Context: an optimization exercise on an open-source flow, tuned for small area, a short achievable clock period and few clock cycles per item. The choices shown serve that exercise and are no tape-out recipe.
At most, simulation tests tie the RTL to the original design; equivalence was not proved.
The series may have gaps, and a smaller design here may also do less where the tests do not look.
For runs 3 to 5, only the layout was checked, not whether the RTL still works.

==> design.v <==
`timescale 1ns/1ps
module dut #(
    parameter int DATAW = 16
)(
    input  wire                 clk,
    input  wire                 rst_n,
    input  wire                 in_valid,
    output wire                 in_ready,
    input  wire signed [DATAW-1:0] in_data,
    output reg                  out_valid,
    input  wire                 out_ready,
    output wire signed [2*DATAW-1:0] out_data
);
    reg         v1;         
    reg  [15:0] a1;         
    wire        en2 = !out_valid || out_ready;    
    wire        en1 = !v1 || en2;                 
    assign in_ready = en1;
    wire        s    = in_data[15];
    wire [15:0] absx = ({16{s}} ^ in_data) + {15'd0, s};
    always @(posedge clk or negedge rst_n) begin
        if (!rst_n) begin
            v1        <= 1'b0;
            out_valid <= 1'b0;
        end else begin
            if (en1) v1 <= in_valid;
            if (en2) out_valid <= v1;
        end
    end
    always @(posedge clk) begin
        if (in_valid && en1) a1 <= absx;
    end
    wire [14:0] m = a1[14:0];
    wire pp_0_1 = m[0] & m[1];
    wire pp_0_2 = m[0] & m[2];
    wire pp_0_3 = m[0] & m[3];
    wire pp_0_4 = m[0] & m[4];
    wire pp_0_5 = m[0] & m[5];
    wire pp_0_6 = m[0] & m[6];
    wire pp_0_7 = m[0] & m[7];
    wire pp_0_8 = m[0] & m[8];
    wire pp_0_9 = m[0] & m[9];
    wire pp_0_10 = m[0] & m[10];
    wire pp_0_11 = m[0] & m[11];
    wire pp_0_12 = m[0] & m[12];
    wire pp_0_13 = m[0] & m[13];
    wire pp_0_14 = m[0] & m[14];
    wire pp_1_2 = m[1] & m[2];
    wire pp_1_3 = m[1] & m[3];
    wire pp_1_4 = m[1] & m[4];
    wire pp_1_5 = m[1] & m[5];
    wire pp_1_6 = m[1] & m[6];
    wire pp_1_7 = m[1] & m[7];
    wire pp_1_8 = m[1] & m[8];
    wire pp_1_9 = m[1] & m[9];
    wire pp_1_10 = m[1] & m[10];
    wire pp_1_11 = m[1] & m[11];
    wire pp_1_12 = m[1] & m[12];
    wire pp_1_13 = m[1] & m[13];
    wire pp_1_14 = m[1] & m[14];
    wire pp_2_3 = m[2] & m[3];
    wire pp_2_4 = m[2] & m[4];
    wire pp_2_5 = m[2] & m[5];
    wire pp_2_6 = m[2] & m[6];
    wire pp_2_7 = m[2] & m[7];
    wire pp_2_8 = m[2] & m[8];
    wire pp_2_9 = m[2] & m[9];
    wire pp_2_10 = m[2] & m[10];
    wire pp_2_11 = m[2] & m[11];
    wire pp_2_12 = m[2] & m[12];
    wire pp_2_13 = m[2] & m[13];
    wire pp_2_14 = m[2] & m[14];
    wire pp_3_4 = m[3] & m[4];
    wire pp_3_5 = m[3] & m[5];
    wire pp_3_6 = m[3] & m[6];
    wire pp_3_7 = m[3] & m[7];
    wire pp_3_8 = m[3] & m[8];
    wire pp_3_9 = m[3] & m[9];
    wire pp_3_10 = m[3] & m[10];
    wire pp_3_11 = m[3] & m[11];
    wire pp_3_12 = m[3] & m[12];
    wire pp_3_13 = m[3] & m[13];
    wire pp_3_14 = m[3] & m[14];
    wire pp_4_5 = m[4] & m[5];
    wire pp_4_6 = m[4] & m[6];
    wire pp_4_7 = m[4] & m[7];
    wire pp_4_8 = m[4] & m[8];
    wire pp_4_9 = m[4] & m[9];
    wire pp_4_10 = m[4] & m[10];
    wire pp_4_11 = m[4] & m[11];
    wire pp_4_12 = m[4] & m[12];
    wire pp_4_13 = m[4] & m[13];
    wire pp_4_14 = m[4] & m[14];
    wire pp_5_6 = m[5] & m[6];
    wire pp_5_7 = m[5] & m[7];
    wire pp_5_8 = m[5] & m[8];
    wire pp_5_9 = m[5] & m[9];
    wire pp_5_10 = m[5] & m[10];
    wire pp_5_11 = m[5] & m[11];
    wire pp_5_12 = m[5] & m[12];
    wire pp_5_13 = m[5] & m[13];
    wire pp_5_14 = m[5] & m[14];
    wire pp_6_7 = m[6] & m[7];
    wire pp_6_8 = m[6] & m[8];
    wire pp_6_9 = m[6] & m[9];
    wire pp_6_10 = m[6] & m[10];
    wire pp_6_11 = m[6] & m[11];
    wire pp_6_12 = m[6] & m[12];
    wire pp_6_13 = m[6] & m[13];
    wire pp_6_14 = m[6] & m[14];
    wire pp_7_8 = m[7] & m[8];
    wire pp_7_9 = m[7] & m[9];
    wire pp_7_10 = m[7] & m[10];
    wire pp_7_11 = m[7] & m[11];
    wire pp_7_12 = m[7] & m[12];
    wire pp_7_13 = m[7] & m[13];
    wire pp_7_14 = m[7] & m[14];
    wire pp_8_9 = m[8] & m[9];
    wire pp_8_10 = m[8] & m[10];
    wire pp_8_11 = m[8] & m[11];
    wire pp_8_12 = m[8] & m[12];
    wire pp_8_13 = m[8] & m[13];
    wire pp_8_14 = m[8] & m[14];
    wire pp_9_10 = m[9] & m[10];
    wire pp_9_11 = m[9] & m[11];
    wire pp_9_12 = m[9] & m[12];
    wire pp_9_13 = m[9] & m[13];
    wire pp_9_14 = m[9] & m[14];
    wire pp_10_11 = m[10] & m[11];
    wire pp_10_12 = m[10] & m[12];
    wire pp_10_13 = m[10] & m[13];
    wire pp_10_14 = m[10] & m[14];
    wire pp_11_12 = m[11] & m[12];
    wire pp_11_13 = m[11] & m[13];
    wire pp_11_14 = m[11] & m[14];
    wire pp_12_13 = m[12] & m[13];
    wire pp_12_14 = m[12] & m[14];
    wire pp_13_14 = m[13] & m[14];
    wire hs0 = pp_0_11 ^ pp_1_10;
    wire hc0 = pp_0_11 & pp_1_10;
    wire hs1 = pp_0_12 ^ pp_1_11;
    wire hc1 = pp_0_12 & pp_1_11;
    wire fs2 = pp_0_13 ^ pp_1_12 ^ pp_2_11;
    wire fc2 = (pp_0_13 & pp_1_12) | (pp_0_13 & pp_2_11) | (pp_1_12 & pp_2_11);
    wire hs3 = pp_3_10 ^ pp_4_9;
    wire hc3 = pp_3_10 & pp_4_9;
    wire fs4 = pp_0_14 ^ pp_1_13 ^ pp_2_12;
    wire fc4 = (pp_0_14 & pp_1_13) | (pp_0_14 & pp_2_12) | (pp_1_13 & pp_2_12);
    wire hs5 = pp_3_11 ^ pp_4_10;
    wire hc5 = pp_3_11 & pp_4_10;
    wire fs6 = pp_1_14 ^ pp_2_13 ^ pp_3_12;
    wire fc6 = (pp_1_14 & pp_2_13) | (pp_1_14 & pp_3_12) | (pp_2_13 & pp_3_12);
    wire fs7 = pp_4_11 ^ pp_5_10 ^ pp_6_9;
    wire fc7 = (pp_4_11 & pp_5_10) | (pp_4_11 & pp_6_9) | (pp_5_10 & pp_6_9);
    wire fs8 = pp_2_14 ^ pp_3_13 ^ pp_4_12;
    wire fc8 = (pp_2_14 & pp_3_13) | (pp_2_14 & pp_4_12) | (pp_3_13 & pp_4_12);
    wire fs9 = pp_3_14 ^ pp_4_13 ^ pp_5_12;
    wire fc9 = (pp_3_14 & pp_4_13) | (pp_3_14 & pp_5_12) | (pp_4_13 & pp_5_12);
    wire hs10 = pp_0_7 ^ pp_1_6;
    wire hc10 = pp_0_7 & pp_1_6;
    wire hs11 = pp_0_8 ^ pp_1_7;
    wire hc11 = pp_0_8 & pp_1_7;
    wire fs12 = pp_0_9 ^ pp_1_8 ^ pp_2_7;
    wire fc12 = (pp_0_9 & pp_1_8) | (pp_0_9 & pp_2_7) | (pp_1_8 & pp_2_7);
    wire hs13 = pp_3_6 ^ pp_4_5;
    wire hc13 = pp_3_6 & pp_4_5;
    wire fs14 = pp_0_10 ^ pp_1_9 ^ pp_2_8;
    wire fc14 = (pp_0_10 & pp_1_9) | (pp_0_10 & pp_2_8) | (pp_1_9 & pp_2_8);
    wire hs15 = pp_3_7 ^ pp_4_6;
    wire hc15 = pp_3_7 & pp_4_6;
    wire fs16 = hs0 ^ pp_2_9 ^ pp_3_8;
    wire fc16 = (hs0 & pp_2_9) | (hs0 & pp_3_8) | (pp_2_9 & pp_3_8);
    wire fs17 = pp_4_7 ^ pp_5_6 ^ m[6];
    wire fc17 = (pp_4_7 & pp_5_6) | (pp_4_7 & m[6]) | (pp_5_6 & m[6]);
    wire fs18 = hc0 ^ hs1 ^ pp_2_10;
    wire fc18 = (hc0 & hs1) | (hc0 & pp_2_10) | (hs1 & pp_2_10);
    wire fs19 = pp_3_9 ^ pp_4_8 ^ pp_5_7;
    wire fc19 = (pp_3_9 & pp_4_8) | (pp_3_9 & pp_5_7) | (pp_4_8 & pp_5_7);
    wire fs20 = hc1 ^ fs2 ^ hs3;
    wire fc20 = (hc1 & fs2) | (hc1 & hs3) | (fs2 & hs3);
    wire fs21 = pp_5_8 ^ pp_6_7 ^ m[7];
    wire fc21 = (pp_5_8 & pp_6_7) | (pp_5_8 & m[7]) | (pp_6_7 & m[7]);
    wire fs22 = fc2 ^ hc3 ^ fs4;
    wire fc22 = (fc2 & hc3) | (fc2 & fs4) | (hc3 & fs4);
    wire fs23 = hs5 ^ pp_5_9 ^ pp_6_8;
    wire fc23 = (hs5 & pp_5_9) | (hs5 & pp_6_8) | (pp_5_9 & pp_6_8);
    wire fs24 = fc4 ^ hc5 ^ fs6;
    wire fc24 = (fc4 & hc5) | (fc4 & fs6) | (hc5 & fs6);
    wire fs25 = fs7 ^ pp_7_8 ^ m[8];
    wire fc25 = (fs7 & pp_7_8) | (fs7 & m[8]) | (pp_7_8 & m[8]);
    wire fs26 = fc6 ^ fc7 ^ fs8;
    wire fc26 = (fc6 & fc7) | (fc6 & fs8) | (fc7 & fs8);
    wire fs27 = pp_5_11 ^ pp_6_10 ^ pp_7_9;
    wire fc27 = (pp_5_11 & pp_6_10) | (pp_5_11 & pp_7_9) | (pp_6_10 & pp_7_9);
    wire fs28 = fc8 ^ fs9 ^ pp_6_11;
    wire fc28 = (fc8 & fs9) | (fc8 & pp_6_11) | (fs9 & pp_6_11);
    wire fs29 = pp_7_10 ^ pp_8_9 ^ m[9];
    wire fc29 = (pp_7_10 & pp_8_9) | (pp_7_10 & m[9]) | (pp_8_9 & m[9]);
    wire fs30 = fc9 ^ pp_4_14 ^ pp_5_13;
    wire fc30 = (fc9 & pp_4_14) | (fc9 & pp_5_13) | (pp_4_14 & pp_5_13);
    wire fs31 = pp_6_12 ^ pp_7_11 ^ pp_8_10;
    wire fc31 = (pp_6_12 & pp_7_11) | (pp_6_12 & pp_8_10) | (pp_7_11 & pp_8_10);
    wire fs32 = pp_5_14 ^ pp_6_13 ^ pp_7_12;
    wire fc32 = (pp_5_14 & pp_6_13) | (pp_5_14 & pp_7_12) | (pp_6_13 & pp_7_12);
    wire fs33 = pp_8_11 ^ pp_9_10 ^ m[10];
    wire fc33 = (pp_8_11 & pp_9_10) | (pp_8_11 & m[10]) | (pp_9_10 & m[10]);
    wire fs34 = pp_6_14 ^ pp_7_13 ^ pp_8_12;
    wire fc34 = (pp_6_14 & pp_7_13) | (pp_6_14 & pp_8_12) | (pp_7_13 & pp_8_12);
    wire fs35 = pp_7_14 ^ pp_8_13 ^ pp_9_12;
    wire fc35 = (pp_7_14 & pp_8_13) | (pp_7_14 & pp_9_12) | (pp_8_13 & pp_9_12);
    wire hs36 = pp_0_5 ^ pp_1_4;
    wire hc36 = pp_0_5 & pp_1_4;
    wire hs37 = pp_0_6 ^ pp_1_5;
    wire hc37 = pp_0_6 & pp_1_5;
    wire fs38 = hs10 ^ pp_2_5 ^ pp_3_4;
    wire fc38 = (hs10 & pp_2_5) | (hs10 & pp_3_4) | (pp_2_5 & pp_3_4);
    wire fs39 = hc10 ^ hs11 ^ pp_2_6;
    wire fc39 = (hc10 & hs11) | (hc10 & pp_2_6) | (hs11 & pp_2_6);
    wire fs40 = hc11 ^ fs12 ^ hs13;
    wire fc40 = (hc11 & fs12) | (hc11 & hs13) | (fs12 & hs13);
    wire fs41 = fc12 ^ hc13 ^ fs14;
    wire fc41 = (fc12 & hc13) | (fc12 & fs14) | (hc13 & fs14);
    wire fs42 = fc14 ^ hc15 ^ fs16;
    wire fc42 = (fc14 & hc15) | (fc14 & fs16) | (hc15 & fs16);
    wire fs43 = fc16 ^ fc17 ^ fs18;
    wire fc43 = (fc16 & fc17) | (fc16 & fs18) | (fc17 & fs18);
    wire fs44 = fc18 ^ fc19 ^ fs20;
    wire fc44 = (fc18 & fc19) | (fc18 & fs20) | (fc19 & fs20);
    wire fs45 = fc20 ^ fc21 ^ fs22;
    wire fc45 = (fc20 & fc21) | (fc20 & fs22) | (fc21 & fs22);
    wire fs46 = fc22 ^ fc23 ^ fs24;
    wire fc46 = (fc22 & fc23) | (fc22 & fs24) | (fc23 & fs24);
    wire fs47 = fc24 ^ fc25 ^ fs26;
    wire fc47 = (fc24 & fc25) | (fc24 & fs26) | (fc25 & fs26);
    wire fs48 = fc26 ^ fc27 ^ fs28;
    wire fc48 = (fc26 & fc27) | (fc26 & fs28) | (fc27 & fs28);
    wire fs49 = fc28 ^ fc29 ^ fs30;
    wire fc49 = (fc28 & fc29) | (fc28 & fs30) | (fc29 & fs30);
    wire fs50 = fc30 ^ fc31 ^ fs32;
    wire fc50 = (fc30 & fc31) | (fc30 & fs32) | (fc31 & fs32);
    wire fs51 = fc32 ^ fc33 ^ fs34;
    wire fc51 = (fc32 & fc33) | (fc32 & fs34) | (fc33 & fs34);
    wire fs52 = fc34 ^ fs35 ^ pp_10_11;
    wire fc52 = (fc34 & fs35) | (fc34 & pp_10_11) | (fs35 & pp_10_11);
    wire fs53 = fc35 ^ pp_8_14 ^ pp_9_13;
    wire fc53 = (fc35 & pp_8_14) | (fc35 & pp_9_13) | (pp_8_14 & pp_9_13);
    wire fs54 = pp_9_14 ^ pp_10_13 ^ pp_11_12;
    wire fc54 = (pp_9_14 & pp_10_13) | (pp_9_14 & pp_11_12) | (pp_10_13 & pp_11_12);
    wire hs55 = pp_0_3 ^ pp_1_2;
    wire hc55 = pp_0_3 & pp_1_2;
    wire hs56 = pp_0_4 ^ pp_1_3;
    wire hc56 = pp_0_4 & pp_1_3;
    wire fs57 = hs36 ^ pp_2_3 ^ m[3];
    wire fc57 = (hs36 & pp_2_3) | (hs36 & m[3]) | (pp_2_3 & m[3]);
    wire fs58 = hc36 ^ hs37 ^ pp_2_4;
    wire fc58 = (hc36 & hs37) | (hc36 & pp_2_4) | (hs37 & pp_2_4);
    wire fs59 = hc37 ^ fs38 ^ m[4];
    wire fc59 = (hc37 & fs38) | (hc37 & m[4]) | (fs38 & m[4]);
    wire fs60 = fc38 ^ fs39 ^ pp_3_5;
    wire fc60 = (fc38 & fs39) | (fc38 & pp_3_5) | (fs39 & pp_3_5);
    wire fs61 = fc39 ^ fs40 ^ m[5];
    wire fc61 = (fc39 & fs40) | (fc39 & m[5]) | (fs40 & m[5]);
    wire fs62 = fc40 ^ fs41 ^ hs15;
    wire fc62 = (fc40 & fs41) | (fc40 & hs15) | (fs41 & hs15);
    wire fs63 = fc41 ^ fs42 ^ fs17;
    wire fc63 = (fc41 & fs42) | (fc41 & fs17) | (fs42 & fs17);
    wire fs64 = fc42 ^ fs43 ^ fs19;
    wire fc64 = (fc42 & fs43) | (fc42 & fs19) | (fs43 & fs19);
    wire fs65 = fc43 ^ fs44 ^ fs21;
    wire fc65 = (fc43 & fs44) | (fc43 & fs21) | (fs44 & fs21);
    wire fs66 = fc44 ^ fs45 ^ fs23;
    wire fc66 = (fc44 & fs45) | (fc44 & fs23) | (fs45 & fs23);
    wire fs67 = fc45 ^ fs46 ^ fs25;
    wire fc67 = (fc45 & fs46) | (fc45 & fs25) | (fs46 & fs25);
    wire fs68 = fc46 ^ fs47 ^ fs27;
    wire fc68 = (fc46 & fs47) | (fc46 & fs27) | (fs47 & fs27);
    wire fs69 = fc47 ^ fs48 ^ fs29;
    wire fc69 = (fc47 & fs48) | (fc47 & fs29) | (fs48 & fs29);
    wire fs70 = fc48 ^ fs49 ^ fs31;
    wire fc70 = (fc48 & fs49) | (fc48 & fs31) | (fs49 & fs31);
    wire fs71 = fc49 ^ fs50 ^ fs33;
    wire fc71 = (fc49 & fs50) | (fc49 & fs33) | (fs50 & fs33);
    wire fs72 = fc50 ^ fs51 ^ pp_9_11;
    wire fc72 = (fc50 & fs51) | (fc50 & pp_9_11) | (fs51 & pp_9_11);
    wire fs73 = fc51 ^ fs52 ^ m[11];
    wire fc73 = (fc51 & fs52) | (fc51 & m[11]) | (fs52 & m[11]);
    wire fs74 = fc52 ^ fs53 ^ pp_10_12;
    wire fc74 = (fc52 & fs53) | (fc52 & pp_10_12) | (fs53 & pp_10_12);
    wire fs75 = fc53 ^ fs54 ^ m[12];
    wire fc75 = (fc53 & fs54) | (fc53 & m[12]) | (fs54 & m[12]);
    wire fs76 = fc54 ^ pp_10_14 ^ pp_11_13;
    wire fc76 = (fc54 & pp_10_14) | (fc54 & pp_11_13) | (pp_10_14 & pp_11_13);
    wire fs77 = pp_11_14 ^ pp_12_13 ^ m[13];
    wire fc77 = (pp_11_14 & pp_12_13) | (pp_11_14 & m[13]) | (pp_12_13 & m[13]);
    wire [29:0] ra = {1'b0, pp_13_14, fc77, fc76, fc75, fc74, fc73, fc72, fc71, fc70, fc69, fc68, fc67, fc66, fc65, fc64, fc63, fc62, fc61, fc60, fc59, fc58, fc57, hc56, hc55, hs55, pp_0_2, pp_0_1, 1'b0, m[0]};
    wire [29:0] rb = {1'b0, m[14], pp_12_14, fs77, fs76, fs75, fs74, fs73, fs72, fs71, fs70, fs69, fs68, fs67, fs66, fs65, fs64, fs63, fs62, fs61, fs60, fs59, fs58, fs57, hs56, m[2], 1'b0, m[1], 1'b0, 1'b0};
    reg f_r;    
    reg [29:0] s_r;    
    reg [6:0] g_r;    
    reg [6:1] p_r;    
    wire [8:0] bs0 = {1'b0, ra[7:0]} + {1'b0, rb[7:0]};
    wire [4:0] bs1 = {1'b0, ra[11:8]} + {1'b0, rb[11:8]};
    wire bp1 = &(ra[11:8] ^ rb[11:8]);
    wire [4:0] bs2 = {1'b0, ra[15:12]} + {1'b0, rb[15:12]};
    wire bp2 = &(ra[15:12] ^ rb[15:12]);
    wire [4:0] bs3 = {1'b0, ra[19:16]} + {1'b0, rb[19:16]};
    wire bp3 = &(ra[19:16] ^ rb[19:16]);
    wire [4:0] bs4 = {1'b0, ra[23:20]} + {1'b0, rb[23:20]};
    wire bp4 = &(ra[23:20] ^ rb[23:20]);
    wire [4:0] bs5 = {1'b0, ra[27:24]} + {1'b0, rb[27:24]};
    wire bp5 = &(ra[27:24] ^ rb[27:24]);
    wire [2:0] bs6 = {1'b0, ra[29:28]} + {1'b0, rb[29:28]};
    wire bp6 = &(ra[29:28] ^ rb[29:28]);
    always @(posedge clk) begin
        if (v1 && en2) begin
            f_r <= a1[15];
            s_r[7:0] <= bs0[7:0];
            g_r[0] <= bs0[8];
            s_r[11:8] <= bs1[3:0];
            g_r[1] <= bs1[4];
            p_r[1] <= bp1;
            s_r[15:12] <= bs2[3:0];
            g_r[2] <= bs2[4];
            p_r[2] <= bp2;
            s_r[19:16] <= bs3[3:0];
            g_r[3] <= bs3[4];
            p_r[3] <= bp3;
            s_r[23:20] <= bs4[3:0];
            g_r[4] <= bs4[4];
            p_r[4] <= bp4;
            s_r[27:24] <= bs5[3:0];
            g_r[5] <= bs5[4];
            p_r[5] <= bp5;
            s_r[29:28] <= bs6[1:0];
            g_r[6] <= bs6[2];
            p_r[6] <= bp6;
        end
    end
    wire [6:1] cin;
    assign cin[1] = g_r[0];
    assign cin[2] = g_r[1] | (p_r[1] & cin[1]);
    assign cin[3] = g_r[2] | (p_r[2] & cin[2]);
    assign cin[4] = g_r[3] | (p_r[3] & cin[3]);
    assign cin[5] = g_r[4] | (p_r[4] & cin[4]);
    assign cin[6] = g_r[5] | (p_r[5] & cin[5]);
    wire [29:0] sq;
    assign sq[7:0] = s_r[7:0];
    assign sq[11:8] = s_r[11:8] + {3'd0, cin[1]};
    assign sq[15:12] = s_r[15:12] + {3'd0, cin[2]};
    assign sq[19:16] = s_r[19:16] + {3'd0, cin[3]};
    assign sq[23:20] = s_r[23:20] + {3'd0, cin[4]};
    assign sq[27:24] = s_r[27:24] + {3'd0, cin[5]};
    assign sq[29:28] = s_r[29:28] + {1'd0, cin[6]};
    assign out_data = {1'b0, f_r, sq[29:2], 1'b0, sq[0]};
endmodule
==> flow/run.sh <==
#!/bin/bash
# Own layout flow: the standard ORFS flow with two changes.
#  1. After the standard synthesis, flow/polarity.py picks the polarity of
#     each full adder (self-dual) and simple gate so that the inverters Yosys's
#     extract_fa leaves around full adders go away.  Registers, ports and the
#     function are unchanged.
#  2. The port buffers that buffer_ports inserts are sky130_fd_sc_hd__buf_2
#     instead of its default (the slow clkdlybuf4s50_1 delay buffer).
# Each step writes its full output to a log file in this folder.
set -euo pipefail
RES=$PWD/orfs/results/${FLOW_PLATFORM}/dut/base
bash standard.sh synth > standard_synth.log 2>&1
cp $RES/1_2_yosys.v synth_standard.v
python3 flow/polarity.py $FLOW_HOME/platforms/sky130hd/lib/sky130_fd_sc_hd__tt_025C_1v80.lib \
    synth_standard.v $RES/1_2_yosys.v > polarity.log 2>&1
rm -f $RES/1_synth.odb $RES/1_synth.sdc
export BUFFER_PORTS_ARGS="-buffer_cell sky130_fd_sc_hd__buf_1"
bash standard.sh finish > standard_finish.log 2>&1
==> flow/polarity.py <==
#!/usr/bin/env python3
"""Polarity clean-up of a flat Yosys gate netlist (sky130hd).

Yosys's extract_fa often wraps full adders in inverters on every input and
output (a full adder is self-dual: FA(~a,~b,~c) = ~FA(a,b,c)).  This script
chooses, for every full adder / majority cell, whether to use it in true or
complemented form, and for every simple gate whether to use it or its
complement (and2 <-> nand2, o21a <-> o21ai, ...), so that the inverters the
netlist needs, and the cell area, are smallest.  Every signal keeps its
function; registers, ports and their nets are untouched.

usage: polarity.py LIBERTY IN.v OUT.v
"""
import re, sys, random

lib, src, dst = sys.argv[1:4]

# ---- cell areas from the liberty
areas = {}
for m in re.finditer(r'cell\s*\(\s*"?(sky130_fd_sc_hd__\w+)"?\s*\)\s*\{', open(lib).read()):
    pass
libtxt = open(lib).read()
for m in re.finditer(r'cell\s*\(\s*"?(sky130_fd_sc_hd__\w+)"?\s*\)\s*\{(.*?)\barea\s*:\s*([\d.]+)', libtxt, re.S):
    areas[m.group(1)] = float(m.group(3))

P = 'sky130_fd_sc_hd__'
OUTPINS = {'X', 'Y', 'Q', 'Q_N', 'SUM', 'COUT', 'HI', 'LO'}
SELFDUAL = {'fa': ['A', 'B', 'CIN'], 'maj3': ['A', 'B', 'C']}
PAIRS = [('and2', 'nand2'), ('and3', 'nand3'), ('and4', 'nand4'), ('or2', 'nor2'),
         ('or3', 'nor3'), ('or4', 'nor4'), ('xor2', 'xnor2'), ('xor3', 'xnor3'),
         ('and2b', 'nand2b'), ('or2b', 'nor2b'), ('and3b', 'nand3b'), ('or3b', 'nor3b'),
         ('and4b', 'nand4b'), ('or4b', 'nor4b'), ('and4bb', 'nand4bb'), ('or4bb', 'nor4bb'),
         ('a21o', 'a21oi'), ('o21a', 'o21ai'), ('a211o', 'a211oi'), ('o211a', 'o211ai'),
         ('a22o', 'a22oi'), ('o22a', 'o22ai'), ('a31o', 'a31oi'), ('o31a', 'o31ai'),
         ('a32o', 'a32oi'), ('o32a', 'o32ai'), ('a41o', 'a41oi'), ('o41a', 'o41ai'),
         ('a221o', 'a221oi'), ('o221a', 'o221ai'), ('a311o', 'a311oi'), ('o311a', 'o311ai'),
         ('a2111o', 'a2111oi'), ('o2111a', 'o2111ai'), ('a21bo', 'a21boi'), ('o21ba', 'o21bai'),
         ('a2bb2o', 'a2bb2oi'), ('o2bb2a', 'o2bb2ai'), ('mux2', 'mux2i')]
COMP = {}
for a, b in PAIRS:
    COMP[a] = b; COMP[b] = a

def base_drive(t):
    m = re.fullmatch(P + r'(\w+?)_(\d+)', t)
    return (m.group(1), m.group(2)) if m else (None, None)

def complement(t):
    b, d = base_drive(t)
    if b not in COMP:
        return None
    c = COMP[b]
    if P + c + '_' + d in areas:
        return P + c + '_' + d
    # nearest available drive
    opts = sorted((int(re.search(r'_(\d+)$', n).group(1)), n) for n in areas
                  if re.fullmatch(P + c + r'_\d+', n))
    for dd, n in opts:
        if dd >= max(1, int(d)):
            return n
    return opts[-1][1] if opts else None

text = open(src).read()
mod = re.search(r'module\s+(\w+)\s*\((.*?)\);(.*)endmodule', text, re.S)
body = mod.group(3)
outports = set()
for m in re.finditer(r'^\s*output\s+(\[(\d+):(\d+)\]\s*)?(\S+?);', body, re.M):
    if m.group(1):
        hi, lo = int(m.group(2)), int(m.group(3))
        for i in range(min(hi, lo), max(hi, lo) + 1):
            outports.add(f'{m.group(4)}[{i}]')
    else:
        outports.add(m.group(4))

cellre = re.compile(r'^\s*(sky130_fd_sc_hd__\w+)\s+(\S+)\s*\((.*?)\);', re.S | re.M)
cells = []
for m in cellre.finditer(body):
    pins = [(p, n.strip()) for p, n in re.findall(r'\.(\w+)\(([^()]*)\)', m.group(3))]
    cells.append({'type': m.group(1), 'name': m.group(2), 'pins': pins, 'span': m.span()})
assert 'assign' not in body, 'netlist has assign statements'

def is_inv(c):
    b, _ = base_drive(c['type'])
    return b in ('inv', 'clkinv')

driver = {}
for i, c in enumerate(cells):
    for p, n in c['pins']:
        if p in OUTPINS:
            driver[n] = (i, p)

# inverters treated as inverters: those whose output is not a port net
invcell = set()
for i, c in enumerate(cells):
    if is_inv(c):
        out = dict(c['pins'])['Y']
        if out not in outports:
            invcell.add(i)

def root(n):
    q = 0
    seen = 0
    while n in driver and driver[n][0] in invcell:
        n = dict(cells[driver[n][0]]['pins'])['A']
        q ^= 1
        seen += 1
        assert seen < 100
    return n, q

# flippable cells
kind = {}
for i, c in enumerate(cells):
    if i in invcell:
        continue
    b, _ = base_drive(c['type'])
    outs = [n for p, n in c['pins'] if p in OUTPINS]
    if any(o in outports for o in outs):
        continue
    if b in SELFDUAL:
        kind[i] = 'sd'
    elif complement(c['type']):
        kind[i] = 'gate'

# loads: (cell index, pin, root, parity)
loads = []
for i, c in enumerate(cells):
    if i in invcell:
        continue
    for p, n in c['pins']:
        if p in OUTPINS:
            continue
        r, q = root(n)
        loads.append([i, p, r, q])
# output ports as loads (only if their net is driven through a removable inverter)
for o in outports:
    r, q = root(o)
    if r != o:
        loads.append([-1, o, r, q])

roots_loads = {}
for k, l in enumerate(loads):
    roots_loads.setdefault(l[2], []).append(k)
cell_inroots = {}
for k, l in enumerate(loads):
    if l[0] >= 0:
        cell_inroots.setdefault(l[0], set()).add(l[2])
cell_outroots = {}
for r in roots_loads:
    if r in driver and driver[r][0] not in invcell:
        cell_outroots.setdefault(driver[r][0], set()).add(r)

flip = {i: 0 for i in kind}
INV = areas[P + 'inv_1']

def eff(k):
    i, p, r, q = loads[k]
    e = q
    if i >= 0 and kind.get(i) == 'sd' and p in SELFDUAL[base_drive(cells[i]['type'])[0]]:
        e ^= flip[i]
    if r in driver:
        d = driver[r][0]
        if d in flip:
            e ^= flip[d]
    return e

def root_cost(r):
    return INV if any(eff(k) for k in roots_loads.get(r, [])) else 0.0

def cell_area(i):
    t = cells[i]['type']
    if kind.get(i) == 'gate' and flip[i]:
        t = complement(t)
    return areas[t]

def affected(i):
    s = set(cell_outroots.get(i, ()))
    if kind[i] == 'sd':
        s |= cell_inroots.get(i, set())
    return s

def total():
    return sum(root_cost(r) for r in roots_loads) + sum(cell_area(i) for i in kind)

before = total()
rng = random.Random(1)
order = list(kind)

def move_delta(i):
    rs = affected(i)
    c0 = sum(root_cost(r) for r in rs) + cell_area(i)
    flip[i] ^= 1
    c1 = sum(root_cost(r) for r in rs) + cell_area(i)
    flip[i] ^= 1
    return c1 - c0

# simulated annealing over single flips, then greedy descent; keep the best
cur = before
best = cur
best_flip = dict(flip)
steps = 200 * len(order) if order else 0
T0, T1 = 3.0, 0.02
for k in range(steps):
    T = T0 * (T1 / T0) ** (k / max(1, steps - 1))
    i = order[rng.randrange(len(order))]
    d = move_delta(i)
    if d <= 0 or rng.random() < pow(2.718281828, -d / T):
        flip[i] ^= 1
        cur += d
        if cur < best - 1e-9:
            best = cur
            best_flip = dict(flip)
flip.update(best_flip)
improved = True
while improved:
    improved = False
    for i in order:
        if move_delta(i) < -1e-9:
            flip[i] ^= 1
            improved = True
after = total()

# ---- rebuild
def fmt(n):
    return n + ' ' if n.startswith('\\') else n

newwires = []
neg_net = {}
newcells = []
ninv = 0
for r in roots_loads:
    if any(eff(k) for k in roots_loads[r]):
        nm = f'pol_n{ninv}'
        ninv += 1
        neg_net[r] = nm
        newwires.append(nm)
        newcells.append(f'  {P}inv_1 pol_inv{ninv} (\n    .A({fmt(r)}),\n    .Y({nm})\n  );\n')
conn = {}
portfix = []
for k, l in enumerate(loads):
    i, p, r, q = l
    net = neg_net[r] if eff(k) else r
    if i >= 0:
        conn[(i, p)] = net
    else:
        # output port net: drive it with a buffer from the right polarity
        portfix.append((p, net))
for p, net in portfix:
    newcells.append(f'  {P}buf_1 pol_obuf_{len(newcells)} (\n    .A({fmt(net)}),\n    .X({fmt(p)})\n  );\n')

def render(i, c):
    t = c['type']
    if kind.get(i) == 'gate' and flip[i]:
        t = complement(t)
    parts = []
    for p, n in c['pins']:
        if p in OUTPINS:
            if kind.get(i) == 'gate' and flip[i]:
                p = 'Y' if p == 'X' else 'X'
            parts.append(f'    .{p}({fmt(n)})')
        else:
            parts.append(f'    .{p}({fmt(conn[(i, p)])})')
    return f'  {t} {c["name"]} (\n' + ',\n'.join(parts) + '\n  );\n'

out = []
pos = 0
for i, c in enumerate(cells):
    s, e = c['span']
    out.append(body[pos:s])
    if i not in invcell:
        out.append(render(i, c).rstrip('\n').lstrip('\n'))
    pos = e
out.append(body[pos:])
newbody = ''.join(out)
decl = ''.join(f'  wire {w};\n' for w in newwires)
newbody = decl + newbody.rstrip() + '\n' + ''.join(newcells)
res = text[:mod.start(3)] + newbody + '\nendmodule' + text[mod.end():]
open(dst, 'w').write(res)
nflip = sum(flip.values())
print(f'polarity: {len(invcell)} inverters before, {ninv} after; {nflip} cells flipped '
      f'({sum(1 for i in flip if flip[i] and kind[i]=="sd")} self-dual); '
      f'{len(portfix)} port buffers; area of inverters+flippable {before:.1f} -> {after:.1f}')
==> standard.sh <==
#!/bin/bash
# synth_recipe.tcl (not shown) runs the flow's synth.tcl, then flattens the netlist and writes it again
# the make line also repeats each setting of config.mk as NAME=value (left out here)
make -C /OpenROAD-flow-scripts/flow DESIGN_CONFIG=/design/flow/config.mk WORK_HOME=/design/flow/orfs CLKGATE_MAP_FILE= SYNTH_SCRIPT=/design/flow/synth_recipe.tcl "${@:-finish}"
==> config.mk <==
export PLATFORM = sky130hd
export DESIGN_NAME = dut
export DESIGN_NICKNAME = dut
export VERILOG_FILES = /design/flow/design.v
export SDC_FILE = /design/flow/constraint.sdc
export NUM_CORES = 4
export LEC_CHECK = 0
export CAP_MARGIN = 20
export CORE_MARGIN = 2
export CORE_UTILIZATION = 65
export CTS_BUF_LIST = sky130_fd_sc_hd__clkbuf_4
export PLACE_DENSITY = 0.75
export SETUP_SLACK_MARGIN = 3.7
export SLEW_MARGIN = 20
==> constraint.sdc <==
create_clock -name core_clock -period 7.5 [get_ports {clk}]
set_input_delay 1.5000 -clock core_clock [delete_from_list [all_inputs] [get_ports {clk}]]
set_output_delay 1.5000 -clock core_clock [all_outputs]
set_load 0.01 [all_outputs]
==> results.json, run 1 <==
{
  "insertion_delay_ns": 0.41,
  "largestClassByArea": "multi-input gates",
  "antenna_found_initial": 0,
  "min_to": "f_r",
  "cpPeakStageDelay_ns": 0.43,
  "yosys_warnings": 1,
  "finalHoldViolCount": 0,
  "required_ns": 6.00,
  "path_clk_slew_ns": 0.10,
  "startpoint_type": "flop",
  "buffers": 76,
  "largest_reg_flops": 29,
  "avgSynthCellArea_um2": 11.8,
  "fmax_mhz": 266,
  "dp_slack_ns": 3.48,
  "die_h_um": 98.9,
  "crit_path_end_kind": "primary output",
  "finalCritPeriodShare_pct": 50.2,
  "core_area_um2": 8720,
  "final_cell_mix": "and2_1, edfxtp_1, fa_1",
  "portBuffers": 51,
  "layout-area-overhead-vs-synth_pct": 9.80,
  "dp.cells": 629,
  "worstMarginPinSlew_ns": 0.944,
  "wl_met3_um": 453,
  "gp_congestion": 0.815,
  "maxUsedRoutingLayer": "met4",
  "multi_input_area_share_pct": 61.3,
  "gr-total-overflow": 0,
  "dpl_cell_area_um2": 6020,
  "antenna_cells": 0,
  "path_class": "flop to primary output",
  "cp.buffers_inverters": 1,
  "startpoint": "g_r[0]",
  "critPathCapture": "out_data[26]",
  "num-nonclk-inverters": 18,
  "via_per_inst": 5.54,
  "initialDrtViolationCount": 137,
  "antenna_left": 0,
  "layout-drive-gt1-share_pct": 14.8,
  "reg2regPathDepth": 12,
  "nFlopsAndLatches": 59,
  "seq_area_um2": 1760,
  "critPathArrivalTime_ns": 2.26,
  "crit_chain": "a21o_1 -> a21o_1 -> a21o_1 -> a21o_1 -> ha_2 -> ha_4 -> xor2_1 -> buf_2",
  "drc_errors": 0,
  "post_cts_resized": 9,
  "r2r_end": "g_r[3]",
  "grt.busiest_layer": "met2",
  "cap_violations": 0,
  "io_pins": 54,
  "grt_max_degree": 42,
  "status": "timing/DRC/antenna clean",
  "min_path_cells": 0,
  "crit_top_cell": "a21o_1",
  "stdcell_area_um2": 6420,
  "rsz0062_at_grt": "true",
  "sh_seq_area_pct": 27.4,
  "finClkSkew_ns": 0.0239,
  "gr-usage-met1_pct": 31.2,
  "fin_cells": 669,
  "ff2ff_setup_slack_ns": 3.75,
  "buf_share_pct": 6.12,
  "crit_cells": 8,
  "fin_crit_ns": 3.76,
  "largest-register": "s_r",
  "syn-instance-count": 497,
  "whs_ns": 0.451,
  "largest_registers": "s_r: 29 flops, a1: 16 flops, g_r: 6 flops",
  "wl_met2_um": 5080,
  "clkCellAreaFrac_pct": 2.01,
  "rows": 34,
  "synth_area_um2": 5850,
  "dp_hpwl_um": 7480,
  "first_pass_iters": 4,
  "routedWlPerCell_um": 15.4,
  "relSlewSlack_pct": 37.0,
  "initial_core_util_pct": 67.1,
  "rr_startpoint": "a1[12]",
  "grt_pass1_vias": 3841,
  "taps": 108,
  "crit_fanout": 2,
  "cp_top_family": "compound AO/OA/AOI/OAI gates",
  "met2_usage_pct": 38.8,
  "multi_input_gates": 392,
  "grtUsageTotal_pct": 22.8,
  "grt_pass1_wl_um": 17800,
  "cts_tree": "built",
  "wl_met1_um": 4720,
  "die-area_um2": 9770,
  "crit_slowest_cell": "edfxtp_1",
  "hold_buffers": 0,
  "multiInputGateArea_um2": 3940,
  "layout_commonest_cell": "and2_1",
  "dieWidth_um": 98.9,
  "clock_buffers": 11,
  "setup_viol": 0
}
Testbench counts for the RTL of run 1, summed over its fixed seeds: cycles 16,016, items 16,000.
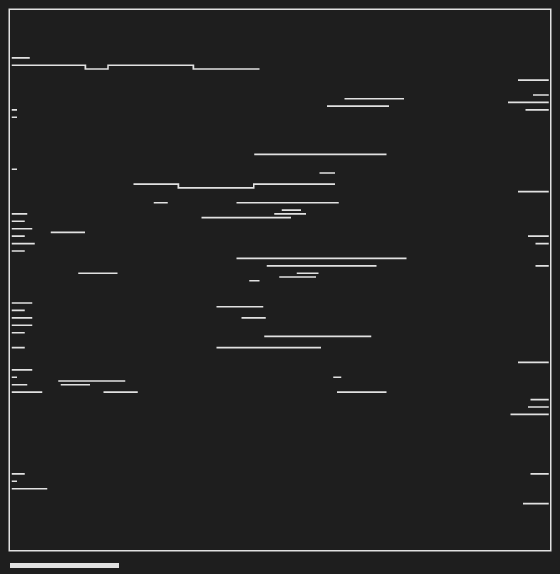
Run 1: M3 wires
The bar under the picture is 20 um long.
longest straight run: 30.8 um
share of all routed wire: 4.4%
nets with wire on the layer: 56
main direction: horizontal
GR Util met3: 3.26%
via count of the routed design: 3709
final WL: 10300 um

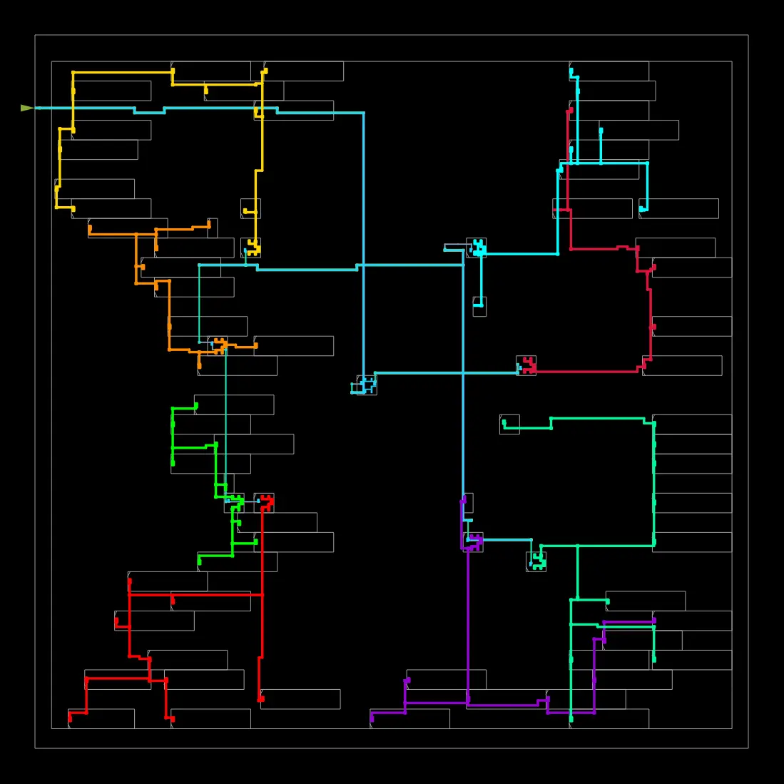
Run 1: the clock tree on the layout
TritonCTS buffer count: 9
CTS sink cnt: 59
H-tree Lvls: 3
clk root buf: clkbuf_4

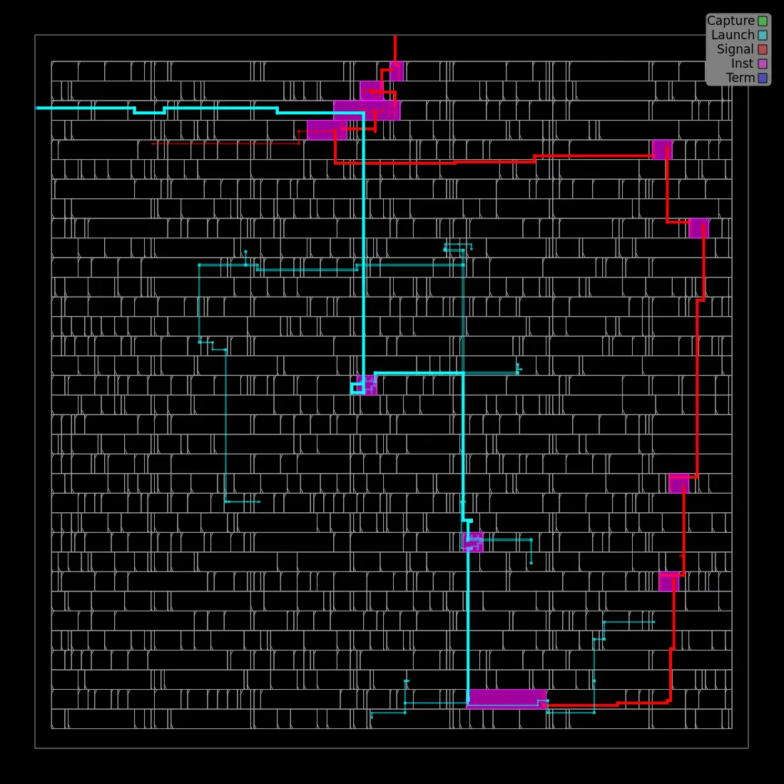
Run 1: worst path highlighted
fin worst setup slack: 3.74 ns
post-layout util: 73.6%

--- run 2 (diff from run 1) ---
--- a/config.mk
+++ b/config.mk
@@ -10,5 +10,4 @@
 export CORE_UTILIZATION = 65
 export CTS_BUF_LIST = sky130_fd_sc_hd__clkbuf_4
 export PLACE_DENSITY = 0.75
-export SETUP_SLACK_MARGIN = 3.7
 export SLEW_MARGIN = 20
==> results.json, run 2 <==
{
  "taps": 108,
  "reg2regPathDepth": 12,
  "gr-usage-met1_pct": 30.1,
  "maxUsedRoutingLayer": "met4",
  "num-nets-final": 673,
  "met2_usage_pct": 36.7,
  "drc_errors": 0,
  "ctsRootBufferMaster": "clkbuf_4",
  "wl_met3_um": 343,
  "layout-drive-gt1-share_pct": 5.21,
  "grt.busiest_layer": "met2",
  "rsz0062_at_grt": "false",
  "wl_met1_um": 4550,
  "dp.cells": 629,
  "multiInputGateArea_um2": 3860,
  "path_class": "flop to flop",
  "cp_top_family": "adder cells",
  "dp_hpwl_um": 7480,
  "crit_slowest_cell": "edfxtp_1",
  "initialDrtViolationCount": 137,
  "rows": 34,
  "synth_area_um2": 5850,
  "rr_startpoint": "a1[1]",
  "final_cell_mix": "and2_1, fa_1, ha_1, edfxtp_1, buf_1",
  "startpoint_type": "flop",
  "cts_sinks": 59,
  "antenna_cells": 0,
  "largestClassByArea": "multi-input gates",
  "gr-total-overflow": 0,
  "clock_buffers": 11,
  "core_area_um2": 8720,
  "grtUsageTotal_pct": 21.8,
  "grt_pass1_wl_um": 17100,
  "critPathArrivalTime_ns": 4.17,
  "fmax_mhz": 249,
  "layout-area-overhead-vs-synth_pct": 5.18,
  "largest-register": "s_r",
  "cap_violations": 0,
  "antenna_found_initial": 0,
  "cts_made_buffers": 9,
  "die-area_um2": 9770,
  "syn-instance-count": 497,
  "cp.buffers_inverters": 2,
  "use_met3_pct": 3.26,
  "whs_ns": 0.451,
  "dp_slack_ns": 3.48,
  "stdcell_area_um2": 6150,
  "gp_congestion": 0.815,
  "cts_buffer_depth": 2,
  "dieWidth_um": 98.9,
  "routedWlPerCell_um": 15.1,
  "die_h_um": 98.9,
  "finalHoldViolCount": 0,
  "status": "timing/DRC/antenna clean",
  "avgSynthCellArea_um2": 11.8,
  "post_cts_resized": 0,
  "nFlopsAndLatches": 59,
  "portBuffers": 51,
  "crit_top_cell": "fa_1",
  "crit_chain": "nand2_1 -> fa_1 -> inv_1 -> fa_1 -> fa_1 -> fa_1 -> ha_1 -> fa_1 -> inv_1 -> nor2b_1 -> o21ai_0 -> nand2b_1",
  "path_clk_slew_ns": 0.10,
  "buf_share_pct": 3.23,
  "wl_met2_um": 4740,
  "setup_ws_ns": 3.49,
  "r2r_end": "g_r[3]",
  "crit_cells": 12,
  "fillCellCount": 667,
  "largest_registers": "s_r: 29 flops, a1: 16 flops, g_r: 6 flops",
  "min_from": "a1[15]",
  "ff2ff_setup_slack_ns": 3.49,
  "grt_max_degree": 42,
  "slew_viol_final": 0,
  "multi_input_gates": 392,
  "cts_tree": "built",
  "first_pass_iters": 4,
  "largest_reg_flops": 29,
  "grt_pass1_vias": 3686,
  "dpl_cell_area_um2": 6020,
  "clkCellAreaFrac_pct": 2.09,
  "cpPeakStageDelay_ns": 0.63,
  "relSlewSlack_pct": 36.8,
  "initial_core_util_pct": 67.1,
  "startpoint": "a1[1]",
  "finClkSkew_ns": 0.0233,
  "via_per_inst": 5.56,
  "hold_buffers": 0,
  "worstMarginPinSlew_ns": 0.948,
  "min_to": "f_r",
  "yosys_warnings": 1,
  "num-nonclk-inverters": 18,
  "io_pins": 54,
  "setup_viol": 0,
  "min_path_type": "flop to flop",
  "antenna_left": 0,
  "crit_fanout": 16,
  "buffers": 52,
  "insertion_delay_ns": 0.40,
  "critPathCapture": "g_r[3]",
  "sh_seq_area_pct": 28.6,
  "htree_levels": 3,
  "required_ns": 7.65,
  "min_path_cells": 0,
  "crit_path_end_kind": "flop",
  "finalCritPeriodShare_pct": 53.5,
  "cts_setup_buffers": 0
}
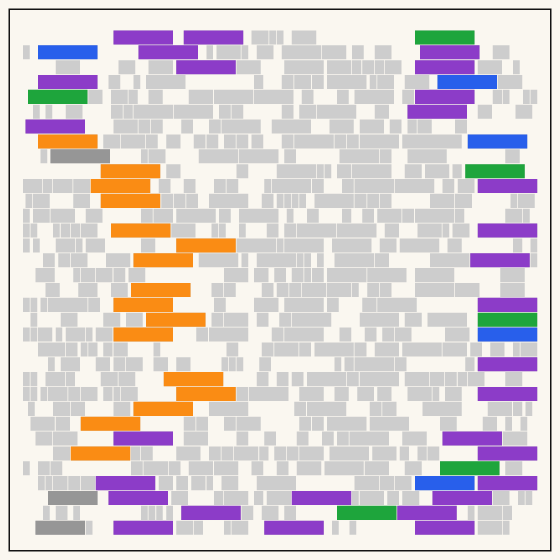
Run 2: where the registers sit
Other sequential cells in the stronger grey, the rest of the logic in the fainter grey.
legend:
  s_r:
    colour: purple
    flops: 29
    where: widely spread
  g_r:
    colour: green
    flops: 6
  p_r:
    colour: blue
    flops: 5
  a1:
    colour: orange
    flops: 16
not coloured: 3
register area: 1760 um2

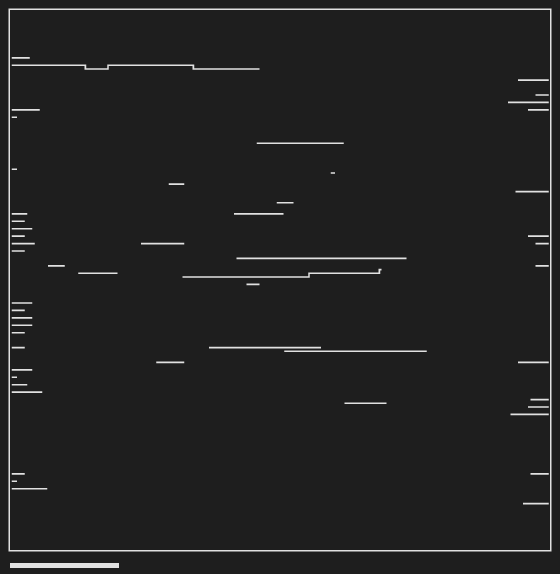
Run 2: M3 wires
The bar under the picture is 20 um long.
nets with wire on the layer: 47
main direction: horizontal
share of all routed wire: 3.5%
final WL: 9750 um
via count of the routed design: 3584

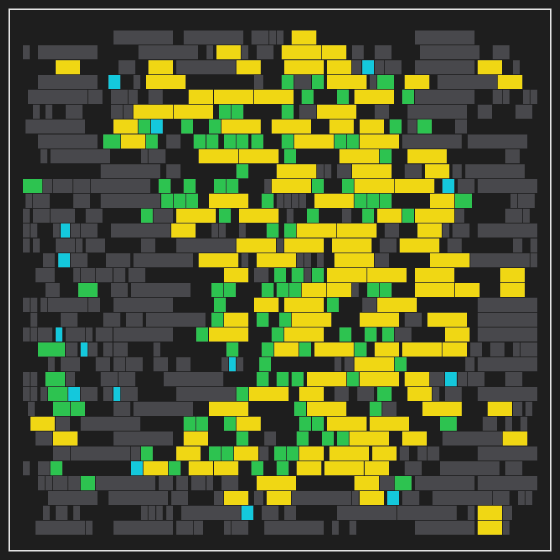
Run 2: gate-type map
legend:
  AND and OR gates:
    colour: green
    cells: 110
  NOR gates:
    colour: cyan
    cells: 15
    where: widely spread
  adder and majority cells:
    colour: yellow
    cells: 121
most common cell after layout, fill and taps aside: and2_1
Finished Layout Cells: 645
multi-input combinational area share: 62.7%

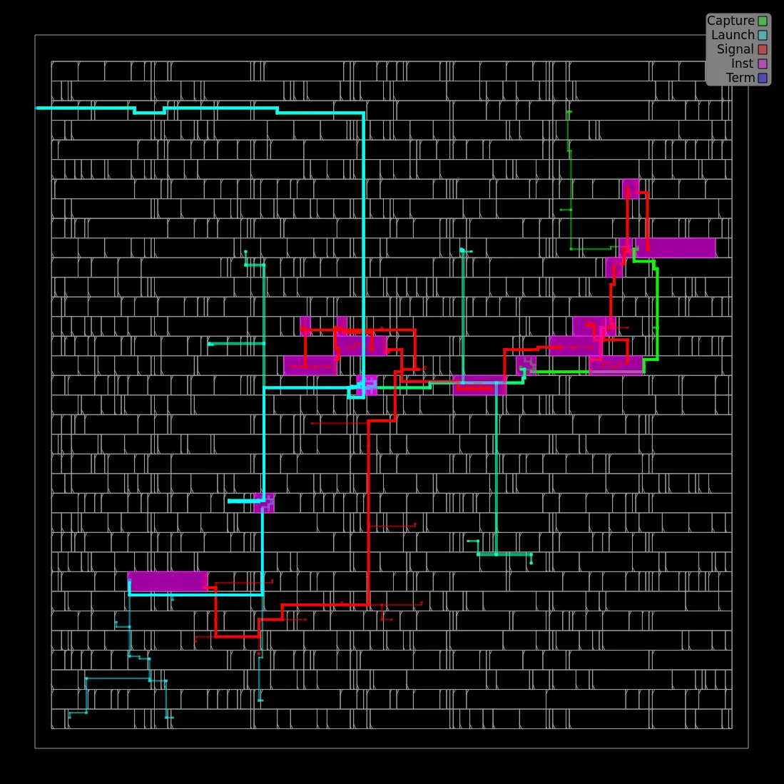
Run 2: worst path highlighted
final setup TNS: 0 ns
post-layout util: 70.5%
fin crit period: 4.01 ns

--- run 3 (diff from run 2) ---
--- a/design.v
+++ b/design.v
@@ -296,21 +296,14 @@
     wire [29:0] rb = {1'b0, m[14], pp_12_14, fs77, fs76, fs75, fs74, fs73, fs72, fs71, fs70, fs69, fs68, fs67, fs66, fs65, fs64, fs63, fs62, fs61, fs60, fs59, fs58, fs57, hs56, m[2], 1'b0, m[1], 1'b0, 1'b0};
     reg f_r;    
     reg [29:0] s_r;    
-    reg [6:0] g_r;    
-    reg [6:1] p_r;    
+    reg [5:0] g_r;    
     wire [8:0] bs0 = {1'b0, ra[7:0]} + {1'b0, rb[7:0]};
     wire [4:0] bs1 = {1'b0, ra[11:8]} + {1'b0, rb[11:8]};
-    wire bp1 = &(ra[11:8] ^ rb[11:8]);
     wire [4:0] bs2 = {1'b0, ra[15:12]} + {1'b0, rb[15:12]};
-    wire bp2 = &(ra[15:12] ^ rb[15:12]);
     wire [4:0] bs3 = {1'b0, ra[19:16]} + {1'b0, rb[19:16]};
-    wire bp3 = &(ra[19:16] ^ rb[19:16]);
     wire [4:0] bs4 = {1'b0, ra[23:20]} + {1'b0, rb[23:20]};
-    wire bp4 = &(ra[23:20] ^ rb[23:20]);
     wire [4:0] bs5 = {1'b0, ra[27:24]} + {1'b0, rb[27:24]};
-    wire bp5 = &(ra[27:24] ^ rb[27:24]);
     wire [2:0] bs6 = {1'b0, ra[29:28]} + {1'b0, rb[29:28]};
-    wire bp6 = &(ra[29:28] ^ rb[29:28]);
     always @(posedge clk) begin
         if (v1 && en2) begin
             f_r <= a1[15];
@@ -318,38 +311,54 @@
             g_r[0] <= bs0[8];
             s_r[11:8] <= bs1[3:0];
             g_r[1] <= bs1[4];
-            p_r[1] <= bp1;
             s_r[15:12] <= bs2[3:0];
             g_r[2] <= bs2[4];
-            p_r[2] <= bp2;
             s_r[19:16] <= bs3[3:0];
             g_r[3] <= bs3[4];
-            p_r[3] <= bp3;
             s_r[23:20] <= bs4[3:0];
             g_r[4] <= bs4[4];
-            p_r[4] <= bp4;
             s_r[27:24] <= bs5[3:0];
             g_r[5] <= bs5[4];
-            p_r[5] <= bp5;
             s_r[29:28] <= bs6[1:0];
-            g_r[6] <= bs6[2];
-            p_r[6] <= bp6;
         end
     end
-    wire [6:1] cin;
-    assign cin[1] = g_r[0];
-    assign cin[2] = g_r[1] | (p_r[1] & cin[1]);
-    assign cin[3] = g_r[2] | (p_r[2] & cin[2]);
-    assign cin[4] = g_r[3] | (p_r[3] & cin[3]);
-    assign cin[5] = g_r[4] | (p_r[4] & cin[4]);
-    assign cin[6] = g_r[5] | (p_r[5] & cin[5]);
+    wire bp1 = &s_r[11:8];
+    wire bp2 = &s_r[15:12];
+    wire bp3 = &s_r[19:16];
+    wire bp4 = &s_r[23:20];
+    wire bp5 = &s_r[27:24];
+    wire pg0 = g_r[1] | (bp1 & g_r[0]);
+    wire pg1 = g_r[2] | (bp2 & pg0);
+    wire pg2 = g_r[4] | (bp4 & g_r[3]);
+    wire pp2 = bp4 & bp3;
+    wire pg3 = g_r[5] | (bp5 & pg2);
+    wire pp3 = bp5 & pp2;
+    wire pg4 = g_r[3] | (bp3 & pg1);
+    wire pg5 = pg2 | (pp2 & pg1);
+    wire pg6 = pg3 | (pp3 & pg1);
     wire [29:0] sq;
     assign sq[7:0] = s_r[7:0];
-    assign sq[11:8] = s_r[11:8] + {3'd0, cin[1]};
-    assign sq[15:12] = s_r[15:12] + {3'd0, cin[2]};
-    assign sq[19:16] = s_r[19:16] + {3'd0, cin[3]};
-    assign sq[23:20] = s_r[23:20] + {3'd0, cin[4]};
-    assign sq[27:24] = s_r[27:24] + {3'd0, cin[5]};
-    assign sq[29:28] = s_r[29:28] + {1'd0, cin[6]};
+    assign sq[8] = s_r[8] ^ (g_r[0]);
+    assign sq[9] = s_r[9] ^ (g_r[0] & s_r[8]);
+    assign sq[10] = s_r[10] ^ (g_r[0] & s_r[8] & s_r[9]);
+    assign sq[11] = s_r[11] ^ (g_r[0] & s_r[8] & s_r[9] & s_r[10]);
+    assign sq[12] = s_r[12] ^ (pg0);
+    assign sq[13] = s_r[13] ^ (pg0 & s_r[12]);
+    assign sq[14] = s_r[14] ^ (pg0 & s_r[12] & s_r[13]);
+    assign sq[15] = s_r[15] ^ (pg0 & s_r[12] & s_r[13] & s_r[14]);
+    assign sq[16] = s_r[16] ^ (pg1);
+    assign sq[17] = s_r[17] ^ (pg1 & s_r[16]);
+    assign sq[18] = s_r[18] ^ (pg1 & s_r[16] & s_r[17]);
+    assign sq[19] = s_r[19] ^ (pg1 & s_r[16] & s_r[17] & s_r[18]);
+    assign sq[20] = s_r[20] ^ (pg4);
+    assign sq[21] = s_r[21] ^ (pg4 & s_r[20]);
+    assign sq[22] = s_r[22] ^ (pg4 & s_r[20] & s_r[21]);
+    assign sq[23] = s_r[23] ^ (pg4 & s_r[20] & s_r[21] & s_r[22]);
+    assign sq[24] = s_r[24] ^ (pg5);
+    assign sq[25] = s_r[25] ^ (pg5 & s_r[24]);
+    assign sq[26] = s_r[26] ^ (pg5 & s_r[24] & s_r[25]);
+    assign sq[27] = s_r[27] ^ (pg5 & s_r[24] & s_r[25] & s_r[26]);
+    assign sq[28] = s_r[28] ^ (pg6);
+    assign sq[29] = s_r[29] ^ (pg6 & s_r[28]);
     assign out_data = {1'b0, f_r, sq[29:2], 1'b0, sq[0]};
 endmodule
--- a/config.mk
+++ b/config.mk
@@ -8,6 +8,7 @@
 export CAP_MARGIN = 20
 export CORE_MARGIN = 2
 export CORE_UTILIZATION = 65
-export CTS_BUF_LIST = sky130_fd_sc_hd__clkbuf_4
+export CTS_BUF_LIST = sky130_fd_sc_hd__clkbuf_8
 export PLACE_DENSITY = 0.75
+export SETUP_SLACK_MARGIN = 3.6
 export SLEW_MARGIN = 20
==> results.json, run 3 <==
{
  "status": "timing/DRC/antenna clean",
  "num-nets-final": 727,
  "first_pass_iters": 4,
  "antenna_cells": 0,
  "clock_buffers": 5,
  "cts_buffer_depth": 2,
  "setup_viol": 0,
  "cts_sinks": 54,
  "critPathCapture": "g_r[3]",
  "ff2ff_setup_slack_ns": 3.64,
  "grt.busiest_layer": "met2",
  "multiInputGateArea_um2": 3900,
  "crit_top_cell": "fa_1",
  "rows": 34,
  "layout-area-overhead-vs-synth_pct": 12.8,
  "met2_usage_pct": 43.9,
  "stdcell_area_um2": 6410,
  "min_path_type": "flop to flop",
  "hold_buffers": 0,
  "clkCellAreaFrac_pct": 1.45,
  "finalHoldViolCount": 0,
  "path_class": "flop to flop",
  "crit_fanout": 4,
  "rsz0062_at_grt": "true",
  "r2r_end": "g_r[3]",
  "cts_made_buffers": 5,
  "avgSynthCellArea_um2": 11.2,
  "finClkSkew_ns": 0.00698,
  "wl_met3_um": 461,
  "dieWidth_um": 97.5,
  "synth_area_um2": 5680,
  "ctsRootBufferMaster": "clkbuf_8",
  "path_clk_slew_ns": 0.11,
  "multi_input_area_share_pct": 60.8,
  "gr-total-overflow": 0,
  "initialDrtViolationCount": 126,
  "wl_met1_um": 4690,
  "grt_pass1_vias": 4031,
  "layout_commonest_cell": "and2_1",
  "largest_registers": "s_r: 29 flops, a1: 16 flops, g_r: 6 flops",
  "crit_chain": "and2_4 -> fa_1 -> fa_1 -> fa_1 -> fa_1 -> ha_2 -> fa_2 -> inv_2 -> nor2b_1 -> o21ai_1 -> nand2b_1",
  "insertion_delay_ns": 0.32,
  "gr-usage-met1_pct": 31.3,
  "cp_top_family": "adder cells",
  "rr_startpoint": "a1[1]",
  "buffers": 97,
  "portBuffers": 51,
  "grt_pass1_wl_um": 18600,
  "fmax_mhz": 259,
  "largest-register": "s_r",
  "relSlewSlack_pct": 52.5,
  "die_h_um": 97.5,
  "crit_slowest_cell": "fa_1",
  "startpoint_type": "flop",
  "via_per_inst": 5.58,
  "slew_viol_final": 0,
  "final_cell_mix": "and2_1, ha_1, fa_1",
  "cp.buffers_inverters": 1,
  "worstMarginPinSlew_ns": 0.712,
  "layout-drive-gt1-share_pct": 14.8,
  "critPathArrivalTime_ns": 3.94,
  "min_from": "a1[15]",
  "grtUsageTotal_pct": 24.3,
  "largestClassByArea": "multi-input gates",
  "min_path_cells": 0,
  "routedWlPerCell_um": 15.9,
  "io_pins": 54,
  "startpoint": "a1[1]",
  "nFlopsAndLatches": 54,
  "grt_max_degree": 29,
  "antenna_found_initial": 0,
  "multi_input_gates": 393,
  "dp_hpwl_um": 7690,
  "cap_violations": 0,
  "cts_setup_buffers": 26,
  "fillCellCount": 635,
  "crit_path_end_kind": "flop",
  "whs_ns": 0.447
}
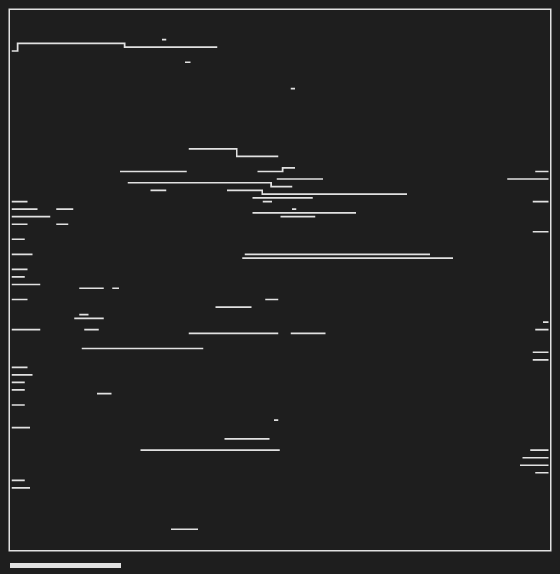
Run 3: M3 wires
The bar under the picture is 20 um long.
wire length on this layer: 462 um
nets with wire on the layer: 57
via count of the routed design: 3848
final WL: 11000 um
GR Util met3: 3.02%

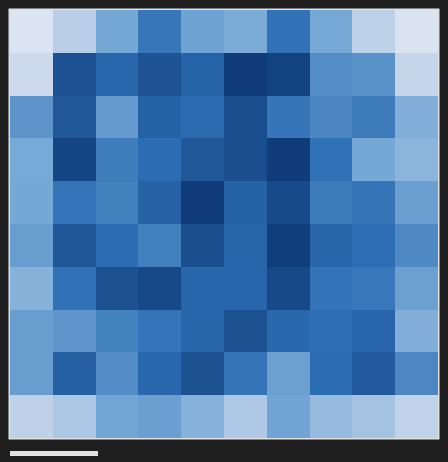
Run 3: cell density map
The bar under the picture is 20 um long. The die is cut into 10 by 10 equal tiles; white is low, dark blue is high, 0 to 100% covered.
densest ninth of the die: centre
fullest tile: 95%
mean over tiles: 66%
tiles over 75% full: 40%
post-layout util: 74.5%
Core ar.: 8590 um2
Initial Utilization: 66.1%

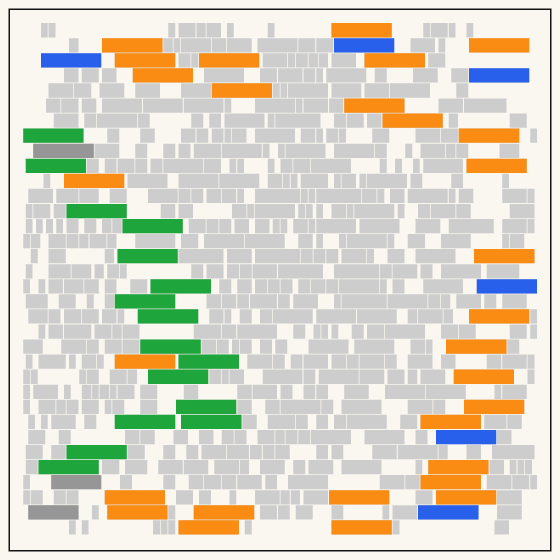
Run 3: where the registers sit
Other sequential cells in the stronger grey, the rest of the logic in the fainter grey.
legend:
  g_r:
    colour: blue
    flops: 6
  a1:
    colour: green
    flops: 16
  s_r:
    colour: orange
    flops: 29
    where: widely spread
not coloured: 3
register area: 1610 um2

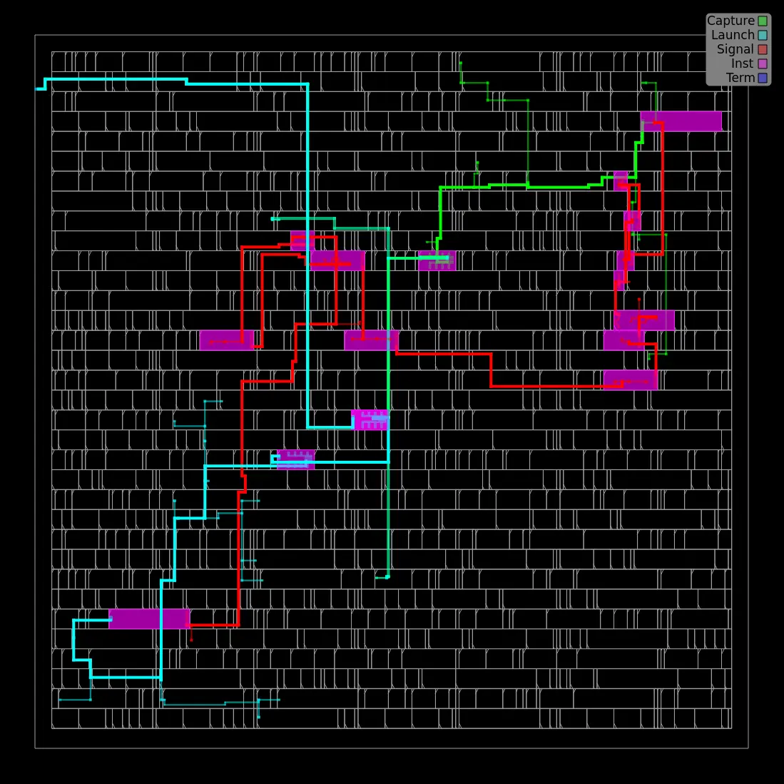
Run 3: worst path highlighted
fin crit period: 3.86 ns
fin worst setup slack: 3.64 ns
Finished Layout Cells: 690

--- run 4 (diff from run 3) ---
--- a/design.v
+++ b/design.v
@@ -296,37 +296,57 @@
     wire [29:0] rb = {1'b0, m[14], pp_12_14, fs77, fs76, fs75, fs74, fs73, fs72, fs71, fs70, fs69, fs68, fs67, fs66, fs65, fs64, fs63, fs62, fs61, fs60, fs59, fs58, fs57, hs56, m[2], 1'b0, m[1], 1'b0, 1'b0};
     reg f_r;    
     reg [29:0] s_r;    
-    reg [5:0] g_r;    
+    reg [10:0] g_r;    
     wire [8:0] bs0 = {1'b0, ra[7:0]} + {1'b0, rb[7:0]};
-    wire [4:0] bs1 = {1'b0, ra[11:8]} + {1'b0, rb[11:8]};
-    wire [4:0] bs2 = {1'b0, ra[15:12]} + {1'b0, rb[15:12]};
-    wire [4:0] bs3 = {1'b0, ra[19:16]} + {1'b0, rb[19:16]};
-    wire [4:0] bs4 = {1'b0, ra[23:20]} + {1'b0, rb[23:20]};
-    wire [4:0] bs5 = {1'b0, ra[27:24]} + {1'b0, rb[27:24]};
-    wire [2:0] bs6 = {1'b0, ra[29:28]} + {1'b0, rb[29:28]};
+    wire [2:0] bs1 = {1'b0, ra[9:8]} + {1'b0, rb[9:8]};
+    wire [2:0] bs2 = {1'b0, ra[11:10]} + {1'b0, rb[11:10]};
+    wire [2:0] bs3 = {1'b0, ra[13:12]} + {1'b0, rb[13:12]};
+    wire [2:0] bs4 = {1'b0, ra[15:14]} + {1'b0, rb[15:14]};
+    wire [2:0] bs5 = {1'b0, ra[17:16]} + {1'b0, rb[17:16]};
+    wire [2:0] bs6 = {1'b0, ra[19:18]} + {1'b0, rb[19:18]};
+    wire [2:0] bs7 = {1'b0, ra[21:20]} + {1'b0, rb[21:20]};
+    wire [2:0] bs8 = {1'b0, ra[23:22]} + {1'b0, rb[23:22]};
+    wire [2:0] bs9 = {1'b0, ra[25:24]} + {1'b0, rb[25:24]};
+    wire [2:0] bs10 = {1'b0, ra[27:26]} + {1'b0, rb[27:26]};
+    wire [2:0] bs11 = {1'b0, ra[29:28]} + {1'b0, rb[29:28]};
     always @(posedge clk) begin
         if (v1 && en2) begin
             f_r <= a1[15];
             s_r[7:0] <= bs0[7:0];
             g_r[0] <= bs0[8];
-            s_r[11:8] <= bs1[3:0];
-            g_r[1] <= bs1[4];
-            s_r[15:12] <= bs2[3:0];
-            g_r[2] <= bs2[4];
-            s_r[19:16] <= bs3[3:0];
-            g_r[3] <= bs3[4];
-            s_r[23:20] <= bs4[3:0];
-            g_r[4] <= bs4[4];
-            s_r[27:24] <= bs5[3:0];
-            g_r[5] <= bs5[4];
-            s_r[29:28] <= bs6[1:0];
+            s_r[9:8] <= bs1[1:0];
+            g_r[1] <= bs1[2];
+            s_r[11:10] <= bs2[1:0];
+            g_r[2] <= bs2[2];
+            s_r[13:12] <= bs3[1:0];
+            g_r[3] <= bs3[2];
+            s_r[15:14] <= bs4[1:0];
+            g_r[4] <= bs4[2];
+            s_r[17:16] <= bs5[1:0];
+            g_r[5] <= bs5[2];
+            s_r[19:18] <= bs6[1:0];
+            g_r[6] <= bs6[2];
+            s_r[21:20] <= bs7[1:0];
+            g_r[7] <= bs7[2];
+            s_r[23:22] <= bs8[1:0];
+            g_r[8] <= bs8[2];
+            s_r[25:24] <= bs9[1:0];
+            g_r[9] <= bs9[2];
+            s_r[27:26] <= bs10[1:0];
+            g_r[10] <= bs10[2];
+            s_r[29:28] <= bs11[1:0];
         end
     end
-    wire bp1 = &s_r[11:8];
-    wire bp2 = &s_r[15:12];
-    wire bp3 = &s_r[19:16];
-    wire bp4 = &s_r[23:20];
-    wire bp5 = &s_r[27:24];
+    wire bp1 = &s_r[9:8];
+    wire bp2 = &s_r[11:10];
+    wire bp3 = &s_r[13:12];
+    wire bp4 = &s_r[15:14];
+    wire bp5 = &s_r[17:16];
+    wire bp6 = &s_r[19:18];
+    wire bp7 = &s_r[21:20];
+    wire bp8 = &s_r[23:22];
+    wire bp9 = &s_r[25:24];
+    wire bp10 = &s_r[27:26];
     wire pg0 = g_r[1] | (bp1 & g_r[0]);
     wire pg1 = g_r[2] | (bp2 & pg0);
     wire pg2 = g_r[4] | (bp4 & g_r[3]);
@@ -336,29 +356,44 @@
     wire pg4 = g_r[3] | (bp3 & pg1);
     wire pg5 = pg2 | (pp2 & pg1);
     wire pg6 = pg3 | (pp3 & pg1);
+    wire pg7 = g_r[7] | (bp7 & g_r[6]);
+    wire pp7 = bp7 & bp6;
+    wire pg8 = g_r[8] | (bp8 & pg7);
+    wire pp8 = bp8 & pp7;
+    wire pg9 = g_r[10] | (bp10 & g_r[9]);
+    wire pp9 = bp10 & bp9;
+    wire pg10 = g_r[9] | (bp9 & pg8);
+    wire pp10 = bp9 & pp8;
+    wire pg11 = pg9 | (pp9 & pg8);
+    wire pp11 = pp9 & pp8;
+    wire pg12 = g_r[6] | (bp6 & pg6);
+    wire pg13 = pg7 | (pp7 & pg6);
+    wire pg14 = pg8 | (pp8 & pg6);
+    wire pg15 = pg10 | (pp10 & pg6);
+    wire pg16 = pg11 | (pp11 & pg6);
     wire [29:0] sq;
     assign sq[7:0] = s_r[7:0];
     assign sq[8] = s_r[8] ^ (g_r[0]);
     assign sq[9] = s_r[9] ^ (g_r[0] & s_r[8]);
-    assign sq[10] = s_r[10] ^ (g_r[0] & s_r[8] & s_r[9]);
-    assign sq[11] = s_r[11] ^ (g_r[0] & s_r[8] & s_r[9] & s_r[10]);
-    assign sq[12] = s_r[12] ^ (pg0);
-    assign sq[13] = s_r[13] ^ (pg0 & s_r[12]);
-    assign sq[14] = s_r[14] ^ (pg0 & s_r[12] & s_r[13]);
-    assign sq[15] = s_r[15] ^ (pg0 & s_r[12] & s_r[13] & s_r[14]);
-    assign sq[16] = s_r[16] ^ (pg1);
-    assign sq[17] = s_r[17] ^ (pg1 & s_r[16]);
-    assign sq[18] = s_r[18] ^ (pg1 & s_r[16] & s_r[17]);
-    assign sq[19] = s_r[19] ^ (pg1 & s_r[16] & s_r[17] & s_r[18]);
-    assign sq[20] = s_r[20] ^ (pg4);
-    assign sq[21] = s_r[21] ^ (pg4 & s_r[20]);
-    assign sq[22] = s_r[22] ^ (pg4 & s_r[20] & s_r[21]);
-    assign sq[23] = s_r[23] ^ (pg4 & s_r[20] & s_r[21] & s_r[22]);
-    assign sq[24] = s_r[24] ^ (pg5);
-    assign sq[25] = s_r[25] ^ (pg5 & s_r[24]);
-    assign sq[26] = s_r[26] ^ (pg5 & s_r[24] & s_r[25]);
-    assign sq[27] = s_r[27] ^ (pg5 & s_r[24] & s_r[25] & s_r[26]);
-    assign sq[28] = s_r[28] ^ (pg6);
-    assign sq[29] = s_r[29] ^ (pg6 & s_r[28]);
+    assign sq[10] = s_r[10] ^ (pg0);
+    assign sq[11] = s_r[11] ^ (pg0 & s_r[10]);
+    assign sq[12] = s_r[12] ^ (pg1);
+    assign sq[13] = s_r[13] ^ (pg1 & s_r[12]);
+    assign sq[14] = s_r[14] ^ (pg4);
+    assign sq[15] = s_r[15] ^ (pg4 & s_r[14]);
+    assign sq[16] = s_r[16] ^ (pg5);
+    assign sq[17] = s_r[17] ^ (pg5 & s_r[16]);
+    assign sq[18] = s_r[18] ^ (pg6);
+    assign sq[19] = s_r[19] ^ (pg6 & s_r[18]);
+    assign sq[20] = s_r[20] ^ (pg12);
+    assign sq[21] = s_r[21] ^ (pg12 & s_r[20]);
+    assign sq[22] = s_r[22] ^ (pg13);
+    assign sq[23] = s_r[23] ^ (pg13 & s_r[22]);
+    assign sq[24] = s_r[24] ^ (pg14);
+    assign sq[25] = s_r[25] ^ (pg14 & s_r[24]);
+    assign sq[26] = s_r[26] ^ (pg15);
+    assign sq[27] = s_r[27] ^ (pg15 & s_r[26]);
+    assign sq[28] = s_r[28] ^ (pg16);
+    assign sq[29] = s_r[29] ^ (pg16 & s_r[28]);
     assign out_data = {1'b0, f_r, sq[29:2], 1'b0, sq[0]};
 endmodule
--- a/config.mk
+++ b/config.mk
@@ -8,7 +8,7 @@
 export CAP_MARGIN = 20
 export CORE_MARGIN = 2
 export CORE_UTILIZATION = 65
-export CTS_BUF_LIST = sky130_fd_sc_hd__clkbuf_8
+export CTS_BUF_LIST = sky130_fd_sc_hd__clkbuf_4
 export PLACE_DENSITY = 0.75
-export SETUP_SLACK_MARGIN = 3.6
+export SETUP_SLACK_MARGIN = 3.9
 export SLEW_MARGIN = 20
==> results.json, run 4 <==
{
  "yosys_warnings": 1,
  "startpoint_type": "flop",
  "io_pins": 54,
  "critPathCapture": "out_data[23]",
  "largest-register": "s_r",
  "finalCritPeriodShare_pct": 54.8,
  "final_cell_mix": "and2_1, fa_1, edfxtp_1",
  "num-nonclk-inverters": 22,
  "antenna_cells": 0,
  "ff2ff_setup_slack_ns": 3.79,
  "cts_setup_buffers": 28,
  "fillCellCount": 549,
  "gr-total-overflow": 0,
  "gp_congestion": 0.809,
  "fmax_mhz": 243,
  "cp_top_family": "compound AO/OA/AOI/OAI gates",
  "stdcell_area_um2": 6300,
  "largestClassByArea": "multi-input gates",
  "met2_usage_pct": 42.0,
  "dp.cells": 604,
  "wl_met2_um": 5610,
  "finClkSkew_ns": 0.0203,
  "multiInputGateArea_um2": 3710,
  "rows": 33,
  "antenna_left": 0,
  "min_path_type": "flop to flop",
  "gr-usage-met1_pct": 33.9,
  "path_class": "flop to primary output",
  "multi_input_gates": 366,
  "reg2regPathDepth": 9,
  "crit_path_end_kind": "primary output",
  "wl_met1_um": 4600,
  "cts_sinks": 59,
  "crit_slowest_cell": "edfxtp_1",
  "cts_tree": "built",
  "drc_errors": 0,
  "crit_chain": "a31o_2 -> o2111a_1 -> a211o_1 -> a31o_2 -> a31o_4 -> ha_4 -> xor2_1 -> buf_2",
  "r2r_end": "s_r[19]",
  "post_cts_resized": 24,
  "use_met3_pct": 4.96,
  "status": "timing/DRC/antenna clean",
  "setup_viol": 0,
  "layout-drive-gt1-share_pct": 17.5,
  "dieWidth_um": 97.1,
  "seq_area_um2": 1760,
  "layout_commonest_cell": "and2_1",
  "rsz0062_at_grt": "true",
  "grt_pass1_wl_um": 18600,
  "sh_seq_area_pct": 28.0,
  "crit_cells": 8,
  "cts_buffer_depth": 2,
  "initialDrtViolationCount": 200,
  "avgSynthCellArea_um2": 11.8,
  "die-area_um2": 9420,
  "largest_registers": "s_r: 29 flops, a1: 16 flops, g_r: 11 flops",
  "grt_pass1_vias": 3864,
  "dp_slack_ns": 3.72,
  "antenna_found_initial": 0,
  "synth_area_um2": 5630,
  "worstMarginPinSlew_ns": 0.977,
  "cap_violations": 0,
  "crit_fanout": 4,
  "cpPeakStageDelay_ns": 0.40,
  "layout-area-overhead-vs-synth_pct": 11.9,
  "crit_top_cell": "a31o_2",
  "largest_reg_flops": 29,
  "grt.busiest_layer": "met2",
  "buffers": 85,
  "clock_buffers": 11,
  "min_path_cells": 0,
  "insertion_delay_ns": 0.42,
  "first_pass_iters": 5,
  "htree_levels": 3,
  "setup_tns_ns": 0,
  "grtUsageTotal_pct": 24.9,
  "dpl_cell_area_um2": 5790,
  "fin_crit_ns": 4.11,
  "whs_ns": 0.456,
  "relSlewSlack_pct": 34.8,
  "rr_startpoint": "a1[14]",
  "slew_viol_final": 0,
  "wl_met3_um": 636,
  "cp.buffers_inverters": 1,
  "maxUsedRoutingLayer": "met4",
  "clkCellAreaFrac_pct": 2.04,
  "routedWlPerCell_um": 16.8,
  "syn-instance-count": 477,
  "die_h_um": 97.1,
  "min_to": "f_r",
  "hold_buffers": 0,
  "path_clk_slew_ns": 0.11,
  "startpoint": "s_r[9]",
  "num-nets-final": 679,
  "grt_max_degree": 42,
  "critPathArrivalTime_ns": 2.61,
  "min_from": "a1[15]",
  "via_per_inst": 5.74,
  "setup_ws_ns": 3.39,
  "dp_hpwl_um": 7470,
  "ctsRootBufferMaster": "clkbuf_4",
  "portBuffers": 51,
  "finalHoldViolCount": 0,
  "cts_made_buffers": 9
}
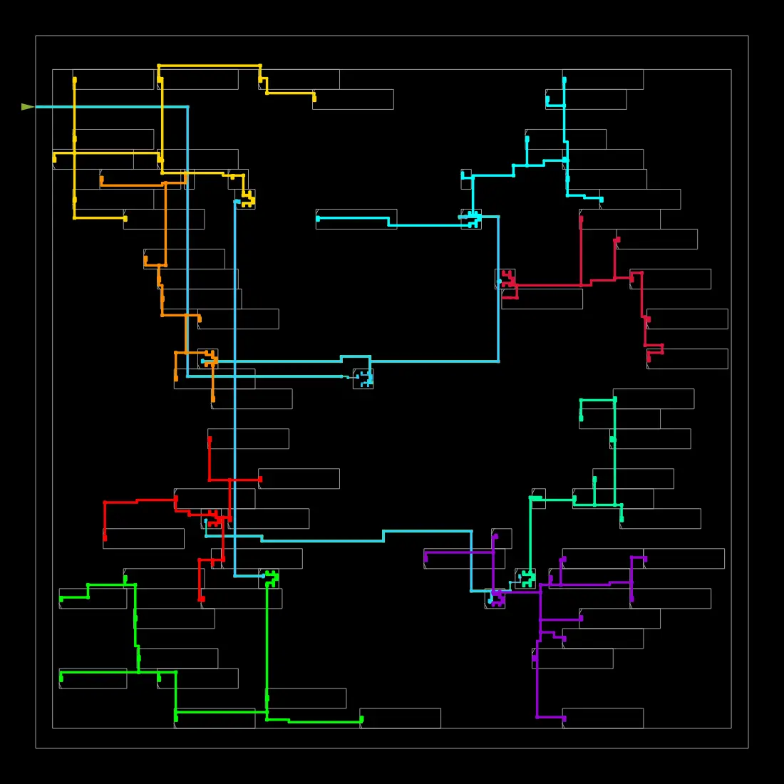
Run 4: the clock tree on the layout
seq_cells: 59

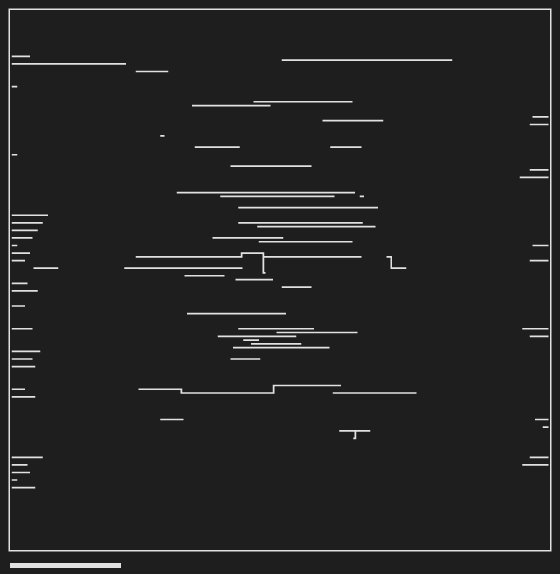
Run 4: M3 wires
The bar under the picture is 20 um long.
main direction: horizontal
nets with wire on the layer: 60
share of all routed wire: 5.8%
via count of the routed design: 3745
final WL: 11000 um

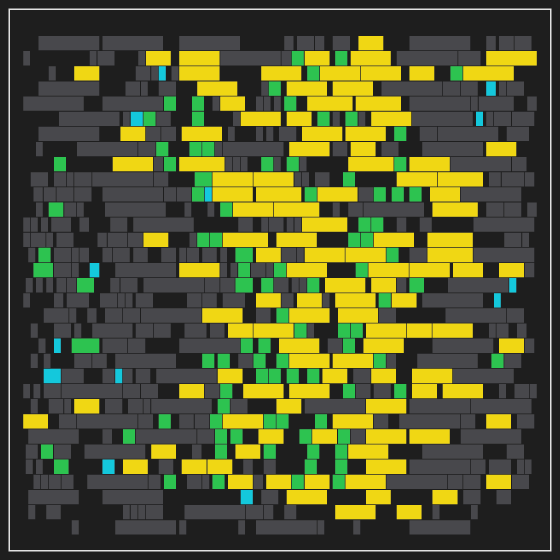
Run 4: gate-type map
legend:
  AND and OR gates:
    colour: green
    cells: 93
  NOR gates:
    colour: cyan
    cells: 13
    where: widely spread
  adder and majority cells:
    colour: yellow
    cells: 116
Finished Layout Cells: 653
multi-input combinational area share: 58.8%

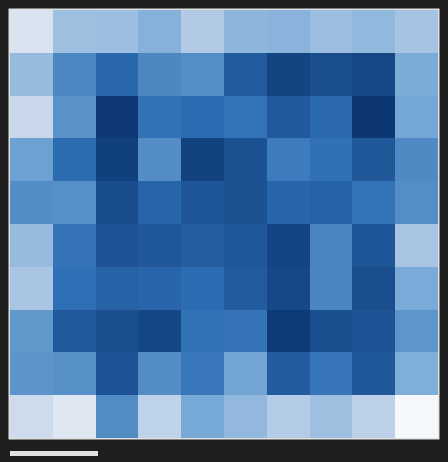
Run 4: cell density map
The bar under the picture is 20 um long. The die is cut into 10 by 10 equal tiles; white is low, dark blue is high, 0 to 100% covered.
mean over tiles: 66%
tiles over 75% full: 42%
densest ninth of the die: centre
fullest tile: 97%
Core ar.: 8300 um2
Initial Utilization: 67.9%
post-layout util: 75.9%

--- run 5 (diff from run 4) ---
--- a/flow/run.sh
+++ b/flow/run.sh
@@ -4,7 +4,7 @@
 #     each full adder (self-dual) and simple gate so that the inverters Yosys's
 #     extract_fa leaves around full adders go away.  Registers, ports and the
 #     function are unchanged.
-#  2. The port buffers that buffer_ports inserts are sky130_fd_sc_hd__buf_2
+#  2. The port buffers that buffer_ports inserts are sky130_fd_sc_hd__buf_1
 #     instead of its default (the slow clkdlybuf4s50_1 delay buffer).
 # Each step writes its full output to a log file in this folder.
 set -euo pipefail
--- a/config.mk
+++ b/config.mk
@@ -8,7 +8,7 @@
 export CAP_MARGIN = 20
 export CORE_MARGIN = 2
 export CORE_UTILIZATION = 65
-export CTS_BUF_LIST = sky130_fd_sc_hd__clkbuf_4
+export CTS_BUF_LIST = sky130_fd_sc_hd__clkbuf_8
 export PLACE_DENSITY = 0.75
-export SETUP_SLACK_MARGIN = 3.9
+export SETUP_SLACK_MARGIN = 3.6
 export SLEW_MARGIN = 20
==> results.json, run 5 <==
{
  "yosys_warnings": 1,
  "crit_slowest_cell": "edfxtp_1",
  "gr-total-overflow": 0,
  "multi_input_area_share_pct": 59.6,
  "wl_met2_um": 4860,
  "multiInputGateArea_um2": 3700,
  "layout_commonest_cell": "and2_1",
  "finClkSkew_ns": 0.0154,
  "buffers": 61,
  "largest-register": "s_r",
  "grtUsageTotal_pct": 22.9,
  "min_path_cells": 0,
  "min_to": "f_r",
  "ff2ff_setup_slack_ns": 3.75,
  "cts_buffer_depth": 2,
  "stdcell_area_um2": 6200,
  "buf_share_pct": 4.88,
  "critPathArrivalTime_ns": 2.52,
  "clock_buffers": 10,
  "cts_setup_buffers": 5,
  "sh_seq_area_pct": 28.4,
  "cp.buffers_inverters": 1,
  "grt_pass1_wl_um": 17400,
  "largestClassByArea": "multi-input gates",
  "setup_viol": 0,
  "relSlewSlack_pct": 36.8,
  "finalHoldViolCount": 0,
  "startpoint_type": "flop",
  "crit_chain": "a31o_2 -> o2111a_2 -> a211o_4 -> a31o_2 -> a31o_4 -> ha_4 -> xor2_1 -> buf_2",
  "path_class": "flop to primary output",
  "routedWlPerCell_um": 15.8,
  "cts_made_buffers": 9,
  "dp.cells": 604,
  "clkCellAreaFrac_pct": 3.65,
  "min_from": "a1[15]",
  "first_pass_iters": 4,
  "synth_area_um2": 5630,
  "initial_core_util_pct": 67.9,
  "setup_tns_ns": 0,
  "crit_path_end_kind": "primary output",
  "largest_reg_flops": 29,
  "fmax_mhz": 249,
  "nFlopsAndLatches": 59,
  "startpoint": "g_r[0]",
  "largest_registers": "s_r: 29 flops, a1: 16 flops, g_r: 11 flops",
  "met2_usage_pct": 37.3,
  "num-nets-final": 655,
  "avgSynthCellArea_um2": 11.8,
  "core_area_um2": 8300,
  "cap_violations": 0,
  "antenna_found_initial": 0,
  "cp_top_family": "compound AO/OA/AOI/OAI gates",
  "grt_max_degree": 42,
  "fin_crit_ns": 4.02,
  "cpPeakStageDelay_ns": 0.39,
  "fin_cells": 629,
  "wl_met3_um": 321,
  "cts_tree": "built",
  "initialDrtViolationCount": 145,
  "whs_ns": 0.432,
  "required_ns": 6.00,
  "fillCellCount": 561,
  "syn-instance-count": 477,
  "taps": 105,
  "multi_input_gates": 366,
  "htree_levels": 3,
  "status": "timing/DRC/antenna clean",
  "crit_top_cell": "a31o_2",
  "wl_met1_um": 4560,
  "layout-drive-gt1-share_pct": 11.5,
  "drc_errors": 0,
  "post_cts_resized": 18,
  "rows": 33,
  "portBuffers": 51,
  "min_path_type": "flop to flop",
  "antenna_left": 0,
  "grt_pass1_vias": 3717,
  "io_pins": 54,
  "dpl_cell_area_um2": 5790,
  "rr_startpoint": "a1[14]",
  "rsz0062_at_grt": "true",
  "crit_fanout": 4,
  "cts_sinks": 59,
  "reg2regPathDepth": 7,
  "die_h_um": 97.1,
  "via_per_inst": 5.61,
  "final_cell_mix": "and2_1, fa_1, edfxtp_1",
  "gp_congestion": 0.827,
  "maxUsedRoutingLayer": "met4",
  "crit_cells": 8,
  "dieWidth_um": 97.1,
  "dp_slack_ns": 3.71,
  "gr-usage-met1_pct": 31.8,
  "grt.busiest_layer": "met2",
  "dp_hpwl_um": 7220,
  "setup_ws_ns": 3.48,
  "num-nonclk-inverters": 22,
  "slew_viol_final": 0,
  "layout-area-overhead-vs-synth_pct": 10.1,
  "hold_buffers": 0,
  "insertion_delay_ns": 0.35,
  "die-area_um2": 9420,
  "r2r_end": "s_r[17]",
  "worstMarginPinSlew_ns": 0.947,
  "critPathCapture": "out_data[23]",
  "antenna_cells": 0,
  "seq_area_um2": 1760,
  "finalCritPeriodShare_pct": 53.6,
  "path_clk_slew_ns": 0.07
}
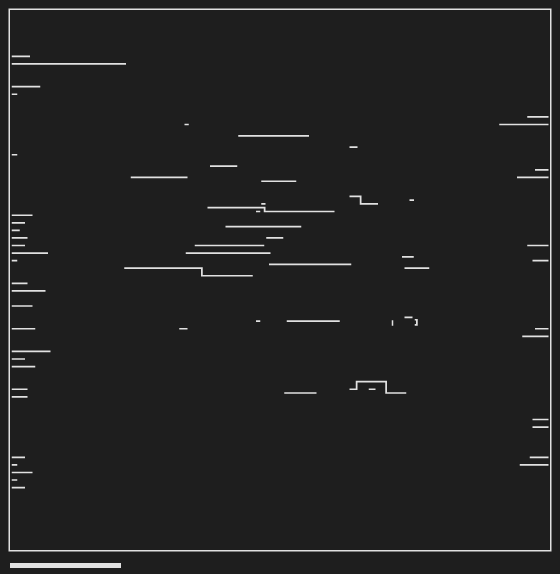
Run 5: M3 wires
The bar under the picture is 20 um long.
share of all routed wire: 3.2%
main direction: horizontal
longest straight run: 20.2 um
nets with wire on the layer: 53
final WL: 9910 um
GR Util met3: 3.45%
via count of the routed design: 3529

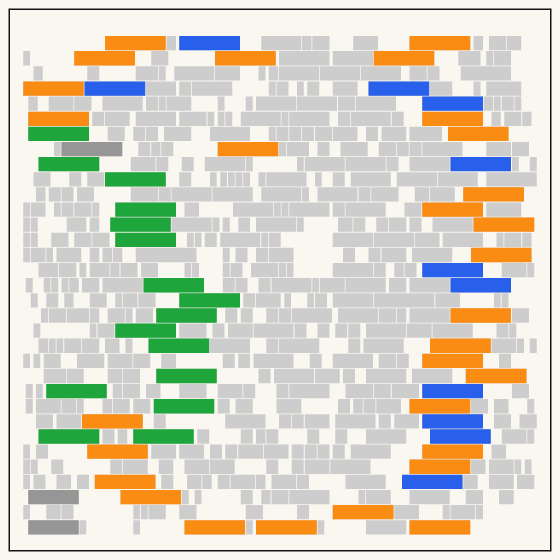
Run 5: where the registers sit
Other sequential cells in the stronger grey, the rest of the logic in the fainter grey.
legend:
  s_r:
    colour: orange
    flops: 29
    where: widely spread
  g_r:
    colour: blue
    flops: 11
  a1:
    colour: green
    flops: 16
not coloured: 3
post-layout util: 74.7%

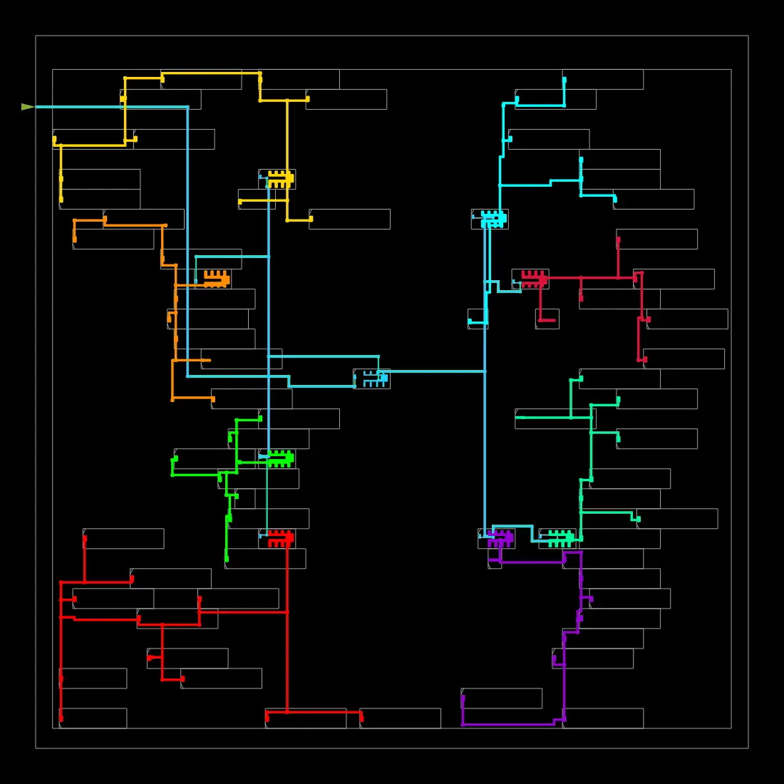
Run 5: the clock tree on the layout
clk root buf: clkbuf_8

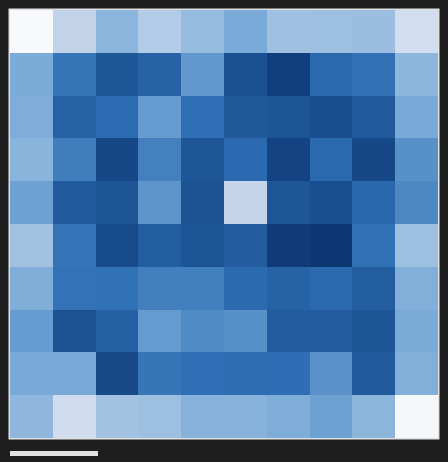
Run 5: cell density map
The bar under the picture is 20 um long. The die is cut into 10 by 10 equal tiles; white is low, dark blue is high, 0 to 100% covered.
tiles over 75% full: 40%
fullest tile: 97%
mean over tiles: 64%

--- run 6 (diff from run 5) ---
--- a/design.v
+++ b/design.v
@@ -296,104 +296,85 @@
     wire [29:0] rb = {1'b0, m[14], pp_12_14, fs77, fs76, fs75, fs74, fs73, fs72, fs71, fs70, fs69, fs68, fs67, fs66, fs65, fs64, fs63, fs62, fs61, fs60, fs59, fs58, fs57, hs56, m[2], 1'b0, m[1], 1'b0, 1'b0};
     reg f_r;    
     reg [29:0] s_r;    
-    reg [10:0] g_r;    
+    reg [7:0] g_r;    
     wire [8:0] bs0 = {1'b0, ra[7:0]} + {1'b0, rb[7:0]};
-    wire [2:0] bs1 = {1'b0, ra[9:8]} + {1'b0, rb[9:8]};
-    wire [2:0] bs2 = {1'b0, ra[11:10]} + {1'b0, rb[11:10]};
-    wire [2:0] bs3 = {1'b0, ra[13:12]} + {1'b0, rb[13:12]};
-    wire [2:0] bs4 = {1'b0, ra[15:14]} + {1'b0, rb[15:14]};
-    wire [2:0] bs5 = {1'b0, ra[17:16]} + {1'b0, rb[17:16]};
-    wire [2:0] bs6 = {1'b0, ra[19:18]} + {1'b0, rb[19:18]};
-    wire [2:0] bs7 = {1'b0, ra[21:20]} + {1'b0, rb[21:20]};
-    wire [2:0] bs8 = {1'b0, ra[23:22]} + {1'b0, rb[23:22]};
-    wire [2:0] bs9 = {1'b0, ra[25:24]} + {1'b0, rb[25:24]};
-    wire [2:0] bs10 = {1'b0, ra[27:26]} + {1'b0, rb[27:26]};
-    wire [2:0] bs11 = {1'b0, ra[29:28]} + {1'b0, rb[29:28]};
+    wire [3:0] bs1 = {1'b0, ra[10:8]} + {1'b0, rb[10:8]};
+    wire [3:0] bs2 = {1'b0, ra[13:11]} + {1'b0, rb[13:11]};
+    wire [3:0] bs3 = {1'b0, ra[16:14]} + {1'b0, rb[16:14]};
+    wire [3:0] bs4 = {1'b0, ra[19:17]} + {1'b0, rb[19:17]};
+    wire [3:0] bs5 = {1'b0, ra[22:20]} + {1'b0, rb[22:20]};
+    wire [3:0] bs6 = {1'b0, ra[25:23]} + {1'b0, rb[25:23]};
+    wire [3:0] bs7 = {1'b0, ra[28:26]} + {1'b0, rb[28:26]};
+    wire [1:0] bs8 = {1'b0, ra[29:29]} + {1'b0, rb[29:29]};
     always @(posedge clk) begin
         if (v1 && en2) begin
             f_r <= a1[15];
             s_r[7:0] <= bs0[7:0];
             g_r[0] <= bs0[8];
-            s_r[9:8] <= bs1[1:0];
-            g_r[1] <= bs1[2];
-            s_r[11:10] <= bs2[1:0];
-            g_r[2] <= bs2[2];
-            s_r[13:12] <= bs3[1:0];
-            g_r[3] <= bs3[2];
-            s_r[15:14] <= bs4[1:0];
-            g_r[4] <= bs4[2];
-            s_r[17:16] <= bs5[1:0];
-            g_r[5] <= bs5[2];
-            s_r[19:18] <= bs6[1:0];
-            g_r[6] <= bs6[2];
-            s_r[21:20] <= bs7[1:0];
-            g_r[7] <= bs7[2];
-            s_r[23:22] <= bs8[1:0];
-            g_r[8] <= bs8[2];
-            s_r[25:24] <= bs9[1:0];
-            g_r[9] <= bs9[2];
-            s_r[27:26] <= bs10[1:0];
-            g_r[10] <= bs10[2];
-            s_r[29:28] <= bs11[1:0];
+            s_r[10:8] <= bs1[2:0];
+            g_r[1] <= bs1[3];
+            s_r[13:11] <= bs2[2:0];
+            g_r[2] <= bs2[3];
+            s_r[16:14] <= bs3[2:0];
+            g_r[3] <= bs3[3];
+            s_r[19:17] <= bs4[2:0];
+            g_r[4] <= bs4[3];
+            s_r[22:20] <= bs5[2:0];
+            g_r[5] <= bs5[3];
+            s_r[25:23] <= bs6[2:0];
+            g_r[6] <= bs6[3];
+            s_r[28:26] <= bs7[2:0];
+            g_r[7] <= bs7[3];
+            s_r[29:29] <= bs8[0:0];
         end
     end
-    wire bp1 = &s_r[9:8];
-    wire bp2 = &s_r[11:10];
-    wire bp3 = &s_r[13:12];
-    wire bp4 = &s_r[15:14];
-    wire bp5 = &s_r[17:16];
-    wire bp6 = &s_r[19:18];
-    wire bp7 = &s_r[21:20];
-    wire bp8 = &s_r[23:22];
-    wire bp9 = &s_r[25:24];
-    wire bp10 = &s_r[27:26];
+    wire bp1 = &s_r[10:8];
+    wire bp2 = &s_r[13:11];
+    wire bp3 = &s_r[16:14];
+    wire bp4 = &s_r[19:17];
+    wire bp5 = &s_r[22:20];
+    wire bp6 = &s_r[25:23];
+    wire bp7 = &s_r[28:26];
     wire pg0 = g_r[1] | (bp1 & g_r[0]);
-    wire pg1 = g_r[2] | (bp2 & pg0);
-    wire pg2 = g_r[4] | (bp4 & g_r[3]);
-    wire pp2 = bp4 & bp3;
-    wire pg3 = g_r[5] | (bp5 & pg2);
-    wire pp3 = bp5 & pp2;
-    wire pg4 = g_r[3] | (bp3 & pg1);
-    wire pg5 = pg2 | (pp2 & pg1);
-    wire pg6 = pg3 | (pp3 & pg1);
-    wire pg7 = g_r[7] | (bp7 & g_r[6]);
-    wire pp7 = bp7 & bp6;
-    wire pg8 = g_r[8] | (bp8 & pg7);
-    wire pp8 = bp8 & pp7;
-    wire pg9 = g_r[10] | (bp10 & g_r[9]);
-    wire pp9 = bp10 & bp9;
-    wire pg10 = g_r[9] | (bp9 & pg8);
-    wire pp10 = bp9 & pp8;
-    wire pg11 = pg9 | (pp9 & pg8);
-    wire pp11 = pp9 & pp8;
-    wire pg12 = g_r[6] | (bp6 & pg6);
-    wire pg13 = pg7 | (pp7 & pg6);
-    wire pg14 = pg8 | (pp8 & pg6);
-    wire pg15 = pg10 | (pp10 & pg6);
-    wire pg16 = pg11 | (pp11 & pg6);
+    wire pg1 = g_r[3] | (bp3 & g_r[2]);
+    wire pp1 = bp3 & bp2;
+    wire pg2 = g_r[2] | (bp2 & pg0);
+    wire pg3 = pg1 | (pp1 & pg0);
+    wire pg4 = g_r[5] | (bp5 & g_r[4]);
+    wire pp4 = bp5 & bp4;
+    wire pg5 = g_r[7] | (bp7 & g_r[6]);
+    wire pp5 = bp7 & bp6;
+    wire pg6 = g_r[6] | (bp6 & pg4);
+    wire pp6 = bp6 & pp4;
+    wire pg7 = pg5 | (pp5 & pg4);
+    wire pp7 = pp5 & pp4;
+    wire pg8 = g_r[4] | (bp4 & pg3);
+    wire pg9 = pg4 | (pp4 & pg3);
+    wire pg10 = pg6 | (pp6 & pg3);
+    wire pg11 = pg7 | (pp7 & pg3);
     wire [29:0] sq;
     assign sq[7:0] = s_r[7:0];
     assign sq[8] = s_r[8] ^ (g_r[0]);
     assign sq[9] = s_r[9] ^ (g_r[0] & s_r[8]);
-    assign sq[10] = s_r[10] ^ (pg0);
-    assign sq[11] = s_r[11] ^ (pg0 & s_r[10]);
-    assign sq[12] = s_r[12] ^ (pg1);
-    assign sq[13] = s_r[13] ^ (pg1 & s_r[12]);
-    assign sq[14] = s_r[14] ^ (pg4);
-    assign sq[15] = s_r[15] ^ (pg4 & s_r[14]);
-    assign sq[16] = s_r[16] ^ (pg5);
-    assign sq[17] = s_r[17] ^ (pg5 & s_r[16]);
-    assign sq[18] = s_r[18] ^ (pg6);
-    assign sq[19] = s_r[19] ^ (pg6 & s_r[18]);
-    assign sq[20] = s_r[20] ^ (pg12);
-    assign sq[21] = s_r[21] ^ (pg12 & s_r[20]);
-    assign sq[22] = s_r[22] ^ (pg13);
-    assign sq[23] = s_r[23] ^ (pg13 & s_r[22]);
-    assign sq[24] = s_r[24] ^ (pg14);
-    assign sq[25] = s_r[25] ^ (pg14 & s_r[24]);
-    assign sq[26] = s_r[26] ^ (pg15);
-    assign sq[27] = s_r[27] ^ (pg15 & s_r[26]);
-    assign sq[28] = s_r[28] ^ (pg16);
-    assign sq[29] = s_r[29] ^ (pg16 & s_r[28]);
+    assign sq[10] = s_r[10] ^ (g_r[0] & s_r[8] & s_r[9]);
+    assign sq[11] = s_r[11] ^ (pg0);
+    assign sq[12] = s_r[12] ^ (pg0 & s_r[11]);
+    assign sq[13] = s_r[13] ^ (pg0 & s_r[11] & s_r[12]);
+    assign sq[14] = s_r[14] ^ (pg2);
+    assign sq[15] = s_r[15] ^ (pg2 & s_r[14]);
+    assign sq[16] = s_r[16] ^ (pg2 & s_r[14] & s_r[15]);
+    assign sq[17] = s_r[17] ^ (pg3);
+    assign sq[18] = s_r[18] ^ (pg3 & s_r[17]);
+    assign sq[19] = s_r[19] ^ (pg3 & s_r[17] & s_r[18]);
+    assign sq[20] = s_r[20] ^ (pg8);
+    assign sq[21] = s_r[21] ^ (pg8 & s_r[20]);
+    assign sq[22] = s_r[22] ^ (pg8 & s_r[20] & s_r[21]);
+    assign sq[23] = s_r[23] ^ (pg9);
+    assign sq[24] = s_r[24] ^ (pg9 & s_r[23]);
+    assign sq[25] = s_r[25] ^ (pg9 & s_r[23] & s_r[24]);
+    assign sq[26] = s_r[26] ^ (pg10);
+    assign sq[27] = s_r[27] ^ (pg10 & s_r[26]);
+    assign sq[28] = s_r[28] ^ (pg10 & s_r[26] & s_r[27]);
+    assign sq[29] = s_r[29] ^ (pg11);
     assign out_data = {1'b0, f_r, sq[29:2], 1'b0, sq[0]};
 endmodule
--- a/flow/run.sh
+++ b/flow/run.sh
@@ -4,7 +4,7 @@
 #     each full adder (self-dual) and simple gate so that the inverters Yosys's
 #     extract_fa leaves around full adders go away.  Registers, ports and the
 #     function are unchanged.
-#  2. The port buffers that buffer_ports inserts are sky130_fd_sc_hd__buf_1
+#  2. The port buffers that buffer_ports inserts are sky130_fd_sc_hd__buf_2
 #     instead of its default (the slow clkdlybuf4s50_1 delay buffer).
 # Each step writes its full output to a log file in this folder.
 set -euo pipefail
==> results.json, run 6 <==
{
  "cts_made_buffers": 5,
  "cts_tree": "built",
  "synth_area_um2": 5730,
  "ctsRootBufferMaster": "clkbuf_8",
  "crit_chain": "a41o_1 -> a41o_2 -> inv_2 -> o31ai_4 -> a41o_1 -> ha_2 -> ha_4 -> xor2_1 -> buf_2",
  "setup_tns_ns": 0,
  "grt_pass1_vias": 3860,
  "taps": 108,
  "first_pass_iters": 4,
  "layout_commonest_cell": "and2_1",
  "yosys_warnings": 1,
  "grt_pass1_wl_um": 17700,
  "min_from": "a1[15]",
  "final_cell_mix": "and2_1, fa_1, ha_1",
  "gr-total-overflow": 0,
  "gr-usage-met1_pct": 31.3,
  "num-nonclk-inverters": 37,
  "r2r_end": "g_r[3]",
  "setup_viol": 0,
  "path_class": "flop to primary output",
  "gp_congestion": 0.841,
  "min_path_cells": 0,
  "rsz0062_at_grt": "false",
  "finClkSkew_ns": 0.00768,
  "htree_levels": 2,
  "layout-area-overhead-vs-synth_pct": 8.94,
  "wl_met2_um": 5130,
  "cap_violations": 0,
  "crit_cells": 9,
  "via_per_inst": 5.56,
  "finalHoldViolCount": 0,
  "antenna_left": 0,
  "hold_buffers": 0,
  "slew_viol_final": 0,
  "worstMarginPinSlew_ns": 0.751,
  "io_pins": 54,
  "fillCellCount": 643,
  "portBuffers": 51,
  "buffers": 83,
  "rows": 34,
  "dp_hpwl_um": 7630,
  "required_ns": 6.00,
  "die-area_um2": 9580,
  "antenna_cells": 0,
  "cts_setup_buffers": 4,
  "crit_path_end_kind": "primary output",
  "dp_slack_ns": 3.71,
  "use_met3_pct": 2.79,
  "fmax_mhz": 265,
  "antenna_found_initial": 0,
  "relSlewSlack_pct": 49.9,
  "grt_max_degree": 38,
  "min_path_type": "flop to flop",
  "maxUsedRoutingLayer": "met4",
  "wl_met1_um": 4660,
  "dpl_cell_area_um2": 5890,
  "syn-instance-count": 506,
  "rr_startpoint": "a1[13]",
  "dieWidth_um": 97.9,
  "critPathCapture": "out_data[28]",
  "dp.cells": 636,
  "critPathArrivalTime_ns": 2.27,
  "num-nets-final": 711,
  "clock_buffers": 5,
  "min_to": "f_r",
  "initialDrtViolationCount": 116,
  "clkCellAreaFrac_pct": 1.36,
  "status": "timing/DRC/antenna clean",
  "die_h_um": 97.9,
  "post_cts_resized": 5,
  "crit_top_cell": "a41o_1",
  "layout-drive-gt1-share_pct": 9.54,
  "cts_buffer_depth": 2,
  "startpoint": "g_r[0]",
  "grt.busiest_layer": "met2",
  "met2_usage_pct": 38.7,
  "multi_input_gates": 383,
  "cp.buffers_inverters": 2,
  "finalCritPeriodShare_pct": 50.3,
  "buf_share_pct": 6.96,
  "crit_fanout": 2,
  "stdcell_area_um2": 6240,
  "largest_registers": "s_r: 28 flops, a1: 16 flops, g_r: 8 flops",
  "multiInputGateArea_um2": 3800,
  "grtUsageTotal_pct": 22.6,
  "ff2ff_setup_slack_ns": 3.76,
  "wl_met3_um": 317,
  "startpoint_type": "flop",
  "largestClassByArea": "multi-input gates",
  "largest-register": "s_r",
  "whs_ns": 0.451,
  "crit_slowest_cell": "edfxtp_1",
  "cpPeakStageDelay_ns": 0.41,
  "reg2regPathDepth": 8,
  "via_count": 3748,
  "routed_wl_um": 10200,
  "initial_core_util_pct": 66.3,
  "cp_top_family": "compound AO/OA/AOI/OAI gates",
  "avgSynthCellArea_um2": 11.3,
  "largest_reg_flops": 28,
  "routedWlPerCell_um": 15.1,
  "core_area_um2": 8640,
  "insertion_delay_ns": 0.32,
  "path_clk_slew_ns": 0.10,
  "drc_errors": 0
}
Testbench counts for the RTL of run 6, summed over its fixed seeds: cycles 16,016, items 16,000.
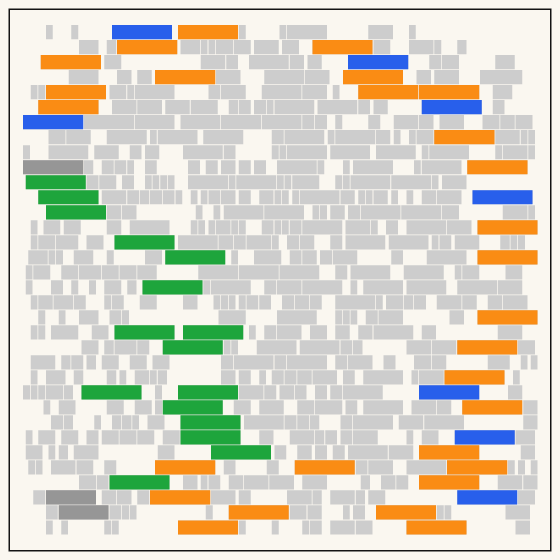
Run 6: where the registers sit
Other sequential cells in the stronger grey, the rest of the logic in the fainter grey.
legend:
  a1:
    colour: green
    flops: 16
  s_r:
    colour: orange
    flops: 28
    where: widely spread
  g_r:
    colour: blue
    flops: 8
    where: widely spread
register area: 1640 um2
post-layout util: 72.2%
fraction of area in registers: 26.3%

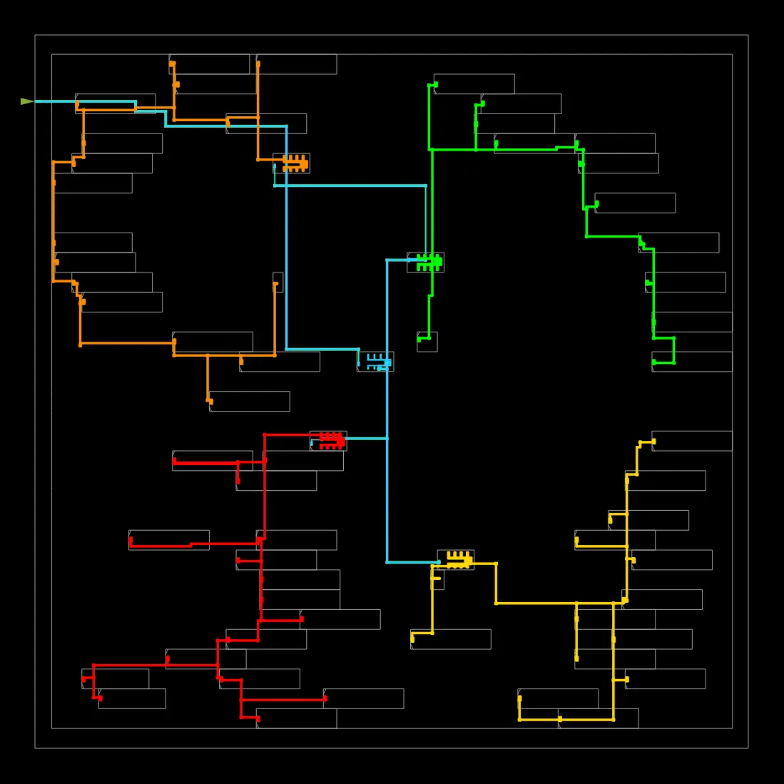
Run 6: the clock tree on the layout
seq_cells: 55
CTS sink cnt: 55

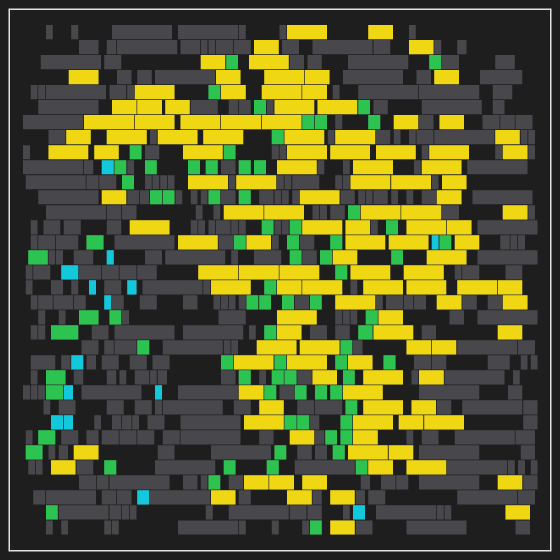
Run 6: gate-type map
legend:
  adder and majority cells:
    colour: yellow
    cells: 126
  AND and OR gates:
    colour: green
    cells: 80
  NOR gates:
    colour: cyan
    cells: 14
multi-input combinational area share: 61.0%
Finished Layout Cells: 674

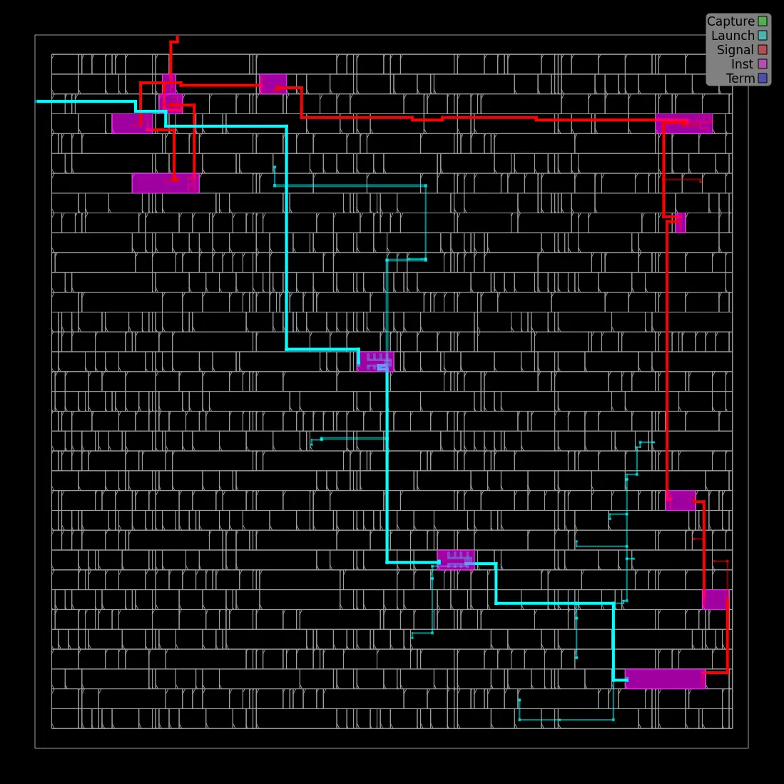
Run 6: worst path highlighted
fin worst setup slack: 3.73 ns
fin crit period: 3.77 ns

--- run 7 (diff from run 6) ---
--- a/flow/run.sh
+++ b/flow/run.sh
@@ -14,5 +14,6 @@
 python3 flow/polarity.py $FLOW_HOME/platforms/sky130hd/lib/sky130_fd_sc_hd__tt_025C_1v80.lib \
     synth_standard.v $RES/1_2_yosys.v > polarity.log 2>&1
 rm -f $RES/1_synth.odb $RES/1_synth.sdc
+export REMOVE_ABC_BUFFERS=1
 export BUFFER_PORTS_ARGS="-buffer_cell sky130_fd_sc_hd__buf_1"
 bash standard.sh finish > standard_finish.log 2>&1
==> results.json, run 7 <==
{
  "status": "timing/DRC/antenna clean",
  "crit_top_cell": "a41o_1",
  "clock_buffers": 5,
  "path_clk_slew_ns": 0.11,
  "min_path_type": "flop to flop",
  "worstMarginPinSlew_ns": 0.919,
  "stdcell_area_um2": 6250,
  "seq_area_um2": 1640,
  "path_class": "flop to primary output",
  "met2_usage_pct": 43.3,
  "nFlopsAndLatches": 55,
  "clkCellAreaFrac_pct": 1.48,
  "required_ns": 6.00,
  "gr-usage-met1_pct": 29.8,
  "dpl_cell_area_um2": 5880,
  "ctsRootBufferMaster": "clkbuf_8",
  "multiInputGateArea_um2": 3810,
  "wl_met3_um": 221,
  "antenna_found_initial": 0,
  "startpoint": "g_r[0]",
  "largest_reg_flops": 28,
  "cts_tree": "built",
  "grt_max_degree": 38,
  "rsz0062_at_grt": "true",
  "buffers": 82,
  "whs_ns": 0.478,
  "cp.buffers_inverters": 2,
  "taps": 108,
  "num-nets-final": 710,
  "wl_met2_um": 5540,
  "antenna_cells": 0,
  "use_met3_pct": 2.36,
  "largestClassByArea": "multi-input gates",
  "layout_commonest_cell": "and2_1",
  "final_cell_mix": "and2_1, fa_1, ha_1",
  "syn-instance-count": 506,
  "startpoint_type": "flop",
  "dp.cells": 634,
  "critPathCapture": "out_data[28]",
  "min_path_cells": 0,
  "sh_seq_area_pct": 26.3,
  "routed_wl_um": 10500,
  "initialDrtViolationCount": 136,
  "dieWidth_um": 97.9,
  "die_h_um": 97.9,
  "grt_pass1_vias": 3990,
  "largest-register": "s_r",
  "yosys_warnings": 1,
  "finClkSkew_ns": 0.0112,
  "gr-total-overflow": 0,
  "io_pins": 54,
  "cts_buffer_depth": 2,
  "grtUsageTotal_pct": 23.2,
  "setup_ws_ns": 3.69,
  "grt.busiest_layer": "met2",
  "setup_viol": 0,
  "via_count": 3734,
  "reg2regPathDepth": 9,
  "rows": 34,
  "setup_tns_ns": 0,
  "drc_errors": 0,
  "cts_sinks": 55,
  "min_to": "f_r",
  "fmax_mhz": 262,
  "hold_buffers": 0,
  "relSlewSlack_pct": 38.7,
  "dp_hpwl_um": 7850,
  "wl_met1_um": 4700,
  "cts_setup_buffers": 4,
  "antenna_left": 0,
  "crit_path_end_kind": "primary output",
  "maxUsedRoutingLayer": "met4",
  "avgSynthCellArea_um2": 11.3,
  "cap_violations": 0,
  "first_pass_iters": 4,
  "layout-area-overhead-vs-synth_pct": 9.09,
  "crit_cells": 9,
  "crit_fanout": 2,
  "insertion_delay_ns": 0.32,
  "gp_congestion": 0.805,
  "crit_chain": "a41o_1 -> a41o_2 -> inv_4 -> o31ai_4 -> a41o_1 -> ha_2 -> ha_4 -> xor2_1 -> buf_2",
  "slew_viol_final": 0,
  "synth_area_um2": 5730,
  "grt_pass1_wl_um": 18200,
  "portBuffers": 51,
  "layout-drive-gt1-share_pct": 10.1,
  "ff2ff_setup_slack_ns": 3.76,
  "min_from": "a1[15]",
  "rr_startpoint": "a1[0]",
  "finalHoldViolCount": 0,
  "via_per_inst": 5.55,
  "dp_slack_ns": 3.39
}
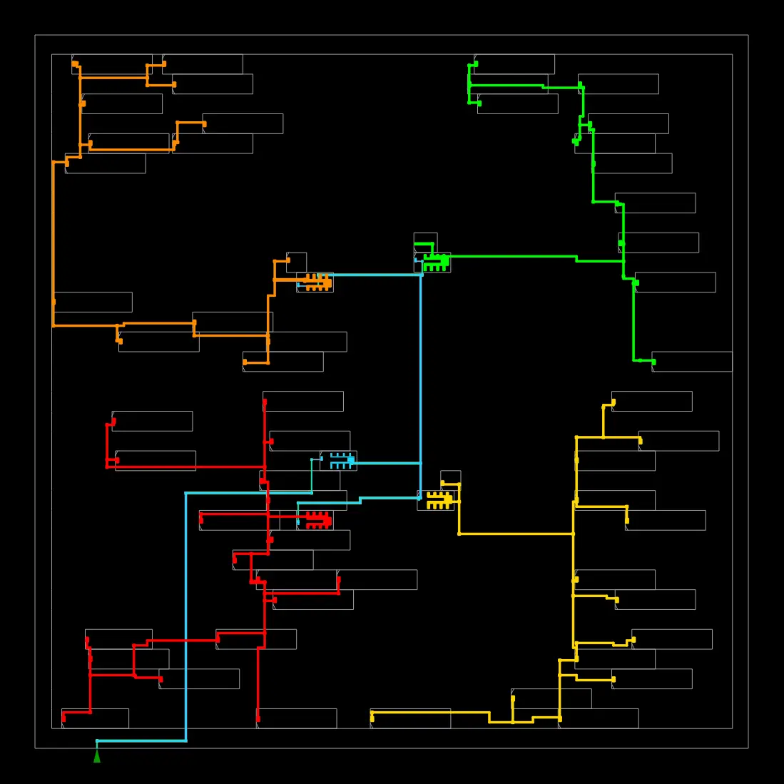
Run 7: the clock tree on the layout
TritonCTS buffer count: 5
H-tree Lvls: 2

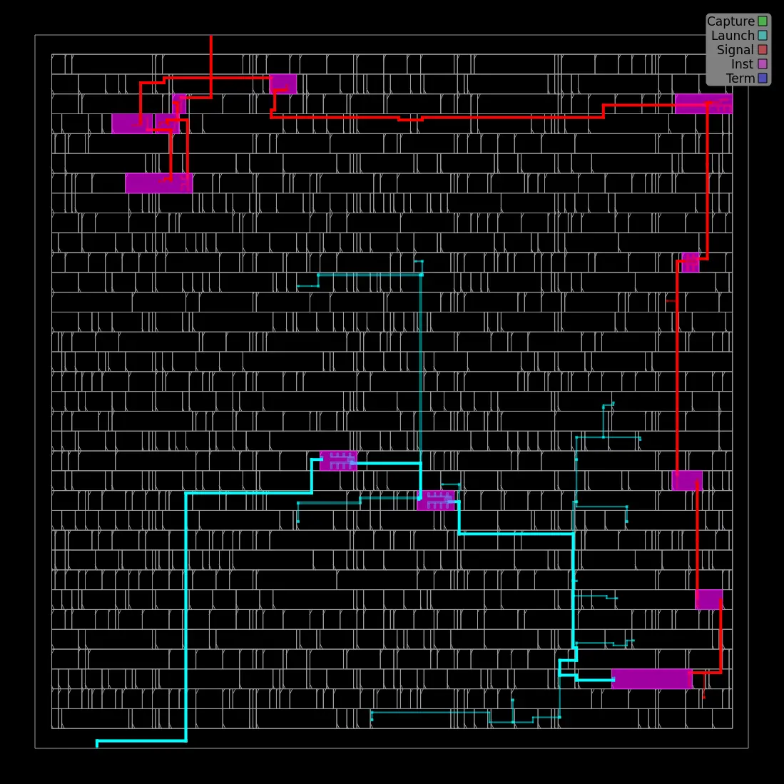
Run 7: worst path highlighted
Finished Layout Cells: 673
fin crit period: 3.81 ns
post-layout util: 72.3%

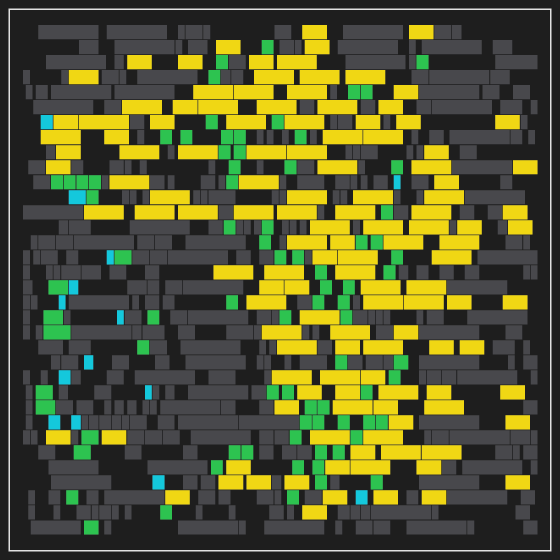
Run 7: gate-type map
legend:
  AND and OR gates:
    colour: green
    cells: 80
  NOR gates:
    colour: cyan
    cells: 14
  adder and majority cells:
    colour: yellow
    cells: 126
multi-input combinational area share: 61.0%

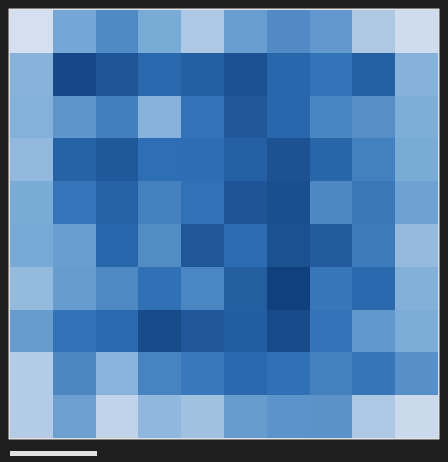
Run 7: cell density map
The bar under the picture is 20 um long. The die is cut into 10 by 10 equal tiles; white is low, dark blue is high, 0 to 100% covered.
tiles over 75% full: 32%
densest ninth of the die: centre
fullest tile: 94%
Core ar.: 8640 um2
Initial Utilization: 66.3%

--- run 8 (diff from run 7) ---
--- a/flow/run.sh
+++ b/flow/run.sh
@@ -14,6 +14,5 @@
 python3 flow/polarity.py $FLOW_HOME/platforms/sky130hd/lib/sky130_fd_sc_hd__tt_025C_1v80.lib \
     synth_standard.v $RES/1_2_yosys.v > polarity.log 2>&1
 rm -f $RES/1_synth.odb $RES/1_synth.sdc
-export REMOVE_ABC_BUFFERS=1
 export BUFFER_PORTS_ARGS="-buffer_cell sky130_fd_sc_hd__buf_1"
 bash standard.sh finish > standard_finish.log 2>&1
--- a/config.mk
+++ b/config.mk
@@ -10,5 +10,5 @@
 export CORE_UTILIZATION = 65
 export CTS_BUF_LIST = sky130_fd_sc_hd__clkbuf_8
 export PLACE_DENSITY = 0.75
-export SETUP_SLACK_MARGIN = 3.6
+export SETUP_SLACK_MARGIN = 3.8
 export SLEW_MARGIN = 20
==> results.json, run 8 <==
{
  "required_ns": 6.00,
  "grt_pass1_wl_um": 18700,
  "antenna_found_initial": 0,
  "clock_buffers": 5,
  "crit_path_end_kind": "primary output",
  "rsz0062_at_grt": "true",
  "htree_levels": 2,
  "ff2ff_setup_slack_ns": 3.87,
  "fin_crit_ns": 3.75,
  "gp_congestion": 0.841,
  "multiInputGateArea_um2": 3830,
  "dp_slack_ns": 3.71,
  "cap_violations": 0,
  "num-nets-final": 731,
  "antenna_left": 0,
  "cts_buffer_depth": 2,
  "via_per_inst": 5.61,
  "wl_met2_um": 5620,
  "gr-total-overflow": 0,
  "finClkSkew_ns": 0.00769,
  "buffers": 103,
  "core_area_um2": 8640,
  "setup_viol": 0,
  "seq_area_um2": 1640,
  "finalHoldViolCount": 0,
  "met2_usage_pct": 42.1,
  "largestClassByArea": "multi-input gates",
  "grt.busiest_layer": "met2",
  "grt_max_degree": 38,
  "min_path_cells": 0,
  "yosys_warnings": 1,
  "grtUsageTotal_pct": 24.0,
  "min_path_type": "flop to flop",
  "antenna_cells": 0,
  "dieWidth_um": 97.9,
  "final_cell_mix": "and2_1, fa_1, ha_1",
  "crit_cells": 9,
  "largest-register": "s_r",
  "nFlopsAndLatches": 55,
  "min_to": "f_r",
  "stdcell_area_um2": 6430,
  "reg2regPathDepth": 11,
  "startpoint_type": "flop",
  "first_pass_iters": 4,
  "gr-usage-met1_pct": 32.9,
  "use_met3_pct": 2.86,
  "largest_reg_flops": 28,
  "crit_chain": "a41o_1 -> a41o_2 -> inv_2 -> o31ai_4 -> a41o_1 -> ha_2 -> ha_4 -> xor2_1 -> buf_2",
  "cp.buffers_inverters": 2,
  "dp_hpwl_um": 7630,
  "routed_wl_um": 11100,
  "hold_buffers": 0,
  "wl_met1_um": 4780,
  "taps": 108,
  "fmax_mhz": 267,
  "grt_pass1_vias": 3965,
  "path_clk_slew_ns": 0.10,
  "ctsRootBufferMaster": "clkbuf_8",
  "cts_sinks": 55,
  "worstMarginPinSlew_ns": 0.745,
  "critPathCapture": "out_data[28]",
  "synth_area_um2": 5730,
  "via_count": 3894,
  "status": "timing/DRC/antenna clean",
  "cts_setup_buffers": 28,
  "cts_tree": "built",
  "crit_top_cell": "a41o_1",
  "slew_viol_final": 0,
  "min_from": "a1[15]",
  "wl_met3_um": 487,
  "setup_ws_ns": 3.75
}
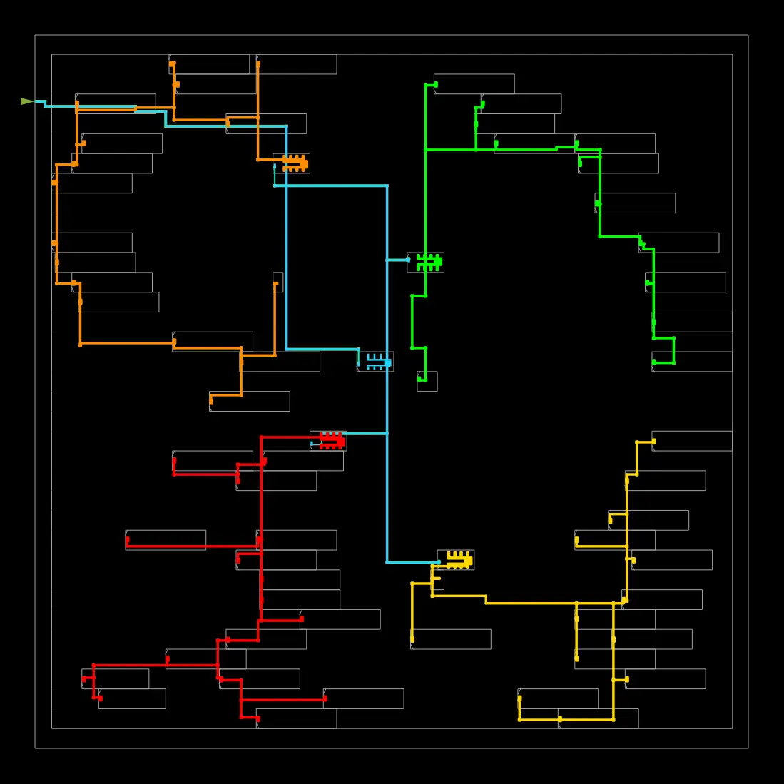
Run 8: the clock tree on the layout

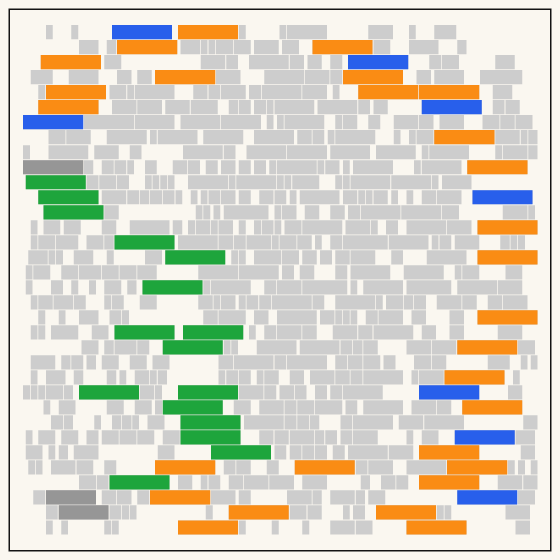
Run 8: where the registers sit
Other sequential cells in the stronger grey, the rest of the logic in the fainter grey.
legend:
  g_r:
    colour: blue
    flops: 8
    where: widely spread
  a1:
    colour: green
    flops: 16
  s_r:
    colour: orange
    flops: 28
    where: widely spread
fraction of area in registers: 25.5%
post-layout util: 74.5%

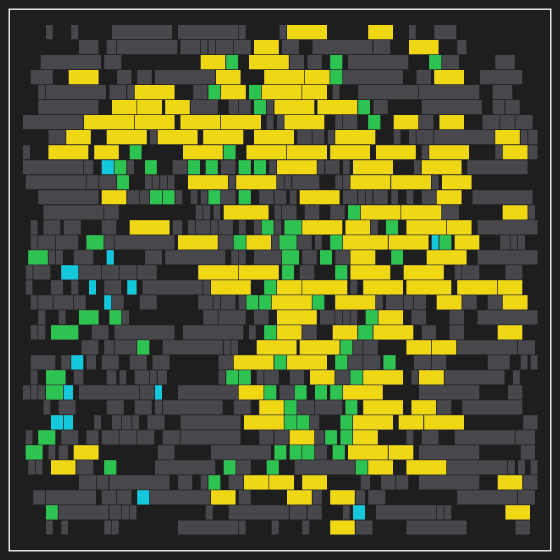
Run 8: gate-type map
legend:
  adder and majority cells:
    colour: yellow
    cells: 126
  NOR gates:
    colour: cyan
    cells: 14
  AND and OR gates:
    colour: green
    cells: 80
Finished Layout Cells: 694
multi-input combinational area share: 59.6%

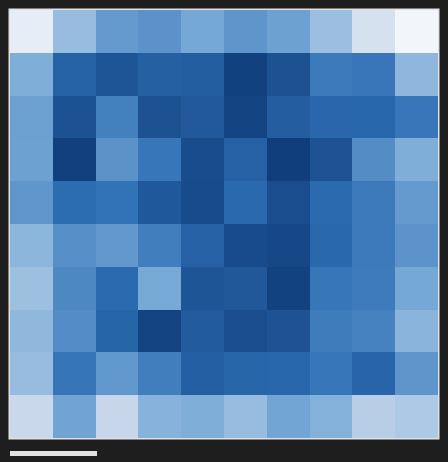
Run 8: cell density map
The bar under the picture is 20 um long. The die is cut into 10 by 10 equal tiles; white is low, dark blue is high, 0 to 100% covered.
tiles over 75% full: 41%
mean over tiles: 66%
fullest tile: 94%

port drivers added, routing unchanged:
The results above use ideal ports. As a check the final layouts listed here were re-extracted and re-timed, cells and wires unchanged. Step 1 assumes that a clkbuf_16 drives the clock port and a buf_2 every other input. Step 2 adds t to the input delays and takes it off the output delays; t is the mean of the earliest and latest rising clock arrival at the registers after step 1. Input paths then give back, and output paths get back, about the clock's delay inside the block. Slacks: ideal / step 1 / step 2; pairs: ideal / step 1.
run | shift t [ns] | slack for setup (ns) | worst setup path after step 2 | latest minus earliest clock arrival (ns) | worst slew at a driven data input, ns
run 1 | 0.424 | 3.738 / 3.707 / 3.746 | register to register | 0.023 / 0.024 | 0.03
run 2 | 0.424 | 3.488 / 3.488 / 3.488 | register to register | 0.024 / 0.023 | 0.03
run 3 | 0.355 | 3.635 / 3.631 / 3.548 | input to register | 0.007 / 0.007 | 0.03
run 4 | 0.440 | 3.387 / 3.358 / 3.718 | input to register | 0.020 / 0.020 | 0.03
run 5 | 0.374 | 3.483 / 3.452 / 3.737 | input to register | 0.015 / 0.015 | 0.03
run 6 | 0.347 | 3.727 / 3.693 / 3.762 | register to register | 0.009 / 0.008 | 0.03
run 7 | 0.341 | 3.686 / 3.657 / 3.756 | register to register | 0.011 / 0.011 | 0.03
run 8 | 0.345 | 3.754 / 3.721 / 3.868 | register to register | 0.009 / 0.008 | 0.03
After both steps every run listed still meets setup and hold. The setup slack of run 3, which loses most, moves by -0.004 ns with the drivers and by -0.087 ns with both steps.
